What follows belongs to an exercise in optimizing a design on an open flow for a short achievable clock period and few clock cycles; a production flow would make more cautious choices. Where RTL was checked, it was by simulation tests only, not by an equivalence proof against the original. Some runs may be left out. An edit can pass the tests and still lose a function that they never use. No functional check of the RTL was part of run 3. No activity file was given, so power comes from the tool's default toggle rates.

**Run 1: a small window of the routed layout**

Window x 130 to 155, y 130 to 155 µm. Cells in grey, sequential cells in the stronger grey; small squares are vias.
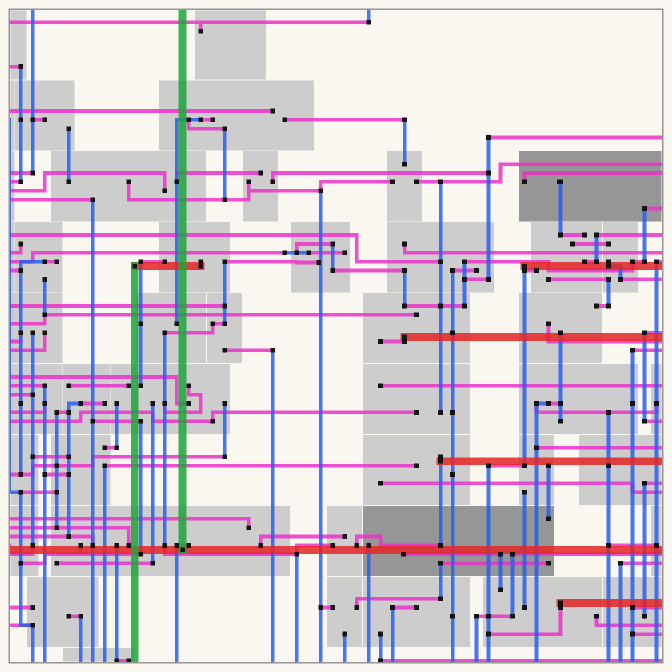
**Run 1: signal wires by layer**

Drawn at 4 px/µm. Only two layers are drawn.
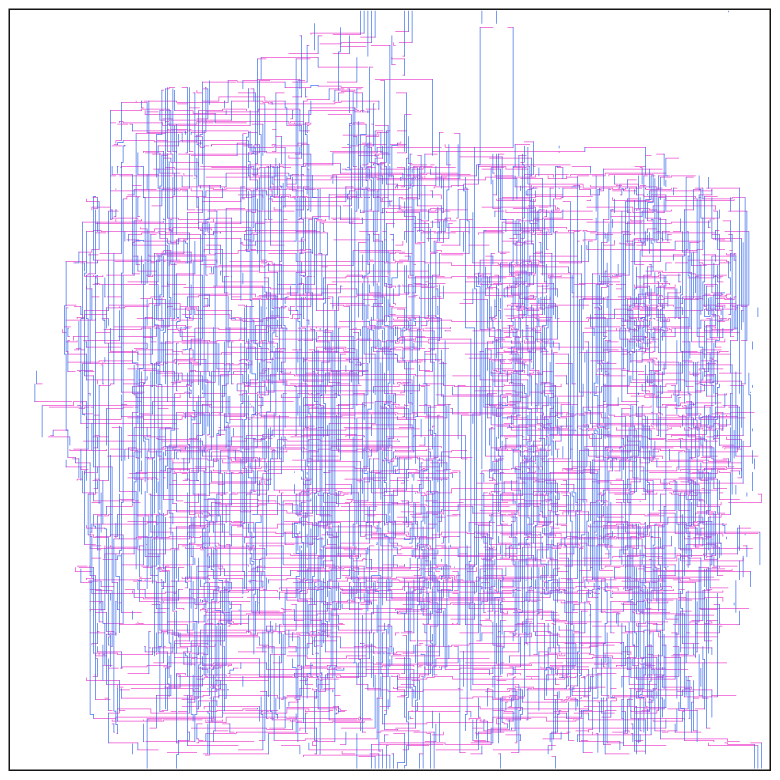
**Run 1: the clock tree on the layout**

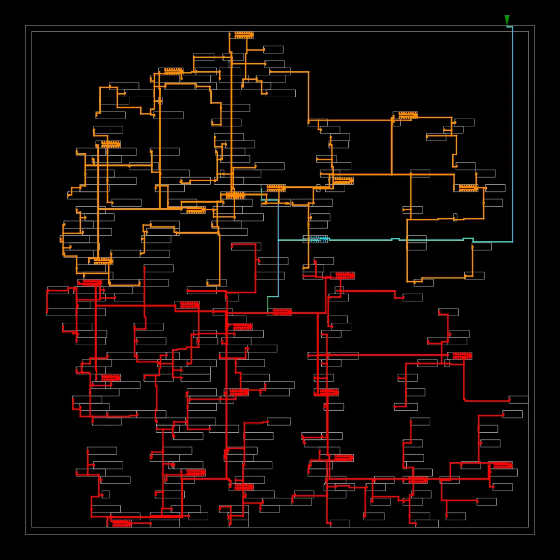
==> flow/design.v <==
`timescale 1ns / 1ps
module LC3(reset, clk, mem_addr, mem_wdata, mem_we, mem_rdata);
	input reset, clk;
	output [15:0] mem_addr, mem_wdata;
	output mem_we;
	input [15:0] mem_rdata;
	reg [15:0] R [0:7];
	reg fN, fZ, fP;
	reg [15:0] fpc;           
	reg ev;                   
	reg e_wr;                 
	reg e_setcc;              
	reg e_ld, e_st, e_br, e_jsr, e_jmp;
	reg [1:0] e_op;           
	reg [2:0] e_dr;
	reg [2:0] e_cc;           
	reg [15:0] e_a, e_b, e_sv, e_tgt;
	wire [15:0] alu = (e_op == 2'd0) ? e_a + e_b :
	                  (e_op == 2'd1) ? e_a & e_b : ~e_a;
	wire [15:0] wb = e_jsr ? fpc : alu;
	wire taken = (fN & e_cc[2]) | (fZ & e_cc[1]) | (fP & e_cc[0]);
	wire sel_tgt = ev & (e_ld | e_st | e_jsr | (e_br & taken));
	wire sel_a = ev & e_jmp;
	wire fetch = ~(ev & (e_ld | e_st));
	assign mem_addr = sel_tgt ? e_tgt : sel_a ? e_a : fpc;
	assign mem_wdata = e_sv;
	assign mem_we = ev & e_st;
	wire fwd_en = ev & e_wr;
	wire [15:0] ldv = mem_rdata;
	wire [15:0] ccv = e_ld ? ldv : alu;
	wire [15:0] ir = mem_rdata;
	wire [3:0] opc = ir[15:12];
	wire [15:0] s9 = {{7{ir[8]}}, ir[8:0]};
	wire [15:0] s11 = {{5{ir[10]}}, ir[10:0]};
	wire [15:0] s5 = {{11{ir[4]}}, ir[4:0]};
	wire [15:0] t9 = mem_addr + s9 + 16'd1;
	wire [15:0] t11 = mem_addr + s11 + 16'd1;
	function [15:0] rd;
		input [2:0] idx;
		begin
			rd = (fwd_en && e_dr == idx) ? wb : R[idx];
		end
	endfunction
	integer i;
	always @(posedge clk) begin
		if (reset) begin
			for (i = 0; i < 8; i = i + 1) R[i] <= 16'd0;
			fN <= 1'b0; fZ <= 1'b0; fP <= 1'b0;
			fpc <= 16'd0;
			ev <= 1'b0;
		end else begin
			if (ev & e_wr) R[e_dr] <= wb;
			if (ev & e_ld) R[e_dr] <= ldv;
			if (ev & (e_setcc | e_ld)) begin
				fN <= ccv[15];
				fZ <= (ccv == 16'd0);
				fP <= ~ccv[15] & (ccv != 16'd0);
			end
			ev <= fetch;
			if (fetch) fpc <= mem_addr + 16'd1;
		end
		e_setcc <= (opc == 4'b0001) | (opc == 4'b0101) | (opc == 4'b1001);
		e_wr <= (opc == 4'b0001) | (opc == 4'b0101) | (opc == 4'b1001) | (opc == 4'b0100);
		e_ld <= (opc == 4'b0010);
		e_st <= (opc == 4'b0011);
		e_br <= (opc == 4'b0000);
		e_jsr <= (opc == 4'b0100);
		e_jmp <= (opc == 4'b1100);
		e_op <= (opc == 4'b0001) ? 2'd0 : (opc == 4'b0101) ? 2'd1 : 2'd2;
		e_dr <= (opc == 4'b0100) ? 3'd7 : ir[11:9];
		e_cc <= ir[11:9];
		e_a <= rd(ir[8:6]);
		e_b <= ir[5] ? s5 : rd(ir[2:0]);
		e_sv <= rd(ir[11:9]);
		e_tgt <= (opc == 4'b0100) ? t11 : t9;
	end
endmodule
==> flow/run.sh <==
#!/bin/bash
# synth_recipe.tcl (not shown) runs the flow's synth.tcl, then flattens the netlist and writes it again
# the make line also repeats each setting of config.mk as NAME=value (left out here)
make -C /OpenROAD-flow-scripts/flow DESIGN_CONFIG=/design/flow/config.mk WORK_HOME=/design/flow/orfs CLKGATE_MAP_FILE= SYNTH_SCRIPT=/design/flow/synth_recipe.tcl finish
==> flow/config.mk <==
export PLATFORM = sky130hd
export DESIGN_NAME = LC3
export DESIGN_NICKNAME = LC3
export VERILOG_FILES = /design/flow/design.v
export SDC_FILE = /design/flow/constraint.sdc
export NUM_CORES = 4
export LEC_CHECK = 0
export ABC_CLOCK_PERIOD_IN_PS = 2200
export CAP_MARGIN = 20
export CORE_MARGIN = 2
export CORE_UTILIZATION = 40
export SETUP_SLACK_MARGIN = 4.6
export SLEW_MARGIN = 20
==> flow/constraint.sdc <==
create_clock -name core_clock -period 7.0 [get_ports {clk}]
set_input_delay 1.4000 -clock core_clock [delete_from_list [all_inputs] [get_ports {clk}]]
set_output_delay 1.4000 -clock core_clock [all_outputs]
set_load 0.01 [all_outputs]
==> results_dict.tcl, run 1 <==
set metrics [dict create \
    cts_root_buf "sky130_fd_sc_hd__clkbuf_16" \
    synthFlopType "sky130_fd_sc_hd__edfxtp_1" \
    finalWorstPathRequiredPeriod_ps 3710 \
    route.vias.total 11700 \
    die-area_mm2 0.0361 \
    detailedPlace.worstSlack_ps 2460 \
    rsz0062_at_grt "yes" \
    diodes 0 \
    power_density_mw_per_mm2 221 \
    power_mw 4.36 \
    post-route-period-util_pct 53.0 \
    fin_util_pct 57.5 \
    slowest_delay_ps 330 \
    grt_pass1_vias 11300 \
    maximum_number_of_pins_on_one_net_before_global_route_repair 46 \
    count_of_final_setup_violators 0 \
    drv_cap 0 \
    routed_wire_length_per_instance_um 24.7 \
    cp_data_required_time_ps 5600 \
    cp-startpoint "e_cc[1]" \
    worst_path_dominant_cell_family "compound AO/OA/AOI/OAI gates" \
    maxClockFrequency_ghz 0.270 \
    critPathLaunchType "register" \
    max-slew-margin-rel_pct 47.4 \
    synth_warnings 1 \
    setup_total_negative_slack_ps 0 \
    hpwl_mm 27.9 \
    path_clk_slew_ps 60 \
    detailed_place.area_mm2 0.0154 \
    grt_overflow_total 0 \
    synth_area_per_cell_um2 10.9 \
    die_h_um 190 \
    die_width_um 190 \
    endpoint "mem_addr[1]" \
    ir_worst_vdd_uv 181 \
    synth.ff_latch_count 227 \
    grt_usage_pct 25.8 \
    critical_path.endpoint_type "output pin" \
    antenna_left 0 \
    synth_sequential_area_ratio_pct 42.2 \
    regToRegStartpoint "e_cc[1]" \
    drt-pass1-iter-count 5 \
    num_rows 68 \
    timing.reg2reg.setup_slack_ps 3380 \
    first_iter_violations 933 \
    critical_path.max_fanout 6 \
    ioPinCount 51 \
    synth_top_cell_area_share_pct 27.8 \
    post_syn_instances 1266 \
    worst_clock_skew_ps 33.8 \
    clock_path_buffers 3 \
    routed_via_density 5.94 \
    area.growth.synth_to_final_pct 42.8 \
    synth.most_common_cell "sky130_fd_sc_hd__nor2_1" \
    input_output_buffers 50 \
    holdBufCountCts 0 \
    drive_above_1_share_pct 45.4 \
    yosys-top-cells-area "sky130_fd_sc_hd__edfxtp_1, sky130_fd_sc_hd__mux4_2, sky130_fd_sc_hd__dfxtp_1, sky130_fd_sc_hd__nor2_1, sky130_fd_sc_hd__mux2i_1" \
    holdCritPathClass "reg -> reg" \
    timing_worst_setup_path_type "reg -> out" \
    finish.instance_area_mm2 0.0197 \
    worstPathCellList "a222oi_1 > buf_4 > buf_4 > buf_6 > o21a_4 > nor3_2 > or2_4 > inv_4 > buf_6" \
    fin_nets 1550 \
    depth_of_the_worst_register_to_register_path 17 \
    global_route_wire_length_before_repair_mm 69.9 \
    synth_fp_nets 1327 \
    gpl_wtd_cong 0.874 \
    cts_inserted_buffers 26 \
    timing_hold_violations_final 0 \
    synth_enable_flop_cells 128 \
    r2r-end "e_tgt[14]" \
    drcViolationCount 0 \
    initial_cell_density_of_the_core_pct 40.3 \
    post-synth-top-area-cell "sky130_fd_sc_hd__edfxtp_1" \
    clock_latency_ps 570 \
    worstSetupPathDepth 9 \
    p_leak_nw 7.62 \
    cts.htree.levels 1 \
    design.core.area_mm2 0.0343 \
    tightest_slew_ps 788 \
    post_synth_instance_area_mm2 0.0138 \
    cts_tree "built" \
    async_reset_ff_share_pct 0 \
    timing.critical_path.arrival_ps 2310 \
    wl_mm 48.5 \
    timing.final.max_slew_violations 0 \
    fin_ws_ps 3290 \
    cp_num_buf_inv 5 \
    timing.critical_path.slowest_stage_cell "sky130_fd_sc_hd__a222oi_1" \
    number_of_distinct_library_cells_after_synthesis 83 \
    number_of_antenna_violations_at_the_first_check_in_global_routing 0 \
    netlist_top_cells_count "sky130_fd_sc_hd__nor2_1, sky130_fd_sc_hd__edfxtp_1, sky130_fd_sc_hd__dfxtp_1" \
    outcome "timing/DRC/antenna clean" \
]
Testbench counts for the RTL of run 1, summed over its fixed seeds: cycles 82,095.
About 'a small window of the routed layout':
[magenta] metal 1
[red] metal 3
[blue] metal 2
[green] metal 4
cells with their middle in the window: 37
netlist names of flops here include: fpc (2)
sequential cells in the window: 2
most frequent: mux2_2 (5), nand2_1 (4)

About 'signal wires by layer':
[blue] metal 2 | wire length: 24.2 mm
[magenta] metal 1 | wire length: 18,700 µm

About 'the clock tree on the layout':
number of sinks driven by the clock tree: 227
seq_cells: 227

[run 1: cells in the final DEF, fill, tap and decap left out, types with 21 or more instances in the layout]
cell                        instances
sky130_fd_sc_hd__buf_12            28
sky130_fd_sc_hd__mux4_2            96
sky130_fd_sc_hd__buf_4            144
sky130_fd_sc_hd__buf_6             57
sky130_fd_sc_hd__xnor2_1           23
sky130_fd_sc_hd__o21ai_0           26
sky130_fd_sc_hd__a21oi_1           39
sky130_fd_sc_hd__clkbuf_16         29
sky130_fd_sc_hd__edfxtp_1         128
sky130_fd_sc_hd__mux2i_1           38
sky130_fd_sc_hd__nor2_1           170
sky130_fd_sc_hd__nand2_1           76
sky130_fd_sc_hd__dfxtp_1           75
sky130_fd_sc_hd__nor3_1            21
sky130_fd_sc_hd__o21ai_1           31
[run 1: power breakdown]
| part | switching [mW] | internal [mW] | leakage, nW |
|---|---|---|---|
| logic | 0.679 | 0.663 | 5.05 |
| clock network | 0.580 | 0.814 | 0.416 |
| registers | 0.0965 | 1.52 | 2.16 |
[run 1: worst min-delay path, stage by stage, from the launching register on]
cell	delay [ps]
sky130_fd_sc_hd__dfxtp_2	320
sky130_fd_sc_hd__nand2_1	40
sky130_fd_sc_hd__o21ai_1	50
[run 1: per-stage QoR]
stage                     hold slack [ps]  instances
after floorplan                       425       1266
after detailed placement              442       1708
after global placement                450       1708
after CTS                             445       1893
after global routing                  475       1963
final                                 452       1963
[run 1: logic make-up (layout without fill, tap and decap cells)]
group	after synthesis	after routing	synth area share (%)
AOI/OAI and AO/OA	239	239	10.9
buffers and inverters	103	345	3.30
and+or+nand+nor	433	433	15.1
DFF	227	227	42.2
muxes	181	181	22.0
adders and majority gates	43	43	4.00
xor gates and xnor gates	40	40	2.53
[run 1: flip-flops by register name, indices dropped and copies added, names as in the netlist, 3 cells and up]
| name | cells |
|---|---|
| R | 128 |
| e_a | 16 |
| e_b | 16 |
| e_sv | 16 |
| e_tgt | 16 |
| fpc | 16 |
| e_cc | 3 |
| e_dr | 3 |
[run 1: timing repair]
item	4_1_cts	5_1_grt
cloned	8	3
resized for setup	371	124
setup endpoints to repair	376	321
pin swaps	77	69
setup buffers	130	67
[run 1: metal layers]
| metal | global-route usage, % | vias up | wire length (µm) |
|---|---|---|---|
| li1 | - | 5235 | - |
| met1 | 32.8 | 5826 | 18700 |
| met2 | 44.6 | 498 | 24200 |
| met3 | 4.24 | 105 | 3830 |
| met4 | 9.09 | 0 | 1810 |
| met5 | 0 | - | 0 |
[run 1: worst min path at each step]
stage	start	endpoint	slack, ps	depth (start not counted)
4_1_cts	fZ	fZ	440	2
3_3_place_gp	fZ	fZ	450	2
5_1_grt	fZ	fZ	470	2
2_1_floorplan	fZ	fZ	420	2
6_report	fZ	fZ	450	2
3_5_place_dp	fZ	fZ	440	2
[run 1: cell type report]
cell class	instances	area (µm²)
clock buffer	37	742
clock inverter	10	130
fill	2713	14600
inverter	24	100
multi-input combinational	936	9340
sequential	227	5870
tap	455	569
timing repair buffer	274	2980
==> run 1 -> run 2 <==
==> flow/config.mk (replaced) <==
export PLATFORM = sky130hd
export DESIGN_NAME = LC3
export DESIGN_NICKNAME = LC3
export VERILOG_FILES = /design/flow/design.v
export SDC_FILE = /design/flow/constraint.sdc
export NUM_CORES = 4
export LEC_CHECK = 0
export CAP_MARGIN = 20
export CORE_MARGIN = 2
export CORE_UTILIZATION = 40
export SLEW_MARGIN = 20
**Run 2: cells coloured by class**

Drawn at 4 px/µm. Fill, decap, tap and diode cells in grey.
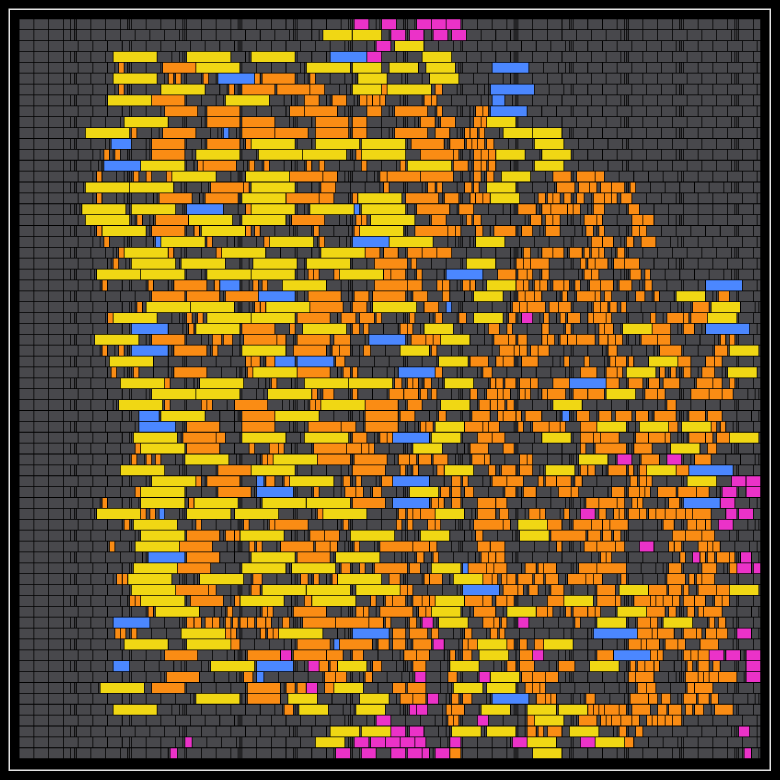
[orange] combinational and other logic | cells: 960 | share of their area: 51%
[blue] clock drivers and dummy loads | cells: 49 | share of their area: 6.4%
[magenta] remaining buffers and delay cells | cells: 68 | share of their area: 4.0%
[yellow] sequential cells | cells: 227 | share of their area: 39%

**Run 2: the clock tree on the layout**

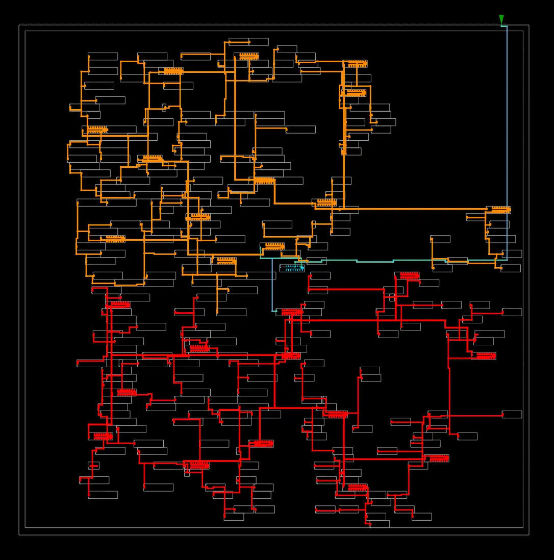
clock tree root driver cell: sky130_fd_sc_hd__clkbuf_16
TritonCTS Buffers: 27
total number of H-tree levels: 1

==> results_dict.tcl, run 2 <==
set metrics [dict create \
    outcome "timing/DRC/antenna clean" \
    timing_worst_setup_path_type "reg -> out" \
    synth_top_cell_area_share_pct 27.8 \
    input_output_buffers 50 \
    die_h_um 190 \
    drt-pass1-iter-count 7 \
    mostFrequentLayoutCells "sky130_fd_sc_hd__nor2_1, sky130_fd_sc_hd__edfxtp_1, sky130_fd_sc_hd__dfxtp_1, sky130_fd_sc_hd__mux4_2, sky130_fd_sc_hd__nand2_1" \
    timing.critical_path.slowest_stage_cell "sky130_fd_sc_hd__dfxtp_1" \
    yosys-top-cells-area "sky130_fd_sc_hd__edfxtp_1, sky130_fd_sc_hd__mux4_2, sky130_fd_sc_hd__dfxtp_1, sky130_fd_sc_hd__nor2_1, sky130_fd_sc_hd__mux2i_1" \
    synthFlopType "sky130_fd_sc_hd__edfxtp_1" \
    post_syn_instances 1266 \
    design.core.area_mm2 0.0343 \
    rsz0062_at_grt "no" \
    setup_total_negative_slack_ps 0 \
    global_route_wire_length_before_repair_mm 62.5 \
    synth_sequential_area_ratio_pct 42.2 \
    largest_family_of_logic_cells_by_synthesized_area "multiplexers" \
    ir_worst_vdd_uv 168 \
    critPathLaunchType "register" \
    detailedPlace.worstSlack_ps 2140 \
    post-synth-top-area-cell "sky130_fd_sc_hd__edfxtp_1" \
    first_iter_violations 934 \
    multi_input_comb_area_mm2 0.00756 \
    timing.final.max_slew_violations 0 \
    place.detailed.instances 1710 \
    maxClockFrequency_ghz 0.218 \
    async_reset_ff_share_pct 0 \
    grt_usage_pct 22.5 \
    area.growth.synth_to_final_pct 12.9 \
    timing.hold.worst_path_depth 2 \
    netlist_top_cells_count "sky130_fd_sc_hd__nor2_1, sky130_fd_sc_hd__edfxtp_1, sky130_fd_sc_hd__dfxtp_1" \
    wl_mm 40.1 \
    tightest_slew_ps 1160 \
    die-area_mm2 0.0361 \
    r2r-end "e_tgt[15]" \
    area_share_of_xor_xnor_cells_in_the_synthesized_design_pct 2.53 \
    ioPinCount 51 \
    hpwl_mm 28.6 \
    p_leak_nw 5.90 \
    resized_after_cts 0 \
    grt_pass1_vias 10300 \
    num_rows 68 \
    count_of_final_setup_violators 0 \
    clock_path_buffers 3 \
    synth_compound_area_share_pct 10.9 \
]
-- run 2: cell counts after synthesis --
Identical to the previous run, type by type.
-- run 2: final cells by class --
class / count / area share (%)
clock inverter: 9 / 0.986
sequential: 227 / 37.3
inverter: 24 / 0.577
timing repair buffer: 68 / 3.85
tap: 455 / 3.65
clock buffer: 40 / 5.18
multi-input combinational: 936 / 48.4
-- run 2: power breakdown --
part           leakage (nW)  internal (mW)  switching [mW]
sequential             2.15           1.52          0.0697
combinational          3.28          0.358           0.503
clock                 0.474          0.946           0.575
total                  5.90           2.83            1.15
-- run 2: how the worst max path moves through the flow --
| stage | slack, ps | end |
|---|---|---|
| 2_1_floorplan | 2460 | e_tgt[14] |
| 6_report | 2410 | mem_addr[15] |
| 5_1_grt | 2100 | e_tgt[15] |
| 4_1_cts | 2350 | mem_addr[15] |
| 3_5_place_dp | 2140 | R[6][1] |
| 3_3_place_gp | 2150 | R[6][10] |
-- run 2: logic make-up (layout without fill, tap and decap cells) --
| family | after synthesis | in the layout |
|---|---|---|
| and+or+nand+nor | 433 | 433 |
| AOI/OAI and AO/OA | 239 | 239 |
| DFF | 227 | 227 |
| muxes | 181 | 181 |
| buffers and inverters | 103 | 141 |
| adders and majority gates | 43 | 43 |
| xor gates and xnor gates | 40 | 40 |
-- run 2: per-stage QoR --
step,hold WS (ps),util (%),area [µm²]
final,473,45.5,15600
after global routing,508,45.5,15600
after CTS,477,45.5,15600
after detailed placement,464,42.7,14600
after global placement,451,42.7,14600
after floorplan,424,-,13800
-- run 2: worst max-delay path: cells and delay by family, from the launching register on --
kind                   cells  cell delay (ps)
buffers and inverters      2              730
multiplexers               2              800
flip-flops                 1              580
AND/OR/NAND/NOR            1              540
-- run 2: layer usage --
metal	track usage (%)	wire length [µm]	vias to the layer above
met5	0	0	-
li1	-	-	4796
met4	7.48	1370	0
met1	30.6	17000	5178
met3	3.34	2790	94
met2	36.8	18900	390
==> run 2 -> run 3 <==
==> flow/design.v (replaced) <==
`timescale 1ns / 1ps
module LC3(reset, clk, mem_addr, mem_wdata, mem_we, mem_rdata);
	input reset, clk;
	output [15:0] mem_addr, mem_wdata;
	output mem_we;
	input [15:0] mem_rdata;
	reg [15:0] R [0:7];
	reg fN, fZ, fP;
	reg [15:0] ma, mw;
	reg we;
	reg fv;                   
	reg [15:0] npc;           
	reg ev;                   
	reg e_setcc;              
	reg e_ld;
	reg [1:0] e_op;           
	reg [2:0] e_dr;
	reg [15:0] e_a, e_b;
	assign mem_addr = ma;
	assign mem_wdata = mw;
	assign mem_we = we;
	wire [15:0] alu = (e_op == 2'd0) ? e_a + e_b :
	                  (e_op == 2'd1) ? e_a & e_b :
	                  (e_op == 2'd2) ? ~e_a : e_a;
	wire e_wr = ev & ~e_ld;               
	wire aN = alu[15];
	wire aZ = (alu == 16'd0);
	wire cN = (ev & e_setcc) ? aN : fN;
	wire cZ = (ev & e_setcc) ? aZ : fZ;
	wire cP = (ev & e_setcc) ? (~aN & ~aZ) : fP;
	wire [15:0] ir = mem_rdata;
	wire [3:0] opc = ir[15:12];
	wire i_add = (opc == 4'b0001);
	wire i_and = (opc == 4'b0101);
	wire i_not = (opc == 4'b1001);
	wire i_br  = (opc == 4'b0000);
	wire i_ld  = (opc == 4'b0010);
	wire i_st  = (opc == 4'b0011);
	wire i_jsr = (opc == 4'b0100);
	wire i_jmp = (opc == 4'b1100);
	wire [15:0] s9 = {{7{ir[8]}}, ir[8:0]};
	wire [15:0] s11 = {{5{ir[10]}}, ir[10:0]};
	wire [15:0] s5 = {{11{ir[4]}}, ir[4:0]};
	wire [15:0] pc1 = ma + 16'd1;
	wire [15:0] t9 = pc1 + s9;
	wire [15:0] t11 = pc1 + s11;
	wire taken = (cN & ir[11]) | (cZ & ir[10]) | (cP & ir[9]);
	function [15:0] rd;
		input [2:0] idx;
		begin
			rd = (e_wr && e_dr == idx) ? alu : R[idx];
		end
	endfunction
	wire [15:0] base = rd(ir[8:6]);
	wire [15:0] nfetch = (i_ld | i_st | (i_br & taken)) ? t9 :
	                     i_jsr ? t11 :
	                     i_jmp ? base : pc1;
	integer i;
	always @(posedge clk) begin
		if (reset) begin
			for (i = 0; i < 8; i = i + 1) R[i] <= 16'd0;
			fN <= 1'b0; fZ <= 1'b0; fP <= 1'b0;
			ma <= 16'd0;
			we <= 1'b0;
			fv <= 1'b1;
			ev <= 1'b0;
		end else begin
			if (e_wr) R[e_dr] <= alu;
			if (ev & e_ld) R[e_dr] <= mem_rdata;
			if (ev & e_setcc) begin
				fN <= aN; fZ <= aZ; fP <= ~aN & ~aZ;
			end
			if (ev & e_ld) begin
				fN <= mem_rdata[15];
				fZ <= (mem_rdata == 16'd0);
				fP <= ~mem_rdata[15] & (mem_rdata != 16'd0);
			end
			if (fv) begin
				ma <= nfetch;
				we <= i_st;
				fv <= ~(i_ld | i_st);
				ev <= i_add | i_and | i_not | i_jsr | i_ld;
			end else begin
				ma <= npc;
				we <= 1'b0;
				fv <= 1'b1;
				ev <= 1'b0;
			end
		end
		npc <= pc1;
		mw <= rd(ir[11:9]);
		e_setcc <= i_add | i_and | i_not;
		e_ld <= i_ld;
		e_op <= i_add ? 2'd0 : i_and ? 2'd1 : i_not ? 2'd2 : 2'd3;
		e_dr <= i_jsr ? 3'd7 : ir[11:9];
		e_a <= i_jsr ? pc1 : base;
		e_b <= ir[5] ? s5 : rd(ir[2:0]);
	end
endmodule
--- a/flow/config.mk
+++ b/flow/config.mk
@@ -5,7 +5,9 @@
 export SDC_FILE = /design/flow/constraint.sdc
 export NUM_CORES = 4
 export LEC_CHECK = 0
+export ABC_CLOCK_PERIOD_IN_PS = 2200
 export CAP_MARGIN = 20
 export CORE_MARGIN = 2
 export CORE_UTILIZATION = 40
+export SETUP_SLACK_MARGIN = 4.6
 export SLEW_MARGIN = 20
**Run 3: gate families picked out**

Drawn at 2 px/µm.
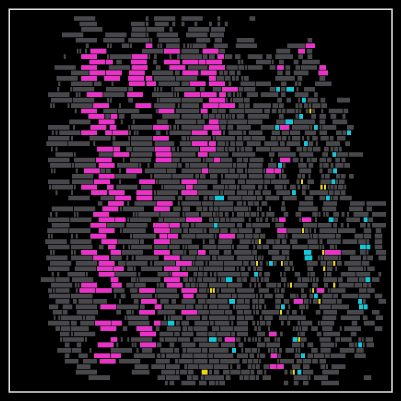
[yellow] inv cells | cells: 21
[cyan] and/or cells | cells: 40
[magenta] mux cells | cells: 169

**Run 3: cells coloured by class**

Drawn at 4 px/µm. Fill, decap, tap and diode cells in grey.
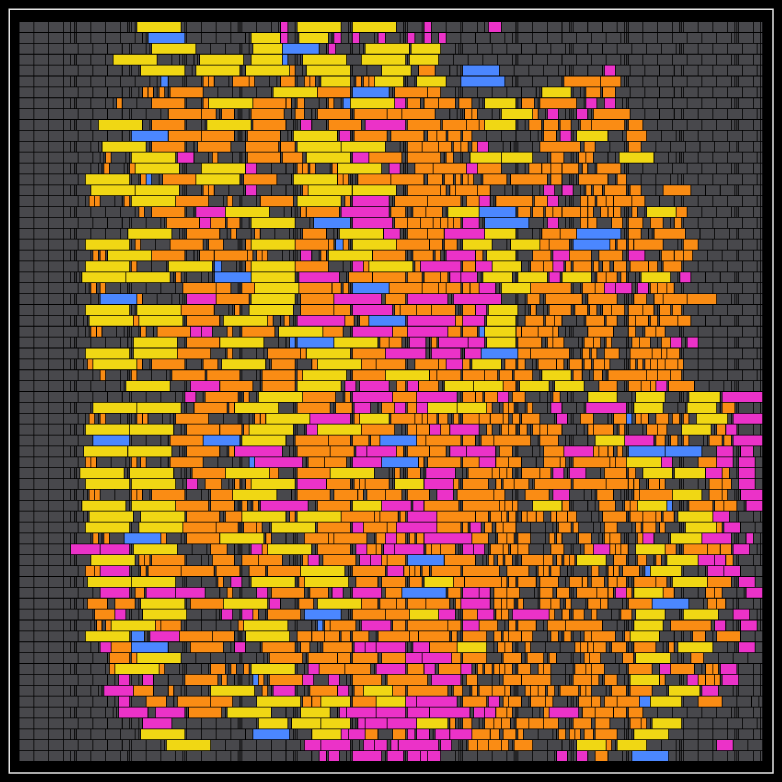
[magenta] remaining buffers and delay cells | cells: 257 | share of their area: 17%
[yellow] sequential cells | cells: 221 | share of their area: 29%
[orange] combinational and other logic | cells: 1,007 | share of their area: 50%
[blue] clock drivers and dummy loads | cells: 47 | share of their area: 4.4%

==> results_dict.tcl, run 3 <==
set metrics [dict create \
    cp-startpoint "e_a[0]" \
    fin_nets 1571 \
    timing_hold_violations_final 0 \
    netlist_top_cells_count "sky130_fd_sc_hd__nor2_1, sky130_fd_sc_hd__edfxtp_1, sky130_fd_sc_hd__mux4_2" \
    ioPinCount 51 \
    grt_pass1_vias 12400 \
    detailed_place.area_mm2 0.0155 \
    max_flop_register "R" \
    ir_worst_vdd_uv 170 \
    number_of_antenna_violations_at_the_first_check_in_global_routing 0 \
    timing.critical_path.slowest_stage_cell "sky130_fd_sc_hd__or4b_4" \
    drive_above_1_share_pct 46.1 \
    cts_tree "built" \
    outcome "timing/DRC/antenna clean" \
    rsz0062_at_grt "yes" \
    post_synth_instance_area_mm2 0.0139 \
    die_width_um 191 \
    clock_latency_ps 550 \
    worstSetupPathDepth 13 \
    flip_flop_count_of_the_largest_register_after_layout 128 \
    synth_warnings 1 \
    hpwl_mm 30.1 \
    endpoint "ma[2]" \
    p_leak_nw 7.63 \
    finalWorstPathRequiredPeriod_ps 3760 \
    detailedPlace.worstSlack_ps 2350 \
    synth.most_common_cell "sky130_fd_sc_hd__nor2_1" \
    post-synth-top-area-cell "sky130_fd_sc_hd__edfxtp_1" \
    cts_root_buf "sky130_fd_sc_hd__clkbuf_16" \
    die-area_mm2 0.0363 \
    initial_cell_density_of_the_core_pct 40.5 \
    design.core.area_mm2 0.0344 \
    grt_usage_pct 29.2 \
    cp_num_buf_inv 1 \
    maxClockFrequency_ghz 0.266 \
    holdCritPathClass "reg -> reg" \
    route.vias.total 12500 \
    drt-pass1-iter-count 5 \
    fin_ws_ps 3240 \
    worstPathCellList "ha_4 > fa_2 > a211oi_4 > nor3_4 > o31ai_4 > a21oi_2 > o211ai_1 > buf_4 > or4b_4 > nor4b_4 > a311oi_4 > o31a_1 > a22o_1" \
    drv_cap 0 \
]
## run 3: cell count changes in the layout (fill, tap and decap cells not counted), sizes merged, moves of 9 or more
cell           before  now
clkdlybuf4s50      43    1
a21oi              66   78
o21ai              81   66
a211oi             29   16
nand3              16   28
nor2b              22   11
mux2               27   18
bufbuf              0    9
nor2              185  217
buf                25  238
xor2               17   31
clkinv              3   13
## run 3: worst min path at each step
stage	from	to	cells after the start
after floorplan	npc[3]	ma[3]	2
after global placement	npc[4]	ma[4]	2
after detailed placement	npc[3]	ma[3]	2
after CTS	npc[0]	ma[0]	2
after global routing	npc[3]	ma[3]	2
final	npc[3]	ma[3]	2
## run 3: per-layer routing
layer,GRT usage (%),wire length [µm],vias to the layer above
met5,0,0,-
met4,17.6,3730,0
met3,4.12,4780,238
met2,49.1,26000,735
met1,35.6,19500,6164
li1,-,-,5374
## run 3: repair_timing
| item | CTS | global route |
|---|---|---|
| hold buffers | 0 | 0 |
| gates resized for setup | 477 | 122 |
| setup buffers | 130 | 32 |
| pin swaps | 61 | 47 |
| cloned | 22 | 2 |
| endpoints found under the setup margin | 362 | 346 |
## run 3: cell type report
class / count / area [µm²]
fillers: 2671 / 13900
multi-input cells: 986 / 9830
flip-flops and latches: 221 / 5760
repair buffers: 257 / 3350
clock buffers: 31 / 691
well taps: 455 / 569
clock inverters: 16 / 179
inverters: 21 / 83.8
## run 3: tightest hold or removal path: stages, from the launching register on
cell,delay [ps]
sky130_fd_sc_hd__dfxtp_1,300
sky130_fd_sc_hd__nand2_1,50
sky130_fd_sc_hd__o21ai_1,50
## run 3: report_power, final
part	internal [mW]	leakage (nW)	switching [mW]	total, mW
Combinational	0.636	5.10	0.724	1.36
Clock	0.845	0.423	0.547	1.39
Sequential	1.47	2.11	0.0703	1.54
## run 3: cells by family after synthesis
family	synth area share (%)
simple gates	15.7
flops	41.0
buf+inv	2.91
mux	20.9
fa+ha+maj	3.70
compound gates	12.0
xor+xnor	3.84
## run 3: per-stage QoR
step	util (%)	hold WS (ps)	std cells
after floorplan	-	401	1309
after global placement	45.2	422	1754
after detailed placement	45.2	422	1754
after CTS	57.0	448	1953
after global routing	59.5	466	1987
final	59.5	436	1987
==> run 3 -> run 4 <==
--- a/flow/design.v
+++ b/flow/design.v
@@ -4,6 +4,25 @@
 	output [15:0] mem_addr, mem_wdata;
 	output mem_we;
 	input [15:0] mem_rdata;
+	function [16:0] ks16;
+		input [15:0] a, b;
+		input cin;
+		reg [15:0] g, p, G, P;
+		integer i, d;
+		begin
+			g = a & b;
+			p = a ^ b;
+			G = g;
+			P = p;
+			G[0] = g[0] | (p[0] & cin);
+			for (d = 1; d < 16; d = d * 2)
+				for (i = 15; i >= d; i = i - 1) begin
+					G[i] = G[i] | (P[i] & G[i-d]);
+					P[i] = P[i] & P[i-d];
+				end
+			ks16 = {G[15], p ^ {G[14:0], cin}};
+		end
+	endfunction
 	reg [15:0] R [0:7];
 	reg fN, fZ, fP;
 	reg [15:0] ma, mw;
@@ -19,12 +38,16 @@
 	assign mem_addr = ma;
 	assign mem_wdata = mw;
 	assign mem_we = we;
-	wire [15:0] alu = (e_op == 2'd0) ? e_a + e_b :
+	wire [16:0] sum = ks16(e_a, e_b, 1'b0);
+	wire [15:0] alu = (e_op == 2'd0) ? sum[15:0] :
 	                  (e_op == 2'd1) ? e_a & e_b :
 	                  (e_op == 2'd2) ? ~e_a : e_a;
 	wire e_wr = ev & ~e_ld;               
+	wire zadd = &((e_a ^ e_b) ~^ {e_a[14:0] | e_b[14:0], 1'b0});
 	wire aN = alu[15];
-	wire aZ = (alu == 16'd0);
+	wire aZ = (e_op == 2'd0) ? zadd :
+	          (e_op == 2'd1) ? ~|(e_a & e_b) :
+	          (e_op == 2'd2) ? &e_a : ~|e_a;
 	wire cN = (ev & e_setcc) ? aN : fN;
 	wire cZ = (ev & e_setcc) ? aZ : fZ;
 	wire cP = (ev & e_setcc) ? (~aN & ~aZ) : fP;
@@ -38,12 +61,19 @@
 	wire i_st  = (opc == 4'b0011);
 	wire i_jsr = (opc == 4'b0100);
 	wire i_jmp = (opc == 4'b1100);
-	wire [15:0] s9 = {{7{ir[8]}}, ir[8:0]};
-	wire [15:0] s11 = {{5{ir[10]}}, ir[10:0]};
 	wire [15:0] s5 = {{11{ir[4]}}, ir[4:0]};
-	wire [15:0] pc1 = ma + 16'd1;
-	wire [15:0] t9 = pc1 + s9;
-	wire [15:0] t11 = pc1 + s11;
+	wire [16:0] pc1x = ks16(ma, 16'd0, 1'b1);
+	wire [15:0] pc1 = pc1x[15:0];
+	wire [16:0] hi_inc = ks16({9'd0, ma[15:9]}, 16'd0, 1'b1);
+	wire [16:0] hi_dec = ks16({9'd0, ma[15:9]}, 16'hffff, 1'b0);
+	wire [16:0] lo9 = ks16({7'd0, ma[8:0]}, {7'd0, ir[8:0]}, 1'b1);
+	wire [6:0] t9hi = (ir[8] == lo9[9]) ? ma[15:9] : lo9[9] ? hi_inc[6:0] : hi_dec[6:0];
+	wire [15:0] t9 = {t9hi, lo9[8:0]};
+	wire [16:0] h5_inc = ks16({11'd0, ma[15:11]}, 16'd0, 1'b1);
+	wire [16:0] h5_dec = ks16({11'd0, ma[15:11]}, 16'hffff, 1'b0);
+	wire [16:0] lo11 = ks16({5'd0, ma[10:0]}, {5'd0, ir[10:0]}, 1'b1);
+	wire [4:0] t11hi = (ir[10] == lo11[11]) ? ma[15:11] : lo11[11] ? h5_inc[4:0] : h5_dec[4:0];
+	wire [15:0] t11 = {t11hi, lo11[10:0]};
 	wire taken = (cN & ir[11]) | (cZ & ir[10]) | (cP & ir[9]);
 	function [15:0] rd;
 		input [2:0] idx;
@@ -52,9 +82,10 @@
 		end
 	endfunction
 	wire [15:0] base = rd(ir[8:6]);
-	wire [15:0] nfetch = (i_ld | i_st | (i_br & taken)) ? t9 :
-	                     i_jsr ? t11 :
-	                     i_jmp ? base : pc1;
+	wire [15:0] nobr = i_jmp ? base :
+	                   i_jsr ? t11 :
+	                   (i_ld | i_st) ? t9 : pc1;
+	wire [15:0] nfetch = (i_br & taken) ? t9 : nobr;
 	integer i;
 	always @(posedge clk) begin
 		if (reset) begin
**Run 4: IR drop over the die**

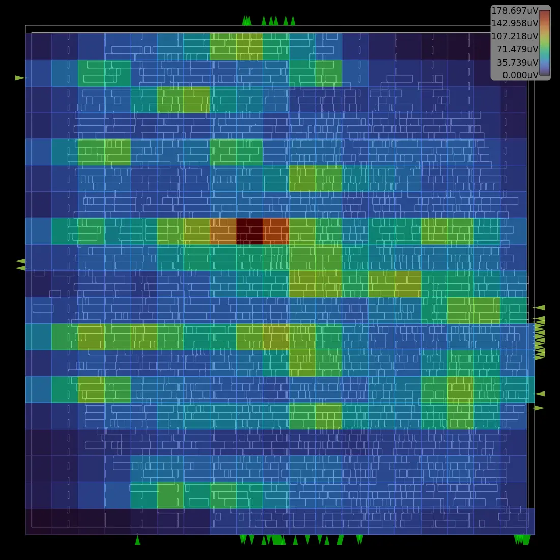
Final Total Pwr: 4.47 mW
ratio of total power to cell area: 211 mW/mm²

**Run 4: a small window of the routed layout**

Window x 132 to 157, y 132 to 157 µm. Cells in grey, sequential cells in the stronger grey; small squares are vias.
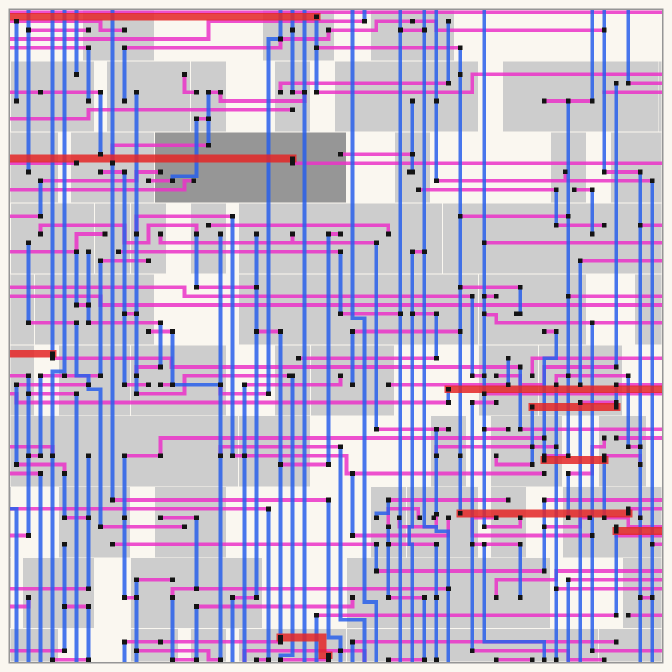
[magenta] metal 1
[red] metal 3
[blue] metal 2
most frequent: nand2_1 (5), buf_4 (5), inv_1 (4)
netlist names of flops here include: e_b (1)
cells with their middle in the window: 43
sequential cells in the window: 1

==> results_dict.tcl, run 4 <==
set metrics [dict create \
    die_width_um 193 \
    synth_top_cell_area_share_pct 26.9 \
    maxClockFrequency_ghz 0.307 \
    die-area_mm2 0.0372 \
    max-slew-margin-rel_pct 47.5 \
    ioPinCount 51 \
    post_synth_instance_area_mm2 0.0143 \
    cts_inserted_buffers 27 \
    synthFlopType "sky130_fd_sc_hd__edfxtp_1" \
    cts_tree "built" \
    share_seq_of_total_power_pct 34.7 \
    critical_path.endpoint_type "register" \
    setup_total_negative_slack_ps 0 \
    route.vias.total 12800 \
    gpl_wtd_cong 0.897 \
    drcViolationCount 0 \
    path_clk_slew_ps 60 \
    critPathLaunchType "input port" \
    layout.cells.most_common "sky130_fd_sc_hd__nor2_1" \
    grt_usage_pct 29.1 \
    async_reset_ff_share_pct 0 \
    routed_via_density 6.12 \
    global_route_wire_length_before_repair_mm 79.4 \
    fin_ws_ps 3740 \
    power.combinational.fraction_pct 33.4 \
    timing.critical_path.arrival_ps 3750 \
    timing.final.max_slew_violations 0 \
    detailedPlace.worstSlack_ps 1960 \
    clockPowerShare_pct 31.8 \
    timing_hold_violations_final 0 \
    sw_share_pct 32.9 \
    input_output_buffers 50 \
    initial_cell_density_of_the_core_pct 40.4 \
    drv_cap 0 \
    count_of_final_setup_violators 0 \
    timing.critical_path.slowest_stage_cell "sky130_fd_sc_hd__o31a_1" \
    clock_latency_ps 570 \
    p_int_mw 3.00 \
    worst_clock_skew_ps 15.6 \
    synth_enable_flop_cells 128 \
    drive_above_1_share_pct 50.0 \
    total_switching_power_mw 1.47 \
    fin_nets 1677 \
    cts_num_sinks 221 \
    outcome "timing/DRC/antenna clean" \
    number_of_distinct_library_cells_after_synthesis 75 \
    cts.htree.levels 1 \
    worstPathCellList "buf_12 > buf_12 > ha_4 > o21a_1 > o31a_1 > o31a_1 > o211a_1 > nor3_2 > o211ai_1 > buf_4 > and2_4 > a31o_1 > a31oi_1" \
    post-route-period-util_pct 46.6 \
    rsz0062_at_grt "yes" \
    clock_path_buffers 3 \
    synth_area_per_cell_um2 10.3 \
    synth_fp_nets 1449 \
    slowest_delay_ps 340 \
    hpwl_mm 30.9 \
    max_flop_register "R" \
    number_of_antenna_violations_at_the_first_check_in_global_routing 0 \
    synth.ff_latch_count 221 \
    timing_worst_setup_path_type "in -> reg" \
    cts_root_buf "sky130_fd_sc_hd__clkbuf_16" \
    post_syn_instances 1382 \
    post-synth-top-area-cell "sky130_fd_sc_hd__edfxtp_1" \
    area.growth.synth_to_final_pct 48.1 \
    p_leak_nw 8.01 \
    routed_wire_length_per_instance_um 26.7 \
    hold-worst-slack_ps 429 \
    finalWorstPathRequiredPeriod_ps 3260 \
    ir_worst_vdd_uv 187 \
    design.core.area_mm2 0.0354 \
    maximum_number_of_pins_on_one_net_before_global_route_repair 53 \
    synth_warnings 1 \
    critical_path.max_fanout 8 \
    drt-pass1-iter-count 6 \
    first_iter_violations 1284 \
    flip_flop_count_of_the_largest_register_after_layout 128 \
    synth.most_common_cell "sky130_fd_sc_hd__nor2_1" \
    diodes 0 \
    holdCritPathClass "reg -> reg" \
    num_rows 69 \
    grt_pass1_vias 12400 \
    cp_data_required_time_ps 7490 \
    die_h_um 193 \
    wl_mm 55.8 \
    grt_overflow_total 0 \
    antenna_left 0 \
    mostFrequentLayoutCells "sky130_fd_sc_hd__nor2_1, sky130_fd_sc_hd__buf_4, sky130_fd_sc_hd__edfxtp_1, sky130_fd_sc_hd__mux4_2, sky130_fd_sc_hd__buf_6" \
    tightest_slew_ps 786 \
    synth_sequential_area_ratio_pct 39.9 \
    yosys-top-cells-area "sky130_fd_sc_hd__edfxtp_1, sky130_fd_sc_hd__mux4_2, sky130_fd_sc_hd__dfxtp_1, sky130_fd_sc_hd__nor2_1, sky130_fd_sc_hd__ha_1" \
    netlist_top_cells_count "sky130_fd_sc_hd__nor2_1, sky130_fd_sc_hd__edfxtp_1, sky130_fd_sc_hd__mux4_2, sky130_fd_sc_hd__nand2_1, sky130_fd_sc_hd__dfxtp_1" \
]
Testbench counts for the RTL of run 4, summed over its fixed seeds: cycles 82,095.
run 4: final timing paths:
check | from | to | slack (ps) | cells past startpoint
worst max-delay path | mem_rdata[2] | ma[13] | 3740 | 13
worst min-delay path | npc[1] | ma[1] | 430 | 2
worst max register to register | e_b[2] | ma[12] | 3990 | 14
worst min register to register | npc[1] | ma[1] | 430 | 2
run 4: repair_timing:
action | in CTS | in global routing
pin swaps | 119 | 112
endpoints found under the setup margin | 364 | 226
gates resized for setup | 538 | 239
gates cloned | 19 | 2
buffers inserted | 129 | 66
hold buffers | 0 | 0
run 4: logic make-up after synthesis:
logic type	count (synthesis)	share of synthesized area (%)
DFF	221	39.9
muxes	160	19.8
adders and majority gates	49	4.40
xor gates and xnor gates	73	4.47
AOI/OAI and AO/OA	290	13.4
and+or+nand+nor	444	14.1
buffers and inverters	145	3.96
run 4: area by class of cell:
type | count | area, µm²
fillers | 2802 | 14200
well taps | 461 | 577
clock buffers | 33 | 718
clock inverters | 17 | 169
multi-input cells | 1020 | 10400
flip-flops and latches | 221 | 5830
repair buffers | 283 | 3230
inverters | 57 | 265
run 4: layer usage:
metal | share of wire, % | GRT usage, %
met1 | 38 | 37.8
met2 | 49 | 48.6
met3 | 9.0 | 4.63
met4 | 4.6 | 11.8
met5 | 0 | 0
run 4: per-stage QoR:
| step | std cells | instance area [µm²] | util (%) | power (mW) |
|---|---|---|---|---|
| after floorplan | 1382 | 15500 | - | 2.23 |
| after global placement | 1826 | 15900 | 44.8 | 2.50 |
| after detailed placement | 1826 | 15900 | 44.8 | 2.51 |
| after CTS | 2024 | 19700 | 55.6 | 4.24 |
| after global routing | 2092 | 21200 | 59.8 | 4.61 |
| final | 2092 | 21200 | 59.8 | 4.47 |
run 4: power groups by stage:
stage / Combinational (mW) / Sequential [mW] / Clock (mW)
6_report: 1.49 / 1.55 / 1.42
2_1_floorplan: 0.681 / 1.55 / 0
3_5_place_dp: 0.938 / 1.57 / 0
3_3_place_gp: 0.935 / 1.57 / 0
4_1_cts: 1.26 / 1.54 / 1.43
5_1_grt: 1.57 / 1.56 / 1.49
run 4: critical path: cells and delay by family:
kind	cells	cell delay, ps
AOI/OAI and AO/OA	7	1380
buffers and inverters	3	400
adders and majority gates	1	230
and+or+nand+nor	2	330
==> run 5: a larger rewrite; changed files in full <==
==> flow/design.v <==
`timescale 1ns / 1ps
module LC3_amux(s_t9, s_t11, s_base, s_pc1, s_npc, s_ma, t9, t11, base, pc1, npc, ma, y);
	input s_t9, s_t11, s_base, s_pc1, s_npc, s_ma;
	input [15:0] t9, t11, base, pc1, npc, ma;
	output [15:0] y;
	assign y = ({16{s_t9}} & t9) | ({16{s_t11}} & t11) | ({16{s_base}} & base) |
	           ({16{s_pc1}} & pc1) | ({16{s_npc}} & npc) | ({16{s_ma}} & ma);
endmodule
`timescale 1ns / 1ps
module LC3_nsel(reset, fv, opc, cc, setcc, aN, aZ, fN, fZ, fP, stall,
                s_t9, s_t11, s_base, s_pc1, s_npc, s_ma);
	input reset;
	input fv;                 
	input [3:0] opc;
	input [2:0] cc;           
	input setcc;              
	input aN, aZ, fN, fZ, fP;
	input stall;
	output s_t9, s_t11, s_base, s_pc1, s_npc, s_ma;
	wire f = fv & ~reset;
	wire i_br  = (opc == 4'b0000);
	wire i_ld  = (opc == 4'b0010);
	wire i_st  = (opc == 4'b0011);
	wire i_jsr = (opc == 4'b0100);
	wire i_jmp = (opc == 4'b1100);
	wire brE = f & i_br & setcc;          
	wire brR = f & i_br & ~setcc;         
	wire tR = (fN & cc[2]) | (fZ & cc[1]) | (fP & cc[0]);
	wire tE = (aN & cc[2]) | (aZ & cc[1]) | (~aN & ~aZ & cc[0]);
	wire seq = f & ~(i_br | i_ld | i_st | i_jsr | i_jmp);
	assign s_t9 = (f & (i_ld | i_st)) | (brR & tR) | (brE & tE);
	assign s_pc1 = seq | (brR & ~tR) | (brE & ~tE);
	assign s_t11 = f & i_jsr;
	assign s_base = f & i_jmp & ~stall;
	assign s_ma = f & i_jmp & stall;
	assign s_npc = ~fv & ~reset;
endmodule
`timescale 1ns / 1ps
module LC3_alu(a, b, op, y, n, z);
	input [15:0] a, b;
	input [1:0] op;           
	output [15:0] y;
	output n, z;
	reg [15:0] G, P;
	integer i, d;
	always @(*) begin
		G = a & b;
		P = a ^ b;
		for (d = 1; d < 16; d = d * 2)
			for (i = 15; i >= d; i = i - 1) begin
				G[i] = G[i] | (P[i] & G[i-d]);
				P[i] = P[i] & P[i-d];
			end
	end
	wire [15:0] sum = a ^ b ^ {G[14:0], 1'b0};
	assign y = (op == 2'd0) ? sum :
	           (op == 2'd1) ? a & b :
	           (op == 2'd2) ? ~a : a;
	wire zadd = &((a ^ b) ~^ {a[14:0] | b[14:0], 1'b0});
	assign n = y[15];
	assign z = (op == 2'd0) ? zadd :
	           (op == 2'd1) ? ~|(a & b) :
	           (op == 2'd2) ? &a : ~|a;
endmodule
`timescale 1ns / 1ps
module LC3_tgt(pc, off, t);
	parameter W = 9;
	input [15:0] pc;
	input [W-1:0] off;
	output [15:0] t;
	wire [W-1:0] a = pc[W-1:0];
	reg [W-1:0] G, P;
	integer i, d;
	always @(*) begin
		G = a & off;
		P = a ^ off;
		G[0] = G[0] | P[0];
		for (d = 1; d < W; d = d * 2)
			for (i = W - 1; i >= d; i = i - 1) begin
				G[i] = G[i] | (P[i] & G[i-d]);
				P[i] = P[i] & P[i-d];
			end
	end
	wire cout = G[W-1];
	assign t[W-1:0] = a ^ off ^ {G[W-2:0], 1'b1};
	wire [15-W:0] hi = pc[15:W];
	reg [15-W:0] hi_inc, hi_dec;
	integer k;
	always @(*)
		for (k = 0; k <= 15 - W; k = k + 1) begin
			hi_inc[k] = hi[k] ^ (&(hi | ~({{(16-W){1'b1}}} >> (16 - W - k))));
			hi_dec[k] = hi[k] ^ ~(|(hi & ({{(16-W){1'b1}}} >> (16 - W - k))));
		end
	assign t[15:W] = (off[W-1] == cout) ? hi : cout ? hi_inc : hi_dec;
endmodule
`timescale 1ns / 1ps
module LC3_inc(a, y);
	input [15:0] a;
	output [15:0] y;
	reg [15:0] P;
	integer i, d;
	always @(*) begin
		P = a;
		for (d = 1; d < 16; d = d * 2)
			for (i = 15; i >= d; i = i - 1)
				P[i] = P[i] & P[i-d];
	end
	assign y = a ^ {P[14:0], 1'b1};
endmodule
`timescale 1ns / 1ps
module LC3_rread(r0, r1, r2, r3, r4, r5, r6, r7, idx, fwd, wsel, wval, y);
	input [15:0] r0, r1, r2, r3, r4, r5, r6, r7;
	input [2:0] idx, wsel;
	input fwd;
	input [15:0] wval;
	output [15:0] y;
	reg [15:0] r;
	always @(*)
		case (idx)
			3'd0: r = r0;
			3'd1: r = r1;
			3'd2: r = r2;
			3'd3: r = r3;
			3'd4: r = r4;
			3'd5: r = r5;
			3'd6: r = r6;
			default: r = r7;
		endcase
	assign y = (fwd && wsel == idx) ? wval : r;
endmodule
`timescale 1ns / 1ps
module LC3(reset, clk, mem_addr, mem_wdata, mem_we, mem_rdata);
	input reset, clk;
	output [15:0] mem_addr, mem_wdata;
	output mem_we;
	input [15:0] mem_rdata;
	reg [15:0] R0, R1, R2, R3, R4, R5, R6, R7;
	reg fN, fZ, fP;
	reg [15:0] ma, mw;
	reg we;
	reg fv;                   
	reg [15:0] npc;           
	reg ev;                   
	reg e_setcc;              
	reg e_ld;
	reg [1:0] e_op;           
	reg [2:0] e_dr;
	reg [15:0] e_a, e_b;
	assign mem_addr = ma;
	assign mem_wdata = mw;
	assign mem_we = we;
	wire [15:0] alu;
	wire aN, aZ;
	LC3_alu ualu(.a(e_a), .b(e_b), .op(e_op), .y(alu), .n(aN), .z(aZ));
	wire e_wr = ev & ~e_ld;               
	wire [15:0] ir = mem_rdata;
	wire [3:0] opc = ir[15:12];
	wire i_add = (opc == 4'b0001);
	wire i_and = (opc == 4'b0101);
	wire i_not = (opc == 4'b1001);
	wire i_ld  = (opc == 4'b0010);
	wire i_st  = (opc == 4'b0011);
	wire i_jsr = (opc == 4'b0100);
	wire i_jmp = (opc == 4'b1100);
	wire [15:0] s5 = {{11{ir[4]}}, ir[4:0]};
	wire [15:0] pc1, t9, t11;
	LC3_inc uinc(.a(ma), .y(pc1));
	LC3_tgt #(.W(9)) ut9(.pc(ma), .off(ir[8:0]), .t(t9));
	LC3_tgt #(.W(11)) ut11(.pc(ma), .off(ir[10:0]), .t(t11));
	wire [15:0] base, rsv, rsb;
	LC3_rread urb(.r0(R0), .r1(R1), .r2(R2), .r3(R3), .r4(R4), .r5(R5), .r6(R6), .r7(R7),
	              .idx(ir[8:6]), .fwd(1'b0), .wsel(e_dr), .wval(alu), .y(base));
	LC3_rread urs(.r0(R0), .r1(R1), .r2(R2), .r3(R3), .r4(R4), .r5(R5), .r6(R6), .r7(R7),
	              .idx(ir[11:9]), .fwd(e_wr), .wsel(e_dr), .wval(alu), .y(rsv));
	LC3_rread urt(.r0(R0), .r1(R1), .r2(R2), .r3(R3), .r4(R4), .r5(R5), .r6(R6), .r7(R7),
	              .idx(ir[2:0]), .fwd(e_wr), .wsel(e_dr), .wval(alu), .y(rsb));
	wire [15:0] ra = (e_wr && e_dr == ir[8:6]) ? alu : base;
	wire jstall = e_wr & (e_dr == ir[8:6]);
	wire s_t9, s_t11, s_base, s_pc1, s_npc, s_ma;
	LC3_nsel unsel(.reset(reset), .fv(fv), .opc(opc), .cc(ir[11:9]), .setcc(ev & e_setcc),
	               .aN(aN), .aZ(aZ), .fN(fN), .fZ(fZ), .fP(fP), .stall(jstall & i_jmp),
	               .s_t9(s_t9), .s_t11(s_t11), .s_base(s_base), .s_pc1(s_pc1),
	               .s_npc(s_npc), .s_ma(s_ma));
	wire [15:0] nma;
	LC3_amux umux(.s_t9(s_t9), .s_t11(s_t11), .s_base(s_base), .s_pc1(s_pc1),
	              .s_npc(s_npc), .s_ma(s_ma), .t9(t9), .t11(t11), .base(base),
	              .pc1(pc1), .npc(npc), .ma(ma), .y(nma));
	wire [15:0] wval = (ev & e_ld) ? mem_rdata : alu;
	wire wen = ev;            
	always @(posedge clk) begin
		if (reset) begin
			R0 <= 16'd0; R1 <= 16'd0; R2 <= 16'd0; R3 <= 16'd0;
			R4 <= 16'd0; R5 <= 16'd0; R6 <= 16'd0; R7 <= 16'd0;
			fN <= 1'b0; fZ <= 1'b0; fP <= 1'b0;
			we <= 1'b0;
			fv <= 1'b1;
			ev <= 1'b0;
		end else begin
			if (wen && e_dr == 3'd0) R0 <= wval;
			if (wen && e_dr == 3'd1) R1 <= wval;
			if (wen && e_dr == 3'd2) R2 <= wval;
			if (wen && e_dr == 3'd3) R3 <= wval;
			if (wen && e_dr == 3'd4) R4 <= wval;
			if (wen && e_dr == 3'd5) R5 <= wval;
			if (wen && e_dr == 3'd6) R6 <= wval;
			if (wen && e_dr == 3'd7) R7 <= wval;
			if (ev & e_setcc) begin
				fN <= aN; fZ <= aZ; fP <= ~aN & ~aZ;
			end
			if (ev & e_ld) begin
				fN <= mem_rdata[15];
				fZ <= (mem_rdata == 16'd0);
				fP <= ~mem_rdata[15] & (mem_rdata != 16'd0);
			end
			if (fv) begin
				we <= i_st;
				fv <= ~(i_ld | i_st);
				ev <= i_add | i_and | i_not | i_jsr | i_ld;
			end else begin
				we <= 1'b0;
				fv <= 1'b1;
				ev <= 1'b0;
			end
		end
		ma <= nma;
		npc <= pc1;
		mw <= rsv;
		e_setcc <= i_add | i_and | i_not;
		e_ld <= i_ld;
		e_op <= i_add ? 2'd0 : i_and ? 2'd1 : i_not ? 2'd2 : 2'd3;
		e_dr <= i_jsr ? 3'd7 : ir[11:9];
		e_a <= i_jsr ? pc1 : ra;
		e_b <= ir[5] ? s5 : rsb;
	end
endmodule
==> flow/config.mk <==
export PLATFORM = sky130hd
export DESIGN_NAME = LC3
export DESIGN_NICKNAME = LC3
export VERILOG_FILES = /design/flow/design.v
export SDC_FILE = /design/flow/constraint.sdc
export NUM_CORES = 4
export LEC_CHECK = 0
export CAP_MARGIN = 20
export CORE_MARGIN = 2
export CORE_UTILIZATION = 40
export SETUP_SLACK_MARGIN = 4.6
export SLEW_MARGIN = 20
export SYNTH_HIERARCHICAL = 1
export SYNTH_MINIMUM_KEEP_SIZE = 0
**Run 5: gate families picked out**

Drawn at 2 px/µm.
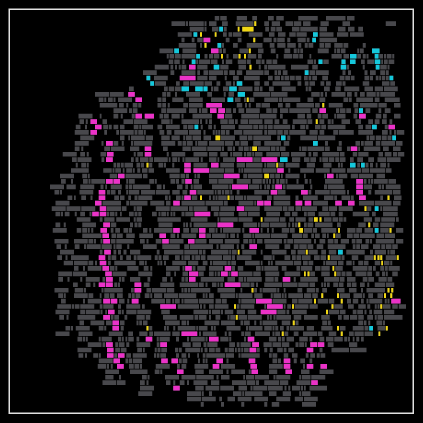
[cyan] and/or cells | cells: 42
[yellow] inv cells | cells: 67
[magenta] mux cells | cells: 136

**Run 5: cells coloured by class**

Drawn at 3 px/µm. Fill, decap, tap and diode cells in grey.
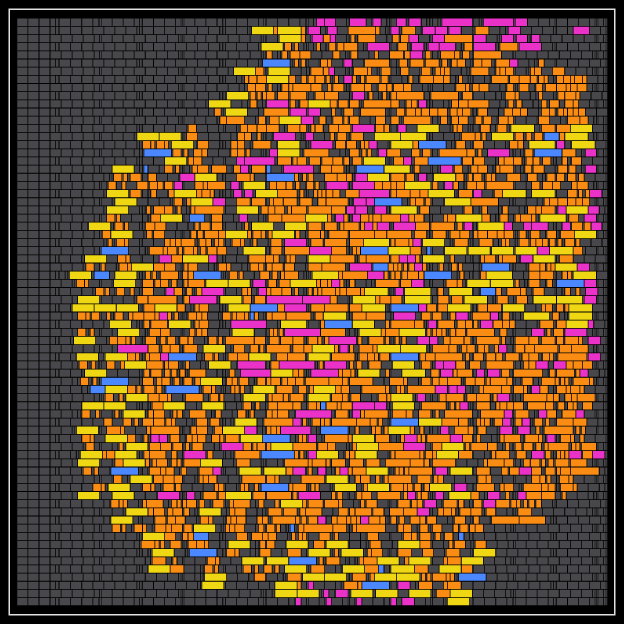
[yellow] sequential cells | cells: 221 | share of their area: 23%
[magenta] remaining buffers and delay cells | cells: 219 | share of their area: 13%
[blue] clock drivers and dummy loads | cells: 46 | share of their area: 4.6%
[orange] combinational and other logic | cells: 1,517 | share of their area: 60%

==> results_dict.tcl, run 5 <==
set metrics [dict create \
    outcome "complete, but fails checks" \
    so_faults "max-slew violations" \
    synth_fp_nets 1957 \
    design.core.area_mm2 0.0386 \
    grt_overflow_total 0 \
    ir_worst_vdd_uv 169 \
    ioPinCount 51 \
    area.growth.synth_to_final_pct 33.8 \
    timing_hold_violations_final 0 \
    synth_top_cell_area_share_pct 28.4 \
    post-synth-top-area-cell "sky130_fd_sc_hd__dfxtp_1" \
    first_iter_violations 1615 \
    synth.ff_latch_count 221 \
    synthFlopType "sky130_fd_sc_hd__dfxtp_1" \
    initial_cell_density_of_the_core_pct 40.4 \
    critical_path.max_fanout 8 \
    regToRegStartpoint "e_a[1]" \
    die_h_um 201 \
    timing.reg2reg.setup_slack_ps 3680 \
    grt_pass1_vias 14800 \
    critical_path.endpoint_type "register" \
    timing_worst_setup_path_type "reg -> reg" \
    drcViolationCount 0 \
    gpl_wtd_cong 0.878 \
    cp-startpoint "e_a[1]" \
    cts_root_buf "sky130_fd_sc_hd__clkbuf_16" \
    worst_clock_skew_ps 18.6 \
    synth_enable_flop_cells 0 \
    power_mw 4.06 \
    post_synth_instance_area_mm2 0.0156 \
    fin_nets 2058 \
    fillCellCount 3402 \
    worst_path_dominant_cell_family "compound AO/OA/AOI/OAI gates" \
    die-area_mm2 0.0405 \
    cp_data_required_time_ps 7430 \
    endpoint "ma[12]" \
    mostFrequentLayoutCells "sky130_fd_sc_hd__nor2_1, sky130_fd_sc_hd__dfxtp_1, sky130_fd_sc_hd__mux2i_1, sky130_fd_sc_hd__a211oi_1, sky130_fd_sc_hd__nand2_1" \
    r2r-end "ma[12]" \
    depth_of_the_worst_register_to_register_path 16 \
    drive_above_1_share_pct 32.4 \
    worstPathCellList "inv_2 > ha_4 > a21oi_4 > nor2b_4 > a311o_1 > a31oi_4 > o21ai_2 > xnor2_1 > a21oi_2 > buf_6 > or3b_4 > a32oi_2 > o22ai_2 > buf_6 > a22oi_2 > nand3_1" \
    synth_sequential_area_ratio_pct 28.4 \
    holdCritPathClass "reg -> reg" \
    place.detailed.instances 2331 \
    cp_num_buf_inv 3 \
    drv_cap 0 \
    final_cell_count_no_fill 2522 \
    number_of_antenna_violations_at_the_first_check_in_global_routing 2 \
    clock_path_buffers 3 \
    count_of_final_setup_violators 0 \
    p_leak_nw 7.53 \
    fin_util_pct 54.0 \
    timing.final.max_slew_violations 33 \
    cts_inserted_buffers 26 \
]
Testbench counts for the RTL of run 5, summed over its fixed seeds: cycles 82,095.
[run 5: cell types whose count changed in the layout (fill, tap and decap cells not counted), moves of 82 or more]
| cell | change |
|---|---|
| sky130_fd_sc_hd__nor2_1 | +102 |
| sky130_fd_sc_hd__a211oi_1 | +90 |
| sky130_fd_sc_hd__mux4_2 | -96 |
| sky130_fd_sc_hd__edfxtp_1 | -128 |
| sky130_fd_sc_hd__dfxtp_1 | +130 |
| sky130_fd_sc_hd__mux2i_1 | +82 |
[run 5: where the power goes]
group	total (mW)	switching (mW)	internal [mW]	leakage, nW
Sequential	1.39	0.0723	1.32	1.82
Clock	1.48	0.571	0.906	0.455
Combinational	1.19	0.668	0.524	5.25
[run 5: how the worst min path moves through the flow]
stage                 end  slack [ps]    from
detailed placement  ma[0]         450  npc[0]
finish              ma[7]         460  npc[7]
global route        ma[5]         480  npc[5]
floorplan           ma[0]         420  npc[0]
CTS                 ma[7]         460  npc[7]
global placement    ma[0]         440  npc[0]
[run 5: what timing repair did]
item | 4_1_cts | 5_1_grt
pin swaps | 38 | 60
gates resized for setup | 411 | 176
setup endpoints to repair | 234 | 220
gates cloned | 11 | 5
setup buffers | 102 | 26
[run 5: layout make-up]
cell class / instances / area (µm²) / area share (%)
Clock inverter: 6 / 105 / 0.504
Sequential cell: 221 / 4550 / 21.8
Clock buffer: 40 / 816 / 3.92
Tap cell: 518 / 648 / 3.11
Antenna cell: 1 / 2.50 / 0.0120
Multi-Input combinational cell: 1450 / 11800 / 56.7
Timing Repair Buffer: 219 / 2630 / 12.6
Inverter: 67 / 280 / 1.35
[run 5: Yosys stat by module, one instance, submodules excluded, a selection]
| module | copies in the design | flops+latches |
|---|---|---|
| LC3_alu | 1 | 0 |
| LC3 | 1 | 221 |
| LC3_rread | 3 | 0 |
| LC3_nsel | 1 | 0 |
| LC3_amux | 1 | 0 |
| LC3_inc | 1 | 0 |
[run 5: logic make-up after synthesis]
logic type	share of synthesized area, %
multiplexers	8.95
other	0.0241
adder cells (fa/ha/maj)	4.56
AO/OA/AOI/OAI	25.6
flip-flops	28.4
buffers and inverters	7.77
AND/OR/NAND/NOR	19.8
XOR/XNOR	4.84
[run 5: through the flow]
| step | hold slack (ps) | worst slack, ps | area, µm² |
|---|---|---|---|
| 3_3_place_gp | 442 | 2720 | 16500 |
| 3_5_place_dp | 448 | 2640 | 16500 |
| 2_1_floorplan | 425 | 3840 | 16200 |
| 5_1_grt | 477 | 3610 | 20800 |
| 4_1_cts | 461 | 3700 | 19700 |
| 6_report | 462 | 3680 | 20800 |
[run 5: metal layers]
metal  vias to the layer above  share of wire, %  routed length, µm  track usage [%]
met5                         -             0.029                 18                0
met4                         2               5.9               3650             13.9
met3                       235               9.2               5670             5.23
met2                       860                45              27600             45.1
met1                      7555                40              24400             36.9
li1                       7125                 -                  -                -
[run 5: worst reg2reg max path: cells and delay by family (launching register included)]
kind                       cells  cell delay [ps]
DFF                            1              370
adders and majority gates      1              240
AOI/OAI and AO/OA              8             1480
xor gates and xnor gates       1              200
and+or+nand+nor                3              530
buffers and inverters          3              390
==> run 5 -> run 6 <==
--- a/flow/design.v
+++ b/flow/design.v
@@ -1,10 +1,16 @@
 `timescale 1ns / 1ps
-module LC3_amux(s_t9, s_t11, s_base, s_pc1, s_npc, s_ma, t9, t11, base, pc1, npc, ma, y);
-	input s_t9, s_t11, s_base, s_pc1, s_npc, s_ma;
-	input [15:0] t9, t11, base, pc1, npc, ma;
-	output [15:0] y;
-	assign y = ({16{s_t9}} & t9) | ({16{s_t11}} & t11) | ({16{s_base}} & base) |
+module LC3_amux(s_t11, s_base, s_pc1, s_npc, s_ma, t11, base, pc1, npc, ma, y);
+	input s_t11, s_base, s_pc1, s_npc, s_ma;
+	input [15:0] t11, base, pc1, npc, ma;
+	output [15:0] y;
+	assign y = ({16{s_t11}} & t11) | ({16{s_base}} & base) |
 	           ({16{s_pc1}} & pc1) | ({16{s_npc}} & npc) | ({16{s_ma}} & ma);
+endmodule
+module LC3_fmux(s, a, b, y);
+	input s;
+	input [15:0] a, b;
+	output [15:0] y;
+	assign y = s ? b : a;
 endmodule
 `timescale 1ns / 1ps
 module LC3_nsel(reset, fv, opc, cc, setcc, aN, aZ, fN, fZ, fP, stall,
@@ -27,20 +33,18 @@
 	wire brR = f & i_br & ~setcc;         
 	wire tR = (fN & cc[2]) | (fZ & cc[1]) | (fP & cc[0]);
 	wire tE = (aN & cc[2]) | (aZ & cc[1]) | (~aN & ~aZ & cc[0]);
-	wire seq = f & ~(i_br | i_ld | i_st | i_jsr | i_jmp);
 	assign s_t9 = (f & (i_ld | i_st)) | (brR & tR) | (brE & tE);
-	assign s_pc1 = seq | (brR & ~tR) | (brE & ~tE);
+	assign s_pc1 = (f & ~(i_ld | i_st | i_jsr | i_jmp) & ~(i_br & ~setcc & tR));
 	assign s_t11 = f & i_jsr;
 	assign s_base = f & i_jmp & ~stall;
 	assign s_ma = f & i_jmp & stall;
 	assign s_npc = ~fv & ~reset;
 endmodule
 `timescale 1ns / 1ps
-module LC3_alu(a, b, op, y, n, z);
+module LC3_alu(a, b, op, y);
 	input [15:0] a, b;
 	input [1:0] op;           
 	output [15:0] y;
-	output n, z;
 	reg [15:0] G, P;
 	integer i, d;
 	always @(*) begin
@@ -56,11 +60,6 @@
 	assign y = (op == 2'd0) ? sum :
 	           (op == 2'd1) ? a & b :
 	           (op == 2'd2) ? ~a : a;
-	wire zadd = &((a ^ b) ~^ {a[14:0] | b[14:0], 1'b0});
-	assign n = y[15];
-	assign z = (op == 2'd0) ? zadd :
-	           (op == 2'd1) ? ~|(a & b) :
-	           (op == 2'd2) ? &a : ~|a;
 endmodule
 `timescale 1ns / 1ps
 module LC3_tgt(pc, off, t);
@@ -92,6 +91,31 @@
 			hi_dec[k] = hi[k] ^ ~(|(hi & ({{(16-W){1'b1}}} >> (16 - W - k))));
 		end
 	assign t[15:W] = (off[W-1] == cout) ? hi : cout ? hi_inc : hi_dec;
+endmodule
+`timescale 1ns / 1ps
+module LC3_flags(a, b, op, n, z);
+	input [15:0] a, b;
+	input [1:0] op;           
+	output n, z;
+	reg [14:0] G, P;
+	integer i, d;
+	always @(*) begin
+		G = a[14:0] & b[14:0];
+		P = a[14:0] ^ b[14:0];
+		for (d = 1; d < 15; d = d * 2)
+			for (i = 14; i >= d; i = i - 1) begin
+				G[i] = G[i] | (P[i] & G[i-d]);
+				P[i] = P[i] & P[i-d];
+			end
+	end
+	wire n_add = a[15] ^ b[15] ^ G[14];
+	wire z_add = &((a ^ b) ~^ {a[14:0] | b[14:0], 1'b0});
+	assign n = (op == 2'd0) ? n_add :
+	           (op == 2'd1) ? a[15] & b[15] :
+	           (op == 2'd2) ? ~a[15] : a[15];
+	assign z = (op == 2'd0) ? z_add :
+	           (op == 2'd1) ? ~|(a & b) :
+	           (op == 2'd2) ? &a : ~|a;
 endmodule
 `timescale 1ns / 1ps
 module LC3_inc(a, y);
@@ -127,6 +151,22 @@
 			default: r = r7;
 		endcase
 	assign y = (fwd && wsel == idx) ? wval : r;
+endmodule
+module LC3_rmux(r0, r1, r2, r3, r4, r5, r6, r7, idx, y);
+	input [15:0] r0, r1, r2, r3, r4, r5, r6, r7;
+	input [2:0] idx;
+	output reg [15:0] y;
+	always @(*)
+		case (idx)
+			3'd0: y = r0;
+			3'd1: y = r1;
+			3'd2: y = r2;
+			3'd3: y = r3;
+			3'd4: y = r4;
+			3'd5: y = r5;
+			3'd6: y = r6;
+			default: y = r7;
+		endcase
 endmodule
 `timescale 1ns / 1ps
 module LC3(reset, clk, mem_addr, mem_wdata, mem_we, mem_rdata);
@@ -151,7 +191,8 @@
 	assign mem_we = we;
 	wire [15:0] alu;
 	wire aN, aZ;
-	LC3_alu ualu(.a(e_a), .b(e_b), .op(e_op), .y(alu), .n(aN), .z(aZ));
+	LC3_alu ualu(.a(e_a), .b(e_b), .op(e_op), .y(alu));
+	LC3_flags uflags(.a(e_a), .b(e_b), .op(e_op), .n(aN), .z(aZ));
 	wire e_wr = ev & ~e_ld;               
 	wire [15:0] ir = mem_rdata;
 	wire [3:0] opc = ir[15:12];
@@ -168,8 +209,8 @@
 	LC3_tgt #(.W(9)) ut9(.pc(ma), .off(ir[8:0]), .t(t9));
 	LC3_tgt #(.W(11)) ut11(.pc(ma), .off(ir[10:0]), .t(t11));
 	wire [15:0] base, rsv, rsb;
-	LC3_rread urb(.r0(R0), .r1(R1), .r2(R2), .r3(R3), .r4(R4), .r5(R5), .r6(R6), .r7(R7),
-	              .idx(ir[8:6]), .fwd(1'b0), .wsel(e_dr), .wval(alu), .y(base));
+	LC3_rmux urb(.r0(R0), .r1(R1), .r2(R2), .r3(R3), .r4(R4), .r5(R5), .r6(R6), .r7(R7),
+	             .idx(ir[8:6]), .y(base));
 	LC3_rread urs(.r0(R0), .r1(R1), .r2(R2), .r3(R3), .r4(R4), .r5(R5), .r6(R6), .r7(R7),
 	              .idx(ir[11:9]), .fwd(e_wr), .wsel(e_dr), .wval(alu), .y(rsv));
 	LC3_rread urt(.r0(R0), .r1(R1), .r2(R2), .r3(R3), .r4(R4), .r5(R5), .r6(R6), .r7(R7),
@@ -181,10 +222,11 @@
 	               .aN(aN), .aZ(aZ), .fN(fN), .fZ(fZ), .fP(fP), .stall(jstall & i_jmp),
 	               .s_t9(s_t9), .s_t11(s_t11), .s_base(s_base), .s_pc1(s_pc1),
 	               .s_npc(s_npc), .s_ma(s_ma));
-	wire [15:0] nma;
-	LC3_amux umux(.s_t9(s_t9), .s_t11(s_t11), .s_base(s_base), .s_pc1(s_pc1),
-	              .s_npc(s_npc), .s_ma(s_ma), .t9(t9), .t11(t11), .base(base),
-	              .pc1(pc1), .npc(npc), .ma(ma), .y(nma));
+	wire [15:0] nrest, nma;
+	LC3_amux umux(.s_t11(s_t11), .s_base(s_base), .s_pc1(s_pc1),
+	              .s_npc(s_npc), .s_ma(s_ma), .t11(t11), .base(base),
+	              .pc1(pc1), .npc(npc), .ma(ma), .y(nrest));
+	LC3_fmux ufmux(.s(s_t9), .a(nrest), .b(t9), .y(nma));
 	wire [15:0] wval = (ev & e_ld) ? mem_rdata : alu;
 	wire wen = ev;            
 	always @(posedge clk) begin
**Run 6: gate families picked out**

Drawn at 2 px/µm.
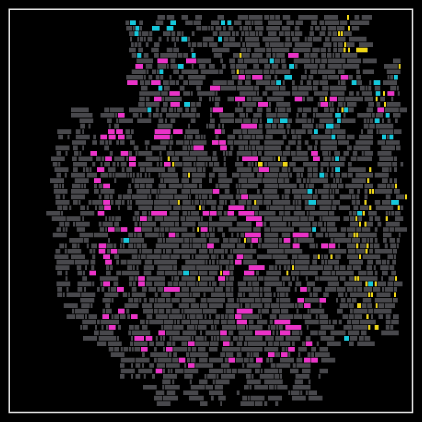
[magenta] mux cells | cells: 127
[yellow] inv cells | cells: 66
[cyan] and/or cells | cells: 49

**Run 6: signal wires by layer**

Drawn at 4 px/µm. Only two layers are drawn.
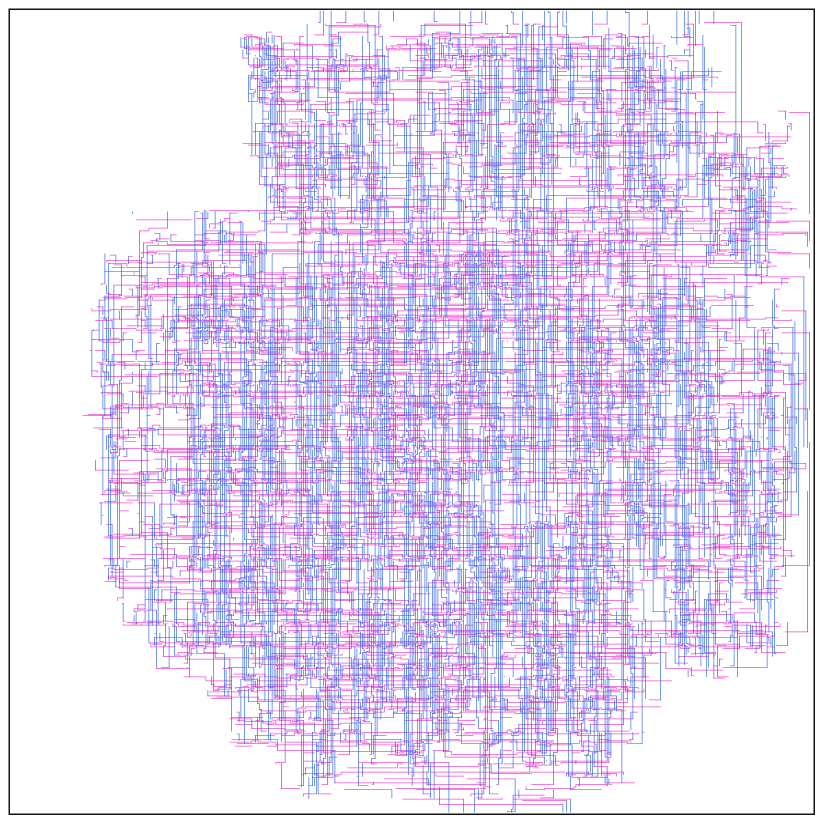
[magenta] metal 1 | wire length: 25.7 mm
[blue] metal 2 | wire length: 28.4 mm

==> results_dict.tcl, run 6 <==
set metrics [dict create \
    p_leak_nw 8.25 \
    synthFlopType "sky130_fd_sc_hd__dfxtp_1" \
    post_synth_instance_area_mm2 0.0155 \
    ioPinCount 51 \
    synth_fp_nets 1946 \
    die_width_um 201 \
    p_int_mw 2.87 \
    cts_num_sinks 221 \
    total_switching_power_mw 1.45 \
    synth_sequential_area_ratio_pct 28.5 \
    post-synth-top-area-cell "sky130_fd_sc_hd__dfxtp_1" \
    routed_via_density 6.38 \
    first_iter_violations 1723 \
    async_reset_ff_share_pct 0 \
    grt_usage_pct 30.2 \
    initial_cell_density_of_the_core_pct 40.3 \
    hpwl_mm 38.0 \
    critical_path.endpoint_type "register" \
    gpl_wtd_cong 0.952 \
    clock_latency_ps 560 \
    path_clk_slew_ps 60 \
    synth.most_common_cell "sky130_fd_sc_hd__nor2_1" \
    die-area_mm2 0.0404 \
    power.combinational.fraction_pct 33.3 \
    diodes 0 \
    fillCellCount 3229 \
    hold_path.startpoint "fv" \
    num_rows 72 \
    drt-pass1-iter-count 6 \
    synth_top_cell_area_share_pct 28.5 \
    input_output_buffers 50 \
    r2r-end "ma[5]" \
    holdBufCountCts 0 \
    worst_clock_skew_ps 35.9 \
    hold_path_end "ev" \
    outcome "timing/DRC/antenna clean" \
    critPathLaunchType "input port" \
    cts_inserted_buffers 27 \
    die_h_um 201 \
    synth_area_per_cell_um2 8.35 \
    fin_nets 2109 \
    drive_above_1_share_pct 37.8 \
    timing_worst_setup_path_type "in -> reg" \
    setup_total_negative_slack_ps 0 \
    route.vias.total 16300 \
    timing.reg2reg.setup_slack_ps 3870 \
    cp_data_required_time_ps 7450 \
    fin_util_pct 56.9 \
    post-route-period-util_pct 46.1 \
    timing.final.max_slew_violations 0 \
    maximum_number_of_pins_on_one_net_before_global_route_repair 73 \
    drcViolationCount 0 \
    drv_cap 0 \
    sw_share_pct 33.5 \
    number_of_antenna_violations_at_the_first_check_in_global_routing 2 \
    multi_input_comb_area_mm2 0.0124 \
    maxClockFrequency_ghz 0.310 \
    cts_tree "built" \
    finish.instance_area_mm2 0.0219 \
    timing.hold.worst_path_depth 2 \
]
Testbench counts for the RTL of run 6, summed over its fixed seeds: cycles 82,095.
-- run 6: area by class of cell --
class / count / area share (%)
clock buffer: 34 / 3.30
clock inverter: 16 / 0.892
inverter: 66 / 1.25
multi-input combinational: 1437 / 56.5
sequential: 221 / 20.8
tap: 518 / 2.96
timing repair buffer: 267 / 14.3
-- run 6: what timing repair did --
item                                    in CTS  in global routing
gates cloned                                14                  2
pin swaps                                   83                100
endpoints found under the setup margin     234                218
gates resized for setup                    526                219
buffers inserted                           118                 53
-- run 6: how the worst max path moves through the flow --
stage | slack (ps) | start | endpoint
2_1_floorplan | 3540 | mem_rdata[0] | ma[10]
3_5_place_dp | 2230 | mem_rdata[8] | ma[12]
5_1_grt | 3600 | mem_rdata[0] | ma[10]
3_3_place_gp | 2280 | mem_rdata[8] | ma[14]
6_report | 3770 | mem_rdata[0] | ma[8]
4_1_cts | 3750 | mem_rdata[0] | ma[10]
-- run 6: power groups by stage --
| stage | Clock [mW] | Sequential (mW) | Combinational (mW) |
|---|---|---|---|
| 6_report | 1.47 | 1.41 | 1.44 |
| 5_1_grt | 1.52 | 1.42 | 1.50 |
| 4_1_cts | 1.47 | 1.40 | 1.20 |
| 2_1_floorplan | 0 | 1.42 | 0.654 |
| 3_5_place_dp | 0 | 1.45 | 0.904 |
| 3_3_place_gp | 0 | 1.45 | 0.892 |
-- run 6: logic make-up after synthesis --
kind of cell	after synthesis	share of synthesized area [%]
simple gates	599	18.7
fa+ha+maj	71	5.87
flops	221	28.5
mux	127	8.83
buf+inv	201	6.88
compound gates	551	26.2
xor+xnor	87	4.91
-- run 6: per-module statistics from Yosys (local to each module, per instance), excerpt --
| module | times used | flops+latches | cells | cell area, µm² |
|---|---|---|---|---|
| LC3_rmux | 1 | 0 | 154 | 1030 |
| LC3_amux | 1 | 0 | 55 | 388 |
| LC3_rread | 2 | 0 | 209 | 1450 |
| LC3_flags | 1 | 0 | 131 | 953 |
| LC3_inc | 1 | 0 | 38 | 283 |
| LC3 | 1 | 221 | 675 | 7040 |
| LC3_fmux | 1 | 0 | 18 | 249 |
| LC3_nsel | 1 | 0 | 22 | 139 |
| LC3_alu | 1 | 0 | 159 | 1170 |
-- run 6: per-layer routing --
layer	track usage, %	part of all wire [%]
met1	39.2	39
met2	46.2	44
met3	6.59	10
met4	17.0	7.0
met5	0	0
-- run 6: worst max-delay path: stages --
cell and delay, ps:
sky130_fd_sc_hd__buf_16 120, sky130_fd_sc_hd__inv_12 40, sky130_fd_sc_hd__ha_4 120, sky130_fd_sc_hd__inv_2 30
sky130_fd_sc_hd__fa_2 340, sky130_fd_sc_hd__a211oi_2 220, sky130_fd_sc_hd__o21bai_2 110, sky130_fd_sc_hd__a31oi_2 200
sky130_fd_sc_hd__nand2b_1 100, sky130_fd_sc_hd__a21oi_2 160, sky130_fd_sc_hd__xnor2_1 110, sky130_fd_sc_hd__a222oi_1 360
sky130_fd_sc_hd__nand2_1 80, sky130_fd_sc_hd__mux2_4 270
==> run 6 -> run 7 <==
--- a/flow/design.v
+++ b/flow/design.v
@@ -1,16 +1,19 @@
 `timescale 1ns / 1ps
-module LC3_amux(s_t11, s_base, s_pc1, s_npc, s_ma, t11, base, pc1, npc, ma, y);
-	input s_t11, s_base, s_pc1, s_npc, s_ma;
-	input [15:0] t11, base, pc1, npc, ma;
-	output [15:0] y;
-	assign y = ({16{s_t11}} & t11) | ({16{s_base}} & base) |
-	           ({16{s_pc1}} & pc1) | ({16{s_npc}} & npc) | ({16{s_ma}} & ma);
-endmodule
-module LC3_fmux(s, a, b, y);
-	input s;
-	input [15:0] a, b;
-	output [15:0] y;
-	assign y = s ? b : a;
+module LC3_amux(s_base, s_pc1, s_npc, s_ma, base, pc1, npc, ma, y);
+	input s_base, s_pc1, s_npc, s_ma;
+	input [15:0] base, pc1, npc, ma;
+	output [15:0] y;
+	assign y = ({16{s_base}} & base) | ({16{s_pc1}} & pc1) |
+	           ({16{s_npc}} & npc) | ({16{s_ma}} & ma);
+endmodule
+module LC3_fmux(s_t9, s_t11, lo, t9hi, t11hi, rest, y);
+	input s_t9, s_t11;
+	input [8:0] lo;
+	input [6:0] t9hi, t11hi;
+	input [15:0] rest;
+	output [15:0] y;
+	assign y[8:0] = (s_t9 | s_t11) ? lo : rest[8:0];
+	assign y[15:9] = s_t9 ? t9hi : s_t11 ? t11hi : rest[15:9];
 endmodule
 `timescale 1ns / 1ps
 module LC3_nsel(reset, fv, opc, cc, setcc, aN, aZ, fN, fZ, fP, stall,
@@ -62,35 +65,52 @@
 	           (op == 2'd2) ? ~a : a;
 endmodule
 `timescale 1ns / 1ps
-module LC3_tgt(pc, off, t);
-	parameter W = 9;
+module LC3_tgt(pc, ir, lo, t9hi, t11hi);
 	input [15:0] pc;
-	input [W-1:0] off;
-	output [15:0] t;
-	wire [W-1:0] a = pc[W-1:0];
-	reg [W-1:0] G, P;
-	integer i, d;
-	always @(*) begin
-		G = a & off;
-		P = a ^ off;
+	input [10:0] ir;
+	output [8:0] lo;
+	output [6:0] t9hi;        
+	output [6:0] t11hi;       
+	wire [8:0] a = pc[8:0];
+	wire [8:0] b = ir[8:0];
+	reg [8:0] G, P;
+	integer i, d;
+	always @(*) begin
+		G = a & b;
+		P = a ^ b;
 		G[0] = G[0] | P[0];
-		for (d = 1; d < W; d = d * 2)
-			for (i = W - 1; i >= d; i = i - 1) begin
+		for (d = 1; d < 9; d = d * 2)
+			for (i = 8; i >= d; i = i - 1) begin
 				G[i] = G[i] | (P[i] & G[i-d]);
 				P[i] = P[i] & P[i-d];
 			end
 	end
-	wire cout = G[W-1];
-	assign t[W-1:0] = a ^ off ^ {G[W-2:0], 1'b1};
-	wire [15-W:0] hi = pc[15:W];
-	reg [15-W:0] hi_inc, hi_dec;
+	wire c9 = G[8];
+	assign lo = a ^ b ^ {G[7:0], 1'b1};
+	wire [6:0] h = pc[15:9];
+	reg [6:0] h_inc, h_dec;
+	reg [4:0] g_inc, g_dec;
 	integer k;
-	always @(*)
-		for (k = 0; k <= 15 - W; k = k + 1) begin
-			hi_inc[k] = hi[k] ^ (&(hi | ~({{(16-W){1'b1}}} >> (16 - W - k))));
-			hi_dec[k] = hi[k] ^ ~(|(hi & ({{(16-W){1'b1}}} >> (16 - W - k))));
+	always @(*) begin
+		for (k = 0; k < 7; k = k + 1) begin
+			h_inc[k] = h[k] ^ (&(h | ~(7'h7f >> (7 - k))));
+			h_dec[k] = h[k] ^ ~(|(h & (7'h7f >> (7 - k))));
 		end
-	assign t[15:W] = (off[W-1] == cout) ? hi : cout ? hi_inc : hi_dec;
+		for (k = 0; k < 5; k = k + 1) begin
+			g_inc[k] = h[k+2] ^ (&(h[6:2] | ~(5'h1f >> (5 - k))));
+			g_dec[k] = h[k+2] ^ ~(|(h[6:2] & (5'h1f >> (5 - k))));
+		end
+	end
+	assign t9hi = (ir[8] == c9) ? h : c9 ? h_inc : h_dec;
+	wire [1:0] m = pc[10:9];
+	wire [1:0] n = ir[10:9];
+	wire [1:0] s0 = {m[1] ^ n[1] ^ (m[0] & n[0]), m[0] ^ n[0]};
+	wire [1:0] s1 = {m[1] ^ n[1] ^ (m[0] | n[0]), ~(m[0] ^ n[0])};
+	wire c11_0 = (m[1] & n[1]) | ((m[1] | n[1]) & m[0] & n[0]);
+	wire c11_1 = (m[1] & n[1]) | ((m[1] | n[1]) & (m[0] | n[0]));
+	wire c11 = c9 ? c11_1 : c11_0;
+	assign t11hi[1:0] = c9 ? s1 : s0;
+	assign t11hi[6:2] = (ir[10] == c11) ? h[6:2] : c11 ? g_inc : g_dec;
 endmodule
 `timescale 1ns / 1ps
 module LC3_flags(a, b, op, n, z);
@@ -204,10 +224,11 @@
 	wire i_jsr = (opc == 4'b0100);
 	wire i_jmp = (opc == 4'b1100);
 	wire [15:0] s5 = {{11{ir[4]}}, ir[4:0]};
-	wire [15:0] pc1, t9, t11;
+	wire [15:0] pc1;
+	wire [8:0] tlo;
+	wire [6:0] t9hi, t11hi;
 	LC3_inc uinc(.a(ma), .y(pc1));
-	LC3_tgt #(.W(9)) ut9(.pc(ma), .off(ir[8:0]), .t(t9));
-	LC3_tgt #(.W(11)) ut11(.pc(ma), .off(ir[10:0]), .t(t11));
+	LC3_tgt utgt(.pc(ma), .ir(ir[10:0]), .lo(tlo), .t9hi(t9hi), .t11hi(t11hi));
 	wire [15:0] base, rsv, rsb;
 	LC3_rmux urb(.r0(R0), .r1(R1), .r2(R2), .r3(R3), .r4(R4), .r5(R5), .r6(R6), .r7(R7),
 	             .idx(ir[8:6]), .y(base));
@@ -223,10 +244,10 @@
 	               .s_t9(s_t9), .s_t11(s_t11), .s_base(s_base), .s_pc1(s_pc1),
 	               .s_npc(s_npc), .s_ma(s_ma));
 	wire [15:0] nrest, nma;
-	LC3_amux umux(.s_t11(s_t11), .s_base(s_base), .s_pc1(s_pc1),
-	              .s_npc(s_npc), .s_ma(s_ma), .t11(t11), .base(base),
-	              .pc1(pc1), .npc(npc), .ma(ma), .y(nrest));
-	LC3_fmux ufmux(.s(s_t9), .a(nrest), .b(t9), .y(nma));
+	LC3_amux umux(.s_base(s_base), .s_pc1(s_pc1), .s_npc(s_npc), .s_ma(s_ma),
+	              .base(base), .pc1(pc1), .npc(npc), .ma(ma), .y(nrest));
+	LC3_fmux ufmux(.s_t9(s_t9), .s_t11(s_t11), .lo(tlo), .t9hi(t9hi), .t11hi(t11hi),
+	               .rest(nrest), .y(nma));
 	wire [15:0] wval = (ev & e_ld) ? mem_rdata : alu;
 	wire wen = ev;            
 	always @(posedge clk) begin
**Run 7: cells coloured by class**

Drawn at 3 px/µm. Fill, decap, tap and diode cells in grey.
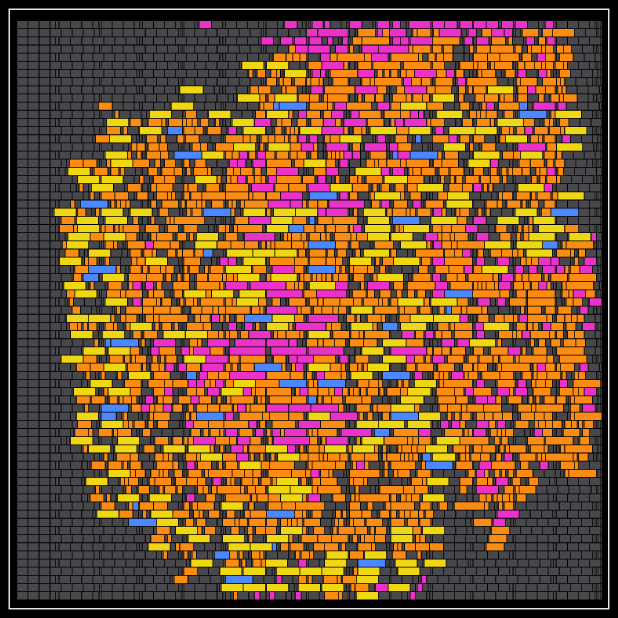
[blue] clock drivers and dummy loads | cells: 48 | share of their area: 4.0%
[magenta] remaining buffers and delay cells | cells: 287 | share of their area: 16%
[yellow] sequential cells | cells: 221 | share of their area: 21%
[orange] combinational and other logic | cells: 1,464 | share of their area: 59%

**Run 7: the clock tree on the layout**

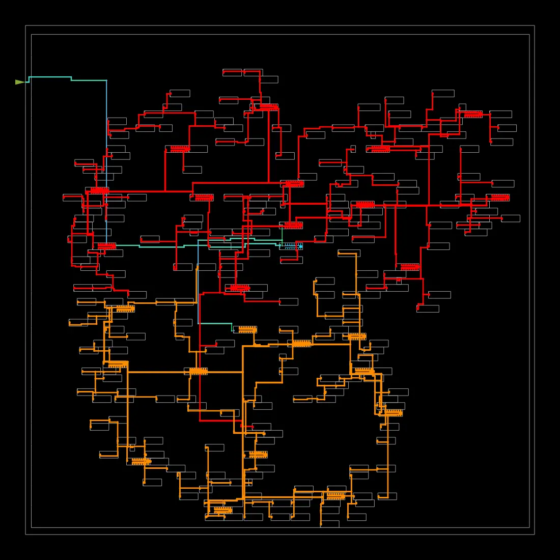
seq_cells: 221
TritonCTS Buffers: 26

==> results_dict.tcl, run 7 <==
set metrics [dict create \
    outcome "timing/DRC/antenna clean" \
    tightest_slew_ps 795 \
    holdBufCountCts 0 \
    die_h_um 199 \
    synth.most_common_cell "sky130_fd_sc_hd__nor2_1" \
    cts_tree "built" \
    routed_via_density 6.43 \
    p_leak_nw 8.10 \
    wl_mm 66.1 \
    timing.final.max_slew_violations 0 \
    rsz0062_at_grt "yes" \
    post_syn_instances 1820 \
    synth_top_cell_area_share_pct 29.0 \
    worst_clock_skew_ps 33.0 \
    drive_above_1_share_pct 43.1 \
    grt_pass1_vias 15300 \
    number_of_distinct_library_cells_after_synthesis 90 \
    drv_cap 0 \
    clock_latency_ps 570 \
    post-route-period-util_pct 46.1 \
    largest_family_of_logic_cells_by_synthesized_area "compound AO/OA/AOI/OAI gates" \
    max-slew-margin-rel_pct 46.9 \
    drcViolationCount 0 \
    cts_root_buf "sky130_fd_sc_hd__clkbuf_16" \
    synth_compound_area_share_pct 26.7 \
    mostFrequentLayoutCells "sky130_fd_sc_hd__nor2_1, sky130_fd_sc_hd__dfxtp_1, sky130_fd_sc_hd__buf_4, sky130_fd_sc_hd__a211oi_2, sky130_fd_sc_hd__nand2_1" \
    final_cell_count_no_fill 2532 \
    netlist_top_cells_count "sky130_fd_sc_hd__nor2_1, sky130_fd_sc_hd__dfxtp_1, sky130_fd_sc_hd__a211oi_1" \
    routed_wire_length_per_instance_um 26.1 \
    maxClockFrequency_ghz 0.310 \
    drt-pass1-iter-count 6 \
    critPathLaunchType "input port" \
    antenna_left 0 \
    maximum_number_of_pins_on_one_net_before_global_route_repair 81 \
    cts.htree.levels 1 \
    critical_path.max_fanout 4 \
    grt_usage_pct 31.0 \
    synthFlopType "sky130_fd_sc_hd__dfxtp_1" \
    yosys-top-cells-area "sky130_fd_sc_hd__dfxtp_1, sky130_fd_sc_hd__a211oi_1, sky130_fd_sc_hd__mux2i_1, sky130_fd_sc_hd__nor2_1, sky130_fd_sc_hd__ha_1" \
    fraction_of_the_mapped_netlist_area_in_adder_cells_pct 5.26 \
    path_clk_slew_ps 60 \
    synth_area_per_cell_um2 8.39 \
    fin_nets 2081 \
    setup_total_negative_slack_ps 0 \
    cts_num_sinks 221 \
    detailedPlace.worstSlack_ps 2380 \
    route.vias.total 16300 \
    clock_path_buffers 3 \
    fin_ws_ps 3770 \
    critical_path.endpoint_type "register" \
    ir_worst_vdd_uv 169 \
    synth_mux_area_share_pct 8.75 \
    layout.cells.most_common "sky130_fd_sc_hd__nor2_1" \
    die-area_mm2 0.0397 \
    synth_fp_nets 1901 \
    power_mw 4.21 \
    hpwl_mm 36.7 \
    timing_worst_setup_path_type "in -> reg" \
    ioPinCount 51 \
    num_rows 71 \
    global_route_wire_length_before_repair_mm 93.8 \
    timing_hold_violations_final 0 \
    die_width_um 199 \
    synth_warnings 13 \
    gpl_wtd_cong 0.936 \
    area_share_of_xor_xnor_cells_in_the_synthesized_design_pct 4.76 \
    hold-worst-slack_ps 509 \
    grt_overflow_total 0 \
    number_of_antenna_violations_at_the_first_check_in_global_routing 0 \
    power_density_mw_per_mm2 190 \
    finalWorstPathRequiredPeriod_ps 3230 \
    input_output_buffers 50 \
    count_of_final_setup_violators 0 \
    place.detailed.instances 2272 \
    initial_cell_density_of_the_core_pct 40.5 \
    timing.critical_path.arrival_ps 3710 \
    synth.ff_latch_count 221 \
    synth_enable_flop_cells 0 \
    area.growth.synth_to_final_pct 44.8 \
    first_iter_violations 1721 \
    cp_data_required_time_ps 7480 \
    post_synth_instance_area_mm2 0.0153 \
    holdCritPathClass "reg -> reg" \
    post-synth-top-area-cell "sky130_fd_sc_hd__dfxtp_1" \
    synth-simple-area-share_pct 18.3 \
    async_reset_ff_share_pct 0 \
    synth_sequential_area_ratio_pct 29.0 \
    design.core.area_mm2 0.0377 \
]
Testbench counts for the RTL of run 7, summed over its fixed seeds: cycles 82,095.
[run 7: logic make-up (layout without fill, tap and decap cells)]
logic type / Yosys count / after routing
AO/OA/AOI/OAI: 540 / 540
flip-flops: 221 / 221
multiplexers: 125 / 125
XOR/XNOR: 83 / 83
buffers and inverters: 207 / 404
adder cells (fa/ha/maj): 63 / 63
AND/OR/NAND/NOR: 581 / 584
other: 0 / 1
[run 7: through the flow]
stage | utilization, % | area, µm²
floorplan | - | 15800
global placement | 43.0 | 16200
detailed placement | 43.0 | 16200
CTS | 53.1 | 20000
global route | 58.7 | 22100
finish | 58.7 | 22100
[run 7: Yosys stat by module, one instance, submodules excluded]
module     flops+latches  cells  area (µm²)
LC3_fmux               0     33         303
LC3_nsel               0     22         139
LC3_alu                0    170        1200
LC3_tgt                0    123         951
LC3_inc                0     38         283
LC3_rread              0    209        1450
LC3_rmux               0    154        1030
LC3_amux               0     56         464
LC3_flags              0    131         953
LC3                  221    675        7040
[run 7: layer usage]
metal  up-vias  routed length [µm]  track usage, %
met1      7875               25700            38.9
met3       348                5990            5.72
li1       7073                   -               -
met4         0                4830            17.1
met2       985               29500            50.2
met5         -                   0               0
[run 7: power breakdown]
| part | switching [mW] | internal (mW) |
|---|---|---|
| Sequential | 0.0857 | 1.33 |
| Combinational | 0.765 | 0.644 |
| Clock | 0.596 | 0.788 |
[run 7: layout make-up]
class	count	area, µm²
antenna	1	2.50
sequential	221	4590
clock buffer	36	790
fill	3084	15600
timing repair buffer	287	3390
multi-input combinational	1395	12300
tap	511	639
inverter	69	288
clock inverter	12	75.1
[run 7: what timing repair did]
item                       4_1_cts  5_1_grt
gates resized for setup        514      322
setup endpoints to repair      232      213
setup buffers                  119       71
gates cloned                    18        3
pin swaps                       71      119
[run 7: worst paths after layout]
check,end,slack (ps),cells after the start,startpoint
min reg2reg,npc[0],510,1,ma[0]
max reg2reg,R1[12],3880,15,e_a[0]
min,npc[0],510,1,ma[0]
max,ma[15],3770,12,mem_rdata[1]
[run 7: critical path: stages]
cell and delay, ps:
sky130_fd_sc_hd__buf_12 100, sky130_fd_sc_hd__buf_12 120, sky130_fd_sc_hd__ha_4 200, sky130_fd_sc_hd__nor2b_4 120, sky130_fd_sc_hd__o2111a_2 300, sky130_fd_sc_hd__o21a_4 260
sky130_fd_sc_hd__o31ai_4 380, sky130_fd_sc_hd__buf_12 160, sky130_fd_sc_hd__o21ai_2 60, sky130_fd_sc_hd__a221oi_2 320, sky130_fd_sc_hd__mux2i_1 130, sky130_fd_sc_hd__o21ai_1 150
==> run 7 -> run 8 <==
==> flow/flow/run.sh (new file) <==
#!/bin/bash
# The standard layout (standard.sh: the standard flow's own ORFS run, unchanged synthesis,
# floorplan, power grid, placement, CTS and routing), with one change: the
# buffers ORFS puts on every input and output port are buf_8 instead of the
# smallest buffer, which the later repair does not always upsize.
# make's output goes to standard.log; each ORFS step logs to orfs/logs/.
set -euo pipefail
bash standard.sh 'BUFFER_PORTS_ARGS=-buffer_cell sky130_fd_sc_hd__buf_8' finish > standard.log 2>&1
==> flow/standard.sh (new file) <==
#!/bin/bash
# synth_recipe.tcl (not shown) runs the flow's synth.tcl, then flattens the netlist and writes it again
# the make line also repeats each setting of config.mk as NAME=value (left out here)
make -C /OpenROAD-flow-scripts/flow DESIGN_CONFIG=/design/flow/config.mk WORK_HOME=/design/flow/orfs CLKGATE_MAP_FILE= SYNTH_SCRIPT=/design/flow/synth_recipe.tcl "${@:-finish}"
removed: flow/run.sh
**Run 8: signal wires by layer**

Drawn at 4 px/µm. Only two layers are drawn.
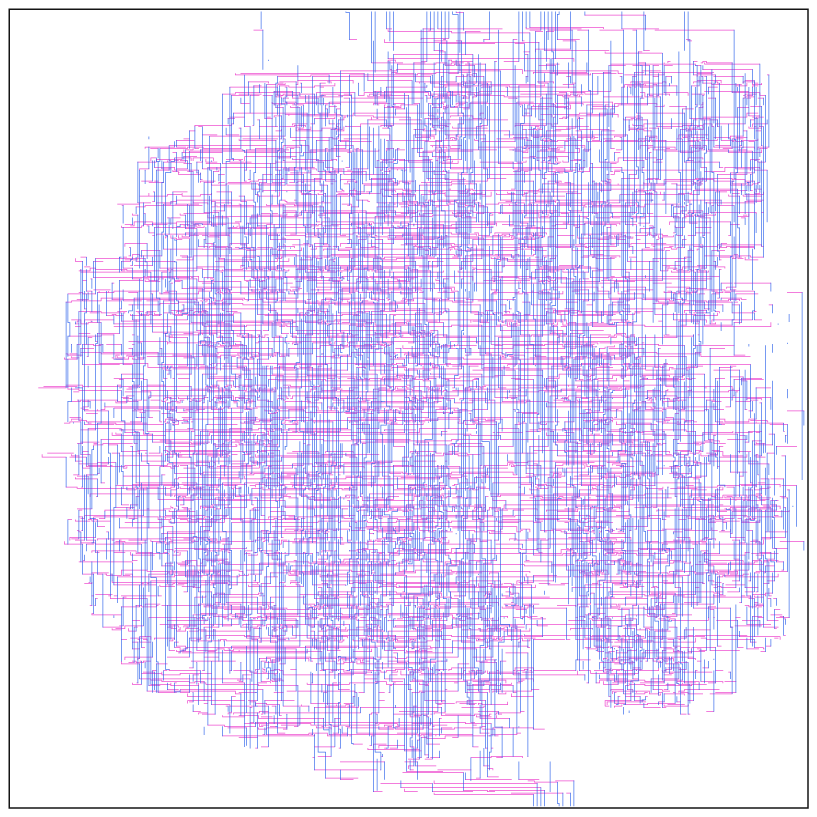
[magenta] metal 1 | wire length: 24.9 mm
[blue] metal 2 | wire length: 27.9 mm

**Run 8: IR drop over the die**

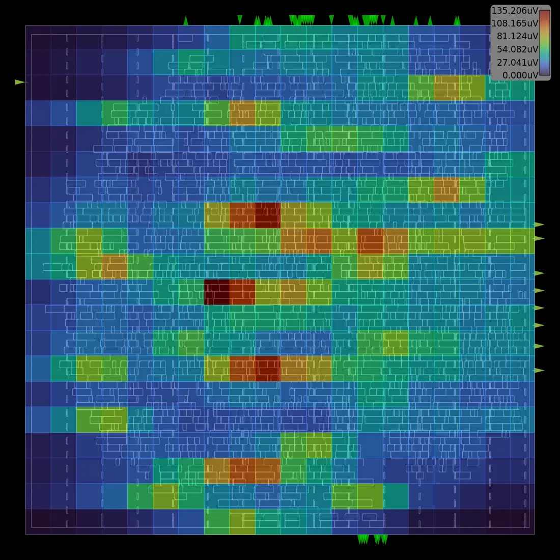
ratio of total power to cell area: 203 mW/mm²
Final Total Pwr: 4.22 mW

==> results_dict.tcl, run 8 <==
set metrics [dict create \
    outcome "timing/DRC/antenna clean" \
    grt_overflow_total 0 \
    critical_path.endpoint_type "register" \
    drt-pass1-iter-count 7 \
    synthFlopType "sky130_fd_sc_hd__dfxtp_1" \
    ioPinCount 51 \
    synth_sequential_area_ratio_pct 29.0 \
    synth_fp_nets 1901 \
    max-slew-margin-rel_pct 17.0 \
    clock_path_buffers 3 \
    clock_latency_ps 560 \
    worstPathCellList "inv_1 > ha_1 > nand2_1 > o21a_1 > nor2_1 > or4_4 > a31o_4 > a22o_1 > a211oi_2 > o21ai_4 > nor2_4 > mux2_4" \
    first_iter_violations 1549 \
    wl_mm 60.7 \
    timing_hold_violations_final 0 \
    cts.htree.levels 1 \
    count_of_final_setup_violators 0 \
    ir_worst_vdd_uv 187 \
    antenna_left 0 \
    async_reset_ff_share_pct 0 \
    worst_path_dominant_cell_family "compound AO/OA/AOI/OAI gates" \
    p_leak_nw 7.50 \
    critical_path.max_fanout 4 \
    synth_top_cell_area_share_pct 29.0 \
    synth.ff_latch_count 221 \
    synth_enable_flop_cells 0 \
    die_width_um 199 \
    drcViolationCount 0 \
    post_synth_instance_area_mm2 0.0153 \
    setup_total_negative_slack_ps 0 \
    grt_usage_pct 28.5 \
    post-route-period-util_pct 43.9 \
    number_of_distinct_library_cells_after_synthesis 90 \
    number_of_antenna_violations_at_the_first_check_in_global_routing 2 \
    rsz0062_at_grt "yes" \
    cts_root_buf "sky130_fd_sc_hd__clkbuf_16" \
    synth.most_common_cell "sky130_fd_sc_hd__nor2_1" \
    finalWorstPathRequiredPeriod_ps 3080 \
    die_h_um 199 \
    slowest_delay_ps 510 \
    layout.cells.most_common "sky130_fd_sc_hd__nor2_1" \
    cts_tree "built" \
    routed_via_density 6.29 \
    cts_inserted_buffers 27 \
    maxClockFrequency_ghz 0.325 \
    num_rows 71 \
    fin_nets 1999 \
    synth_area_per_cell_um2 8.39 \
    path_clk_slew_ps 60 \
    timing.final.max_slew_violations 0 \
    netlist_top_cells_count "sky130_fd_sc_hd__nor2_1, sky130_fd_sc_hd__dfxtp_1, sky130_fd_sc_hd__a211oi_1" \
    synth_warnings 13 \
    cp_data_required_time_ps 7450 \
    area.growth.synth_to_final_pct 36.1 \
    critPathLaunchType "register" \
    timing_worst_setup_path_type "reg -> reg" \
    cp_num_buf_inv 1 \
    worst_clock_skew_ps 19.2 \
    grt_pass1_vias 14400 \
    cts_num_sinks 221 \
    input_output_buffers 50 \
    timing.critical_path.arrival_ps 3520 \
    hold-worst-slack_ps 532 \
    die-area_mm2 0.0397 \
    initial_cell_density_of_the_core_pct 40.5 \
    drive_above_1_share_pct 35.8 \
    mostFrequentLayoutCells "sky130_fd_sc_hd__nor2_1, sky130_fd_sc_hd__dfxtp_1, sky130_fd_sc_hd__nand2_1, sky130_fd_sc_hd__a211oi_2, sky130_fd_sc_hd__mux2i_1" \
    design.core.area_mm2 0.0377 \
    maximum_number_of_pins_on_one_net_before_global_route_repair 138 \
    tightest_slew_ps 1250 \
    global_route_wire_length_before_repair_mm 87.4 \
    gpl_wtd_cong 0.884 \
    yosys-top-cells-area "sky130_fd_sc_hd__dfxtp_1, sky130_fd_sc_hd__a211oi_1, sky130_fd_sc_hd__mux2i_1, sky130_fd_sc_hd__nor2_1, sky130_fd_sc_hd__ha_1" \
    routed_wire_length_per_instance_um 24.8 \
    timing.critical_path.slowest_stage_cell "sky130_fd_sc_hd__or4_4" \
    route.vias.total 15400 \
    post-synth-top-area-cell "sky130_fd_sc_hd__dfxtp_1" \
    drv_cap 0 \
    post_syn_instances 1820 \
    holdCritPathClass "reg -> reg" \
    hpwl_mm 35.9 \
]
==> run 8: worst register-to-register path, delay by kind of cell, from the launching register on <==
family | cells | cell delay [ps]
and+or+nand+nor | 4 | 890
DFF | 1 | 400
AOI/OAI and AO/OA | 5 | 1010
muxes | 1 | 320
adders and majority gates | 1 | 300
buffers and inverters | 1 | 70
==> run 8: area by class of cell <==
type	count	area (µm²)
Tap cell	511	639
Inverter	69	285
Clock buffer	42	842
Fill cell	3297	16900
Timing Repair Buffer	202	2560
Multi-Input combinational cell	1397	11700
Clock inverter	7	123
Antenna cell	1	2.50
Sequential cell	221	4580
==> run 8: modules after synthesis (local to each module, per instance) <==
module,flip-flops and latches,cells,times used
LC3_rread,0,209,2
LC3,221,675,1
LC3_tgt,0,123,1
LC3_fmux,0,33,1
LC3_rmux,0,154,1
LC3_flags,0,131,1
LC3_inc,0,38,1
LC3_alu,0,170,1
LC3_amux,0,56,1
LC3_nsel,0,22,1
==> run 8: per-layer routing <==
metal / up-vias / global-route usage (%) / wire length (µm)
met5: - / 0 / 0
li1: 6898 / - / -
met3: 197 / 3.80 / 4810
met2: 770 / 46.3 / 27900
met1: 7555 / 37.4 / 24900
met4: 0 / 13.5 / 3110
==> run 8: path summary, 6_finish.rpt <==
| check | from | to | slack [ps] | cells past startpoint |
|---|---|---|---|---|
| min reg2reg | fv | ev | 530 | 2 |
| min | fv | ev | 530 | 2 |
| max reg2reg | e_b[9] | ma[4] | 3920 | 12 |
| max | e_b[9] | ma[4] | 3920 | 12 |
==> run 8: cells by family after synthesis <==
kind of cell / Yosys count / share of synthesized area (%)
compound gates: 540 / 26.7
xor+xnor: 83 / 4.76
fa+ha+maj: 63 / 5.26
buf+inv: 207 / 7.26
flops: 221 / 29.0
mux: 125 / 8.75
simple gates: 581 / 18.3
==> run 8: power by group <==
group,internal [mW],switching (mW)
clock network,0.934,0.575
registers,1.33,0.0885
logic,0.590,0.709
==> run 8: through the flow <==
step	utilization [%]	cells	setup slack, ps	area, µm²
CTS	52.1	2404	3840	19600
global route	55.1	2449	3840	20800
detailed placement	43.5	2261	2890	16400
finish	55.1	2450	3920	20800
floorplan	-	1820	3790	15800
global placement	43.5	2261	2920	16400
==> run 8: timing repair <==
action,in CTS,in global routing
gates resized for setup,303,130
setup buffers,86,38
hold buffers,0,0
pin swaps,63,55
gates cloned,8,6
setup endpoints to repair,218,222
--- run 9: outline of the changes from run 8 ---
flow/design.v: 298 -> 333 lines; modules unchanged: 4
  LC3_amux: edited, 7 -> 14 lines
  LC3_cmux: new, 7 lines
  LC3_fmux: edited, 9 -> 7 lines
  LC3_nsel: edited, 27 -> 28 lines
  LC3_tsel: new, 5 lines
  LC3_tadd: new, 20 lines
  LC3_hsel: new, 30 lines
  LC3_nflag: new, 20 lines
  LC3_zflag: new, 9 lines
  LC3: edited, 107 -> 116 lines
  removed: LC3_tgt, LC3_flags
==> module LC3_hsel as of run 9 <==
module LC3_hsel(pc, ir, t9_c1, t9_c0, t11_c1, t11_c0);
	input [15:0] pc;
	input [10:8] ir;
	output [6:0] t9_c1, t9_c0;        
	output [6:0] t11_c1, t11_c0;      
	wire [6:0] h = pc[15:9];
	reg [6:0] h_inc, h_dec;
	reg [4:0] g_inc, g_dec;
	integer k;
	always @(*) begin
		for (k = 0; k < 7; k = k + 1) begin
			h_inc[k] = h[k] ^ (&(h | ~(7'h7f >> (7 - k))));
			h_dec[k] = h[k] ^ ~(|(h & (7'h7f >> (7 - k))));
		end
		for (k = 0; k < 5; k = k + 1) begin
			g_inc[k] = h[k+2] ^ (&(h[6:2] | ~(5'h1f >> (5 - k))));
			g_dec[k] = h[k+2] ^ ~(|(h[6:2] & (5'h1f >> (5 - k))));
		end
	end
	assign t9_c1 = ir[8] ? h : h_inc;
	assign t9_c0 = ir[8] ? h_dec : h;
	wire [1:0] m = pc[10:9];
	wire [1:0] n = ir[10:9];
	wire [1:0] s0 = {m[1] ^ n[1] ^ (m[0] & n[0]), m[0] ^ n[0]};
	wire [1:0] s1 = {m[1] ^ n[1] ^ (m[0] | n[0]), ~(m[0] ^ n[0])};
	wire c11_0 = (m[1] & n[1]) | ((m[1] | n[1]) & m[0] & n[0]);
	wire c11_1 = (m[1] & n[1]) | ((m[1] | n[1]) & (m[0] | n[0]));
	assign t11_c1 = {(ir[10] == c11_1) ? h[6:2] : c11_1 ? g_inc : g_dec, s1};
	assign t11_c0 = {(ir[10] == c11_0) ? h[6:2] : c11_0 ? g_inc : g_dec, s0};
endmodule
==> module LC3_zflag as of run 9 <==
module LC3_zflag(a, b, op, z);
	input [15:0] a, b;
	input [1:0] op;           
	output z;
	wire z_add = &((a ^ b) ~^ {a[14:0] | b[14:0], 1'b0});
	assign z = (op == 2'd0) ? z_add :
	           (op == 2'd1) ? ~|(a & b) :
	           (op == 2'd2) ? &a : ~|a;
endmodule
==> module LC3_tsel as of run 9 <==
module LC3_tsel(n, t9_n1, t9_n0, s_t9);
	input n, t9_n1, t9_n0;
	output s_t9;
	assign s_t9 = n ? t9_n1 : t9_n0;
endmodule
==> module LC3_cmux as of run 9 <==
module LC3_cmux(c9, t9_c1, t9_c0, yhi_c1, yhi_c0, t9hi, yhi);
	input c9;
	input [6:0] t9_c1, t9_c0, yhi_c1, yhi_c0;
	output [6:0] t9hi, yhi;
	assign t9hi = c9 ? t9_c1 : t9_c0;
	assign yhi = c9 ? yhi_c1 : yhi_c0;
endmodule
==> module LC3_amux as of run 9 <==
module LC3_amux(s_t11, s_base, s_pc1, s_npc, s_ma, lo, t11_c1, t11_c0, base, pc1, npc, ma,
                ylo, yhi_c1, yhi_c0);
	input s_t11, s_base, s_pc1, s_npc, s_ma;
	input [8:0] lo;
	input [6:0] t11_c1, t11_c0;
	input [15:0] base, pc1, npc, ma;
	output [8:0] ylo;
	output [6:0] yhi_c1, yhi_c0;
	wire [15:0] rest = ({16{s_base}} & base) | ({16{s_pc1}} & pc1) |
	                   ({16{s_npc}} & npc) | ({16{s_ma}} & ma);
	assign ylo = s_t11 ? lo : rest[8:0];
	assign yhi_c1 = s_t11 ? t11_c1 : rest[15:9];
	assign yhi_c0 = s_t11 ? t11_c0 : rest[15:9];
endmodule
==> module LC3_fmux as of run 9 <==
module LC3_fmux(s_t9, lo, t9hi, ylo, yhi, y);
	input s_t9;
	input [8:0] lo, ylo;
	input [6:0] t9hi, yhi;
	output [15:0] y;
	assign y = s_t9 ? {t9hi, lo} : {yhi, ylo};
endmodule
==> module LC3_tadd as of run 9 <==
module LC3_tadd(pc, ir, lo, c9);
	input [15:0] pc;
	input [8:0] ir;
	output [8:0] lo;
	output c9;
	reg [8:0] G, P;
	integer i, d;
	always @(*) begin
		G = pc[8:0] & ir;
		P = pc[8:0] ^ ir;
		G[0] = G[0] | P[0];
		for (d = 1; d < 9; d = d * 2)
			for (i = 8; i >= d; i = i - 1) begin
				G[i] = G[i] | (P[i] & G[i-d]);
				P[i] = P[i] & P[i-d];
			end
	end
	assign c9 = G[8];
	assign lo = pc[8:0] ^ ir ^ {G[7:0], 1'b1};
endmodule
==> module LC3_nsel as of run 9 <==
module LC3_nsel(reset, fv, opc, cc, setcc, aZ, fN, fZ, fP, stall,
                t9_n1, t9_n0, s_t11, s_base, s_pc1, s_npc, s_ma);
	input reset;
	input fv;                 
	input [3:0] opc;
	input [2:0] cc;           
	input setcc;              
	input aZ;                 
	input fN, fZ, fP;
	input stall;
	output t9_n1, t9_n0, s_t11, s_base, s_pc1, s_npc, s_ma;
	wire f = fv & ~reset;
	wire i_br  = (opc == 4'b0000);
	wire i_ld  = (opc == 4'b0010);
	wire i_st  = (opc == 4'b0011);
	wire i_jsr = (opc == 4'b0100);
	wire i_jmp = (opc == 4'b1100);
	wire brE = f & i_br & setcc;          
	wire tR = (fN & cc[2]) | (fZ & cc[1]) | (fP & cc[0]);
	wire early9 = f & (i_ld | i_st | (i_br & ~setcc & tR));
	assign t9_n1 = early9 | (brE & cc[2]);
	assign t9_n0 = early9 | (brE & (aZ ? cc[1] : cc[0]));
	assign s_pc1 = f & ~(i_ld | i_st | i_jsr | i_jmp);
	assign s_t11 = f & i_jsr;
	assign s_base = f & i_jmp & ~stall;
	assign s_ma = f & i_jmp & stall;
	assign s_npc = ~fv & ~reset;
endmodule
==> module LC3_nflag as of run 9 <==
module LC3_nflag(a, b, op, n);
	input [15:0] a, b;
	input [1:0] op;           
	output n;
	reg [14:0] G, P;
	integer i, d;
	always @(*) begin
		G = a[14:0] & b[14:0];
		P = a[14:0] ^ b[14:0];
		for (d = 1; d < 15; d = d * 2)
			for (i = 14; i >= d; i = i - 1) begin
				G[i] = G[i] | (P[i] & G[i-d]);
				P[i] = P[i] & P[i-d];
			end
	end
	wire n_add = a[15] ^ b[15] ^ G[14];
	assign n = (op == 2'd0) ? n_add :
	           (op == 2'd1) ? a[15] & b[15] :
	           (op == 2'd2) ? ~a[15] : a[15];
endmodule
**Run 9: the clock tree on the layout**

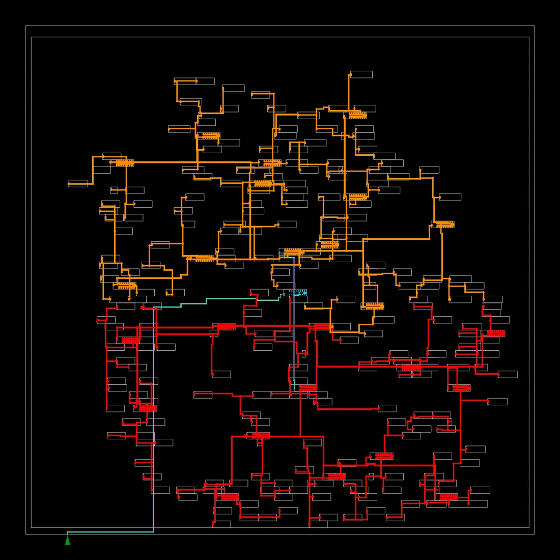
number of sinks driven by the clock tree: 221

**Run 9: signal wires by layer**

Drawn at 4 px/µm. Only two layers are drawn.
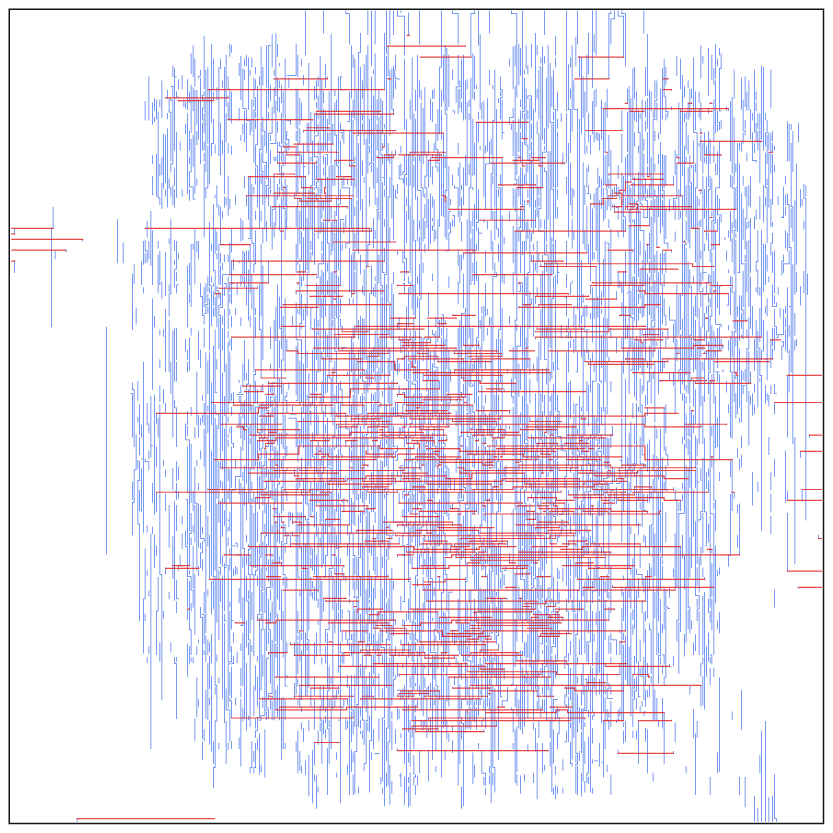
[red] metal 3 | wire length: 7,250 µm
[blue] metal 2 | wire length: 29.7 mm

==> results_dict.tcl, run 9 <==
set metrics [dict create \
    clock_path_buffers 3 \
    synth_mux_area_share_pct 10.1 \
    maxClockFrequency_ghz 0.335 \
    drt-pass1-iter-count 9 \
    routed_via_density 6.51 \
    cp_num_buf_inv 2 \
    route.vias.total 16600 \
    mostFrequentLayoutCells "sky130_fd_sc_hd__nor2_1, sky130_fd_sc_hd__dfxtp_1, sky130_fd_sc_hd__buf_4, sky130_fd_sc_hd__nand2_1, sky130_fd_sc_hd__mux2i_1" \
    synth_warnings 14 \
    layout.cells.most_common "sky130_fd_sc_hd__nor2_1" \
    global_route_wire_length_before_repair_mm 94.1 \
    routed_wire_length_per_instance_um 26.5 \
    timing_hold_violations_final 0 \
    timing.critical_path.slowest_stage_cell "sky130_fd_sc_hd__dfxtp_4" \
    place.detailed.instances 2325 \
    hpwl_mm 36.9 \
    ir_worst_vdd_uv 153 \
    synth.ff_latch_count 221 \
    outcome "timing/DRC/antenna clean" \
    path_common_cell "sky130_fd_sc_hd__mux2_4" \
    design.core.area_mm2 0.0389 \
    timing_worst_setup_path_type "reg -> reg" \
    synth_area_per_cell_um2 8.46 \
    drv_cap 0 \
    clock_latency_ps 560 \
    wl_mm 67.5 \
    async_reset_ff_share_pct 0 \
    cp_data_required_time_ps 7420 \
    yosys-top-cells-area "sky130_fd_sc_hd__dfxtp_1, sky130_fd_sc_hd__ha_1, sky130_fd_sc_hd__a211oi_1, sky130_fd_sc_hd__mux2i_1, sky130_fd_sc_hd__nor2_1" \
    grt_overflow_total 0 \
    fin_util_pct 55.7 \
    die_h_um 203 \
    ioPinCount 51 \
    worstPathCellList "inv_2 > ha_4 > xor2_1 > nand4_1 > nor4_4 > a221o_2 > mux2i_1 > a22o_1 > o21ai_1 > mux2_4 > buf_12 > mux2_4" \
    synthFlopType "sky130_fd_sc_hd__dfxtp_1" \
    timing.final.max_slew_violations 0 \
    input_output_buffers 50 \
    synth_fp_nets 1983 \
    antenna_left 0 \
    grt_usage_pct 29.7 \
    drcViolationCount 0 \
    synth_top_cell_area_share_pct 27.9 \
]
Testbench counts for the RTL of run 9, summed over its fixed seeds: cycles 82,095.
run 9: changes by cell type after synthesis, moves of 8 or more:
| cell | delta |
|---|---|
| sky130_fd_sc_hd__nor3_1 | -11 |
| sky130_fd_sc_hd__nand2_1 | -24 |
| sky130_fd_sc_hd__nor2b_1 | +9 |
| sky130_fd_sc_hd__inv_1 | +10 |
| sky130_fd_sc_hd__a22oi_2 | -13 |
| sky130_fd_sc_hd__mux2_2 | +24 |
| sky130_fd_sc_hd__ha_1 | +25 |
| sky130_fd_sc_hd__a2bb2oi_1 | +15 |
| sky130_fd_sc_hd__xnor2_1 | -8 |
| sky130_fd_sc_hd__a21oi_1 | +8 |
run 9: what timing repair did:
item                       CTS  global route
hold buffers                 0             0
setup endpoints to repair  222           205
resized for setup          254           226
gates cloned                19             8
setup buffers               69            78
pin swaps                   45            90
run 9: stage by stage:
stage	power (mW)	hold slack (ps)
finish	4.20	533
global route	4.33	550
CTS	3.94	525
detailed placement	2.43	517
global placement	2.41	505
floorplan	2.09	467
run 9: worst reg2reg max path: stages, from the launching register on:
cell                      delay, ps
sky130_fd_sc_hd__dfxtp_4        410
sky130_fd_sc_hd__inv_2           70
sky130_fd_sc_hd__ha_4           260
sky130_fd_sc_hd__xor2_1         130
sky130_fd_sc_hd__nand4_1        170
sky130_fd_sc_hd__nor4_4         330
sky130_fd_sc_hd__a221o_2        260
sky130_fd_sc_hd__mux2i_1        210
sky130_fd_sc_hd__a22o_1         160
sky130_fd_sc_hd__o21ai_1         60
sky130_fd_sc_hd__mux2_4         350
sky130_fd_sc_hd__buf_12         170
sky130_fd_sc_hd__mux2_4         300
run 9: power breakdown:
part           total, mW  switching (mW)  leakage, nW  internal (mW)
clock network       1.33           0.572        0.396          0.754
registers           1.44           0.107         1.83           1.33
logic               1.43           0.767         5.86          0.668
total               4.20            1.45         8.09           2.76
run 9: cell type report:
type	count	area [µm²]
clock buffer	38	767
clock inverter	7	43.8
fill	3354	17200
inverter	78	320
multi-input combinational	1441	12200
sequential	221	4610
tap	518	648
timing repair buffer	239	3090
timing repair inverter	2	15.0
run 9: worst paths after layout:
path	start	endpoint	slack [ps]	depth (start not counted)
max	e_b[7]	ma[9]	4020	12
max reg2reg	e_b[7]	ma[9]	4020	12
min reg2reg	fv	ev	530	2
min	fv	ev	530	2
run 9: logic make-up (layout without fill, tap and decap cells):
logic type                 count (synthesis)  in the layout
AOI/OAI and AO/OA                        556            557
xor gates and xnor gates                  82             82
adders and majority gates                 89             89
buffers and inverters                    219            364
DFF                                      221            221
muxes                                    148            148
and+or+nand+nor                          561            565
run 9: metal layers:
layer	part of all wire (%)	track usage, %	wire, µm
met1	39	38.3	26200
met2	44	45.3	29700
met3	11	6.31	7250
met4	6.5	18.1	4360
met5	0.021	0	14
run 9: Yosys stat by module, one instance, submodules excluded, a selection:
| module | times used | flip-flops and latches |
|---|---|---|
| LC3_inc | 1 | 0 |
| LC3_cmux | 1 | 0 |
| LC3_rmux | 1 | 0 |
| LC3_nflag | 1 | 0 |
| LC3_tadd | 1 | 0 |
| LC3_fmux | 1 | 0 |
| LC3_rread | 2 | 0 |
| LC3_zflag | 1 | 0 |
| LC3 | 1 | 221 |
==> run 9 -> run 10 <==
--- a/flow/design.v
+++ b/flow/design.v
@@ -28,17 +28,16 @@
 	assign y = s_t9 ? {t9hi, lo} : {yhi, ylo};
 endmodule
 `timescale 1ns / 1ps
-module LC3_nsel(reset, fv, opc, cc, setcc, aZ, fN, fZ, fP, stall,
-                t9_n1, t9_n0, s_t11, s_base, s_pc1, s_npc, s_ma);
+module LC3_nsel(reset, fv, opc, cc, setcc, fN, fZ, fP, stall,
+                t9_n1, t9_z1, t9_z0, s_t11, s_base, s_pc1, s_npc, s_ma);
 	input reset;
 	input fv;                 
 	input [3:0] opc;
 	input [2:0] cc;           
 	input setcc;              
-	input aZ;                 
 	input fN, fZ, fP;
 	input stall;
-	output t9_n1, t9_n0, s_t11, s_base, s_pc1, s_npc, s_ma;
+	output t9_n1, t9_z1, t9_z0, s_t11, s_base, s_pc1, s_npc, s_ma;
 	wire f = fv & ~reset;
 	wire i_br  = (opc == 4'b0000);
 	wire i_ld  = (opc == 4'b0010);
@@ -49,17 +48,18 @@
 	wire tR = (fN & cc[2]) | (fZ & cc[1]) | (fP & cc[0]);
 	wire early9 = f & (i_ld | i_st | (i_br & ~setcc & tR));
 	assign t9_n1 = early9 | (brE & cc[2]);
-	assign t9_n0 = early9 | (brE & (aZ ? cc[1] : cc[0]));
+	assign t9_z1 = early9 | (brE & cc[1]);
+	assign t9_z0 = early9 | (brE & cc[0]);
 	assign s_pc1 = f & ~(i_ld | i_st | i_jsr | i_jmp);
 	assign s_t11 = f & i_jsr;
 	assign s_base = f & i_jmp & ~stall;
 	assign s_ma = f & i_jmp & stall;
 	assign s_npc = ~fv & ~reset;
 endmodule
-module LC3_tsel(n, t9_n1, t9_n0, s_t9);
-	input n, t9_n1, t9_n0;
+module LC3_tsel(n, z, t9_n1, t9_z1, t9_z0, s_t9);
+	input n, z, t9_n1, t9_z1, t9_z0;
 	output s_t9;
-	assign s_t9 = n ? t9_n1 : t9_n0;
+	assign s_t9 = n ? t9_n1 : z ? t9_z1 : t9_z0;
 endmodule
 `timescale 1ns / 1ps
 module LC3_alu(a, b, op, y);
@@ -268,12 +268,12 @@
 	              .idx(ir[2:0]), .fwd(e_wr), .wsel(e_dr), .wval(alu), .y(rsb));
 	wire [15:0] ra = (e_wr && e_dr == ir[8:6]) ? alu : base;
 	wire jstall = e_wr & (e_dr == ir[8:6]);
-	wire t9_n1, t9_n0, s_t9, s_t11, s_base, s_pc1, s_npc, s_ma;
+	wire t9_n1, t9_z1, t9_z0, s_t9, s_t11, s_base, s_pc1, s_npc, s_ma;
 	LC3_nsel unsel(.reset(reset), .fv(fv), .opc(opc), .cc(ir[11:9]), .setcc(ev & e_setcc),
-	               .aZ(aZ), .fN(fN), .fZ(fZ), .fP(fP), .stall(jstall & i_jmp),
-	               .t9_n1(t9_n1), .t9_n0(t9_n0), .s_t11(s_t11), .s_base(s_base),
+	               .fN(fN), .fZ(fZ), .fP(fP), .stall(jstall & i_jmp),
+	               .t9_n1(t9_n1), .t9_z1(t9_z1), .t9_z0(t9_z0), .s_t11(s_t11), .s_base(s_base),
 	               .s_pc1(s_pc1), .s_npc(s_npc), .s_ma(s_ma));
-	LC3_tsel utsel(.n(aN), .t9_n1(t9_n1), .t9_n0(t9_n0), .s_t9(s_t9));
+	LC3_tsel utsel(.n(aN), .z(aZ), .t9_n1(t9_n1), .t9_z1(t9_z1), .t9_z0(t9_z0), .s_t9(s_t9));
 	wire [8:0] ylo;
 	wire [6:0] yhi_c1, yhi_c0, t9hi, yhi;
 	wire [15:0] nma;
**Run 10: cells coloured by class**

Drawn at 3 px/µm. Fill, decap, tap and diode cells in grey.
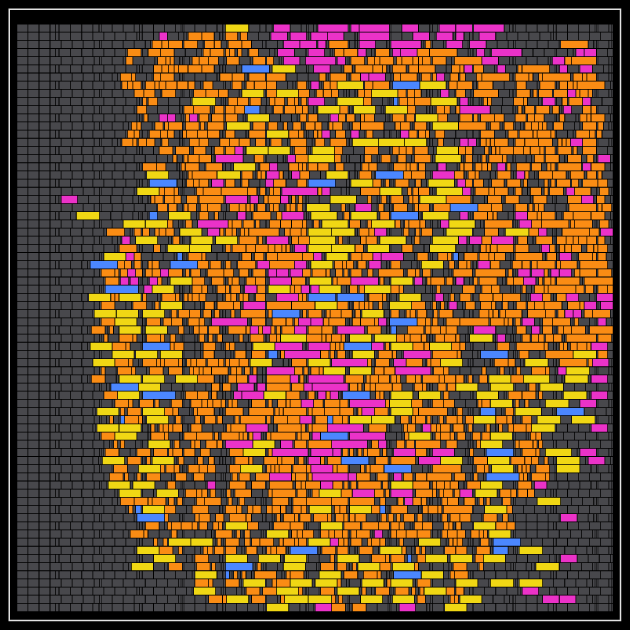
[magenta] remaining buffers and delay cells | cells: 234 | share of their area: 15%
[orange] combinational and other logic | cells: 1,523 | share of their area: 59%
[blue] clock drivers and dummy loads | cells: 46 | share of their area: 4.2%
[yellow] sequential cells | cells: 221 | share of their area: 22%

**Run 10: IR drop over the die**

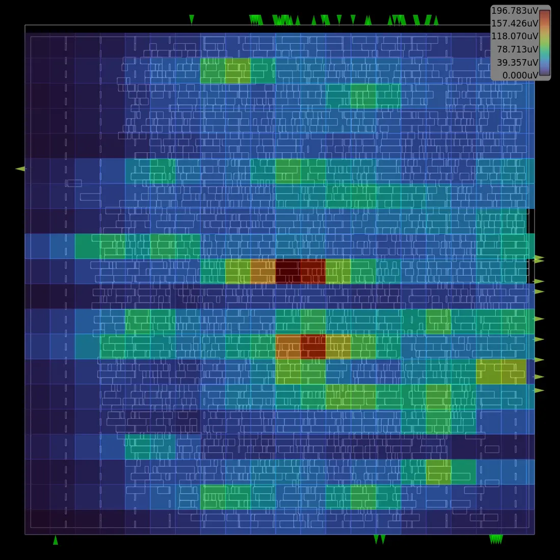
internal power summed over all cells: 2.88 mW
switching pwr: 1.46 mW
Final Total Pwr: 4.33 mW
ratio of total power to cell area: 198 mW/mm²

==> results_dict.tcl, run 10 <==
set metrics [dict create \
    outcome "timing/DRC/antenna clean" \
    ir_worst_vdd_uv 174 \
    fin_ws_ps 4100 \
    drt-pass1-iter-count 7 \
    design.core.area_mm2 0.0389 \
    finalWorstPathRequiredPeriod_ps 2900 \
    tightest_slew_ps 1250 \
    route.vias.total 16300 \
    ff_latch_area_mm2 0.00458 \
    timing.final.max_slew_violations 0 \
    area.growth.synth_to_final_pct 37.9 \
    synth.ff_latch_count 221 \
    timing.critical_path.arrival_ps 3330 \
    synth_top_cell_area_share_pct 27.9 \
    diodes 0 \
    detailedPlace.worstSlack_ps 2510 \
    maximum_number_of_pins_on_one_net_before_global_route_repair 70 \
    timing_hold_violations_final 0 \
    drcViolationCount 0 \
    fillCellCount 3243 \
    number_of_distinct_library_cells_after_synthesis 90 \
    gpl_wtd_cong 0.894 \
    drive_above_1_share_pct 37.5 \
    path_common_cell "sky130_fd_sc_hd__and4_4" \
    die_width_um 203 \
    maxClockFrequency_ghz 0.345 \
    count_of_final_setup_violators 0 \
    post-route-period-util_pct 41.4 \
    yosys-top-cells-area "sky130_fd_sc_hd__dfxtp_1, sky130_fd_sc_hd__ha_1, sky130_fd_sc_hd__a211oi_1, sky130_fd_sc_hd__mux2i_1, sky130_fd_sc_hd__nor2_1" \
    cp_data_required_time_ps 7430 \
    hold-worst-slack_ps 536 \
    critical_path.max_fanout 18 \
    critical_path.endpoint_type "register" \
    layout.cells.most_common "sky130_fd_sc_hd__nor2_1" \
    worstPathCellList "buf_16 > xnor2_2 > and4_4 > and4_4 > inv_4 > nor2_4 > a222oi_1 > a2bb2oi_1 > mux2_2 > mux2_4" \
    grt_pass1_vias 15100 \
    synth.most_common_cell "sky130_fd_sc_hd__nor2_1" \
    timing.critical_path.slowest_stage_cell "sky130_fd_sc_hd__a222oi_1" \
    timing_worst_setup_path_type "in -> reg" \
    hpwl_mm 36.7 \
    worst_path_dominant_cell_family "multiplexers" \
    synthFlopType "sky130_fd_sc_hd__dfxtp_1" \
    clock_path_buffers 3 \
    routed_wire_length_per_instance_um 26.1 \
    async_reset_ff_share_pct 0 \
    fin_nets 2113 \
    rsz0062_at_grt "yes" \
    number_of_antenna_violations_at_the_first_check_in_global_routing 3 \
    p_leak_nw 8.20 \
    slowest_delay_ps 410 \
    wl_mm 66.4 \
]
Testbench counts for the RTL of run 10, summed over its fixed seeds: cycles 82,095.
==> run 10: Yosys stat by module, one instance, submodules excluded, a selection <==
module	times used	cells
LC3	1	675
LC3_rread	2	209
LC3_alu	1	171
LC3_rmux	1	154
LC3_zflag	1	102
LC3_amux	1	74
LC3_nflag	1	42
LC3_fmux	1	18
LC3_cmux	1	15
LC3_nsel	1	22
==> run 10: logic make-up (layout without fill, tap and decap cells) <==
| group | count (synthesis) | after routing | share of synthesized area, % |
|---|---|---|---|
| fa+ha+maj | 89 | 89 | 7.16 |
| flops | 221 | 221 | 27.9 |
| simple gates | 567 | 572 | 17.6 |
| compound gates | 553 | 554 | 25.5 |
| xor+xnor | 83 | 83 | 4.58 |
| mux | 147 | 147 | 10.0 |
| buf+inv | 219 | 358 | 7.23 |
==> run 10: what timing repair did <==
item,4_1_cts,5_1_grt
gates cloned,17,11
endpoints found under the setup margin,218,201
setup buffers,79,63
pin swaps,51,71
resized for setup,260,230
==> run 10: metrics by stage <==
stage                     total power, mW  instance area (µm²)  util [%]  cells
after floorplan                      2.10                16300         -   1879
after global placement               2.41                16900      43.4   2326
after detailed placement             2.43                16900      43.4   2326
after CTS                            4.09                20000      51.3   2468
after global routing                 4.46                21900      56.3   2542
final                                4.33                21900      56.3   2542
==> run 10: worst paths after layout <==
check	end	slack, ps	from	depth (start not counted)
worst min register to register	ev	540	fv	2
worst min-delay path	ev	540	fv	2
worst max-delay path	ma[10]	4100	mem_rdata[8]	10
worst max register to register	e_a[12]	4200	e_b[0]	14
==> run 10: power by group <==
| group | total (mW) | switching, mW | internal [mW] |
|---|---|---|---|
| clock | 1.44 | 0.575 | 0.865 |
| sequential | 1.46 | 0.124 | 1.34 |
| combinational | 1.43 | 0.757 | 0.675 |
| total | 4.33 | 1.46 | 2.88 |
==> run 10: metal layers <==
layer	vias to the layer above	wire length (µm)	global-route usage, %	part of all wire, %
li1	7211	-	-	-
met1	7891	26100	38.3	39
met2	933	29400	46.7	44
met3	299	6610	5.67	10
met4	4	4270	14.6	6.4
met5	-	17	0	0.026
==> run 10: layout make-up <==
cell class | instances | area share [%]
sequential | 221 | 20.9
inverter | 76 | 1.43
clock inverter | 11 | 0.623
multi-input combinational | 1445 | 56.2
timing repair buffer | 234 | 14.4
tap | 518 | 2.96
timing repair inverter | 2 | 0.0686
clock buffer | 35 | 3.46

Setup slack of run 10, layout unchanged: 4.099 ns with ideal ports, 3.908 ns with driving cells assumed (clock clkbuf_16, inputs buf_2), 3.313 ns with port delays also shifted by the 0.595 ns mid clock arrival.
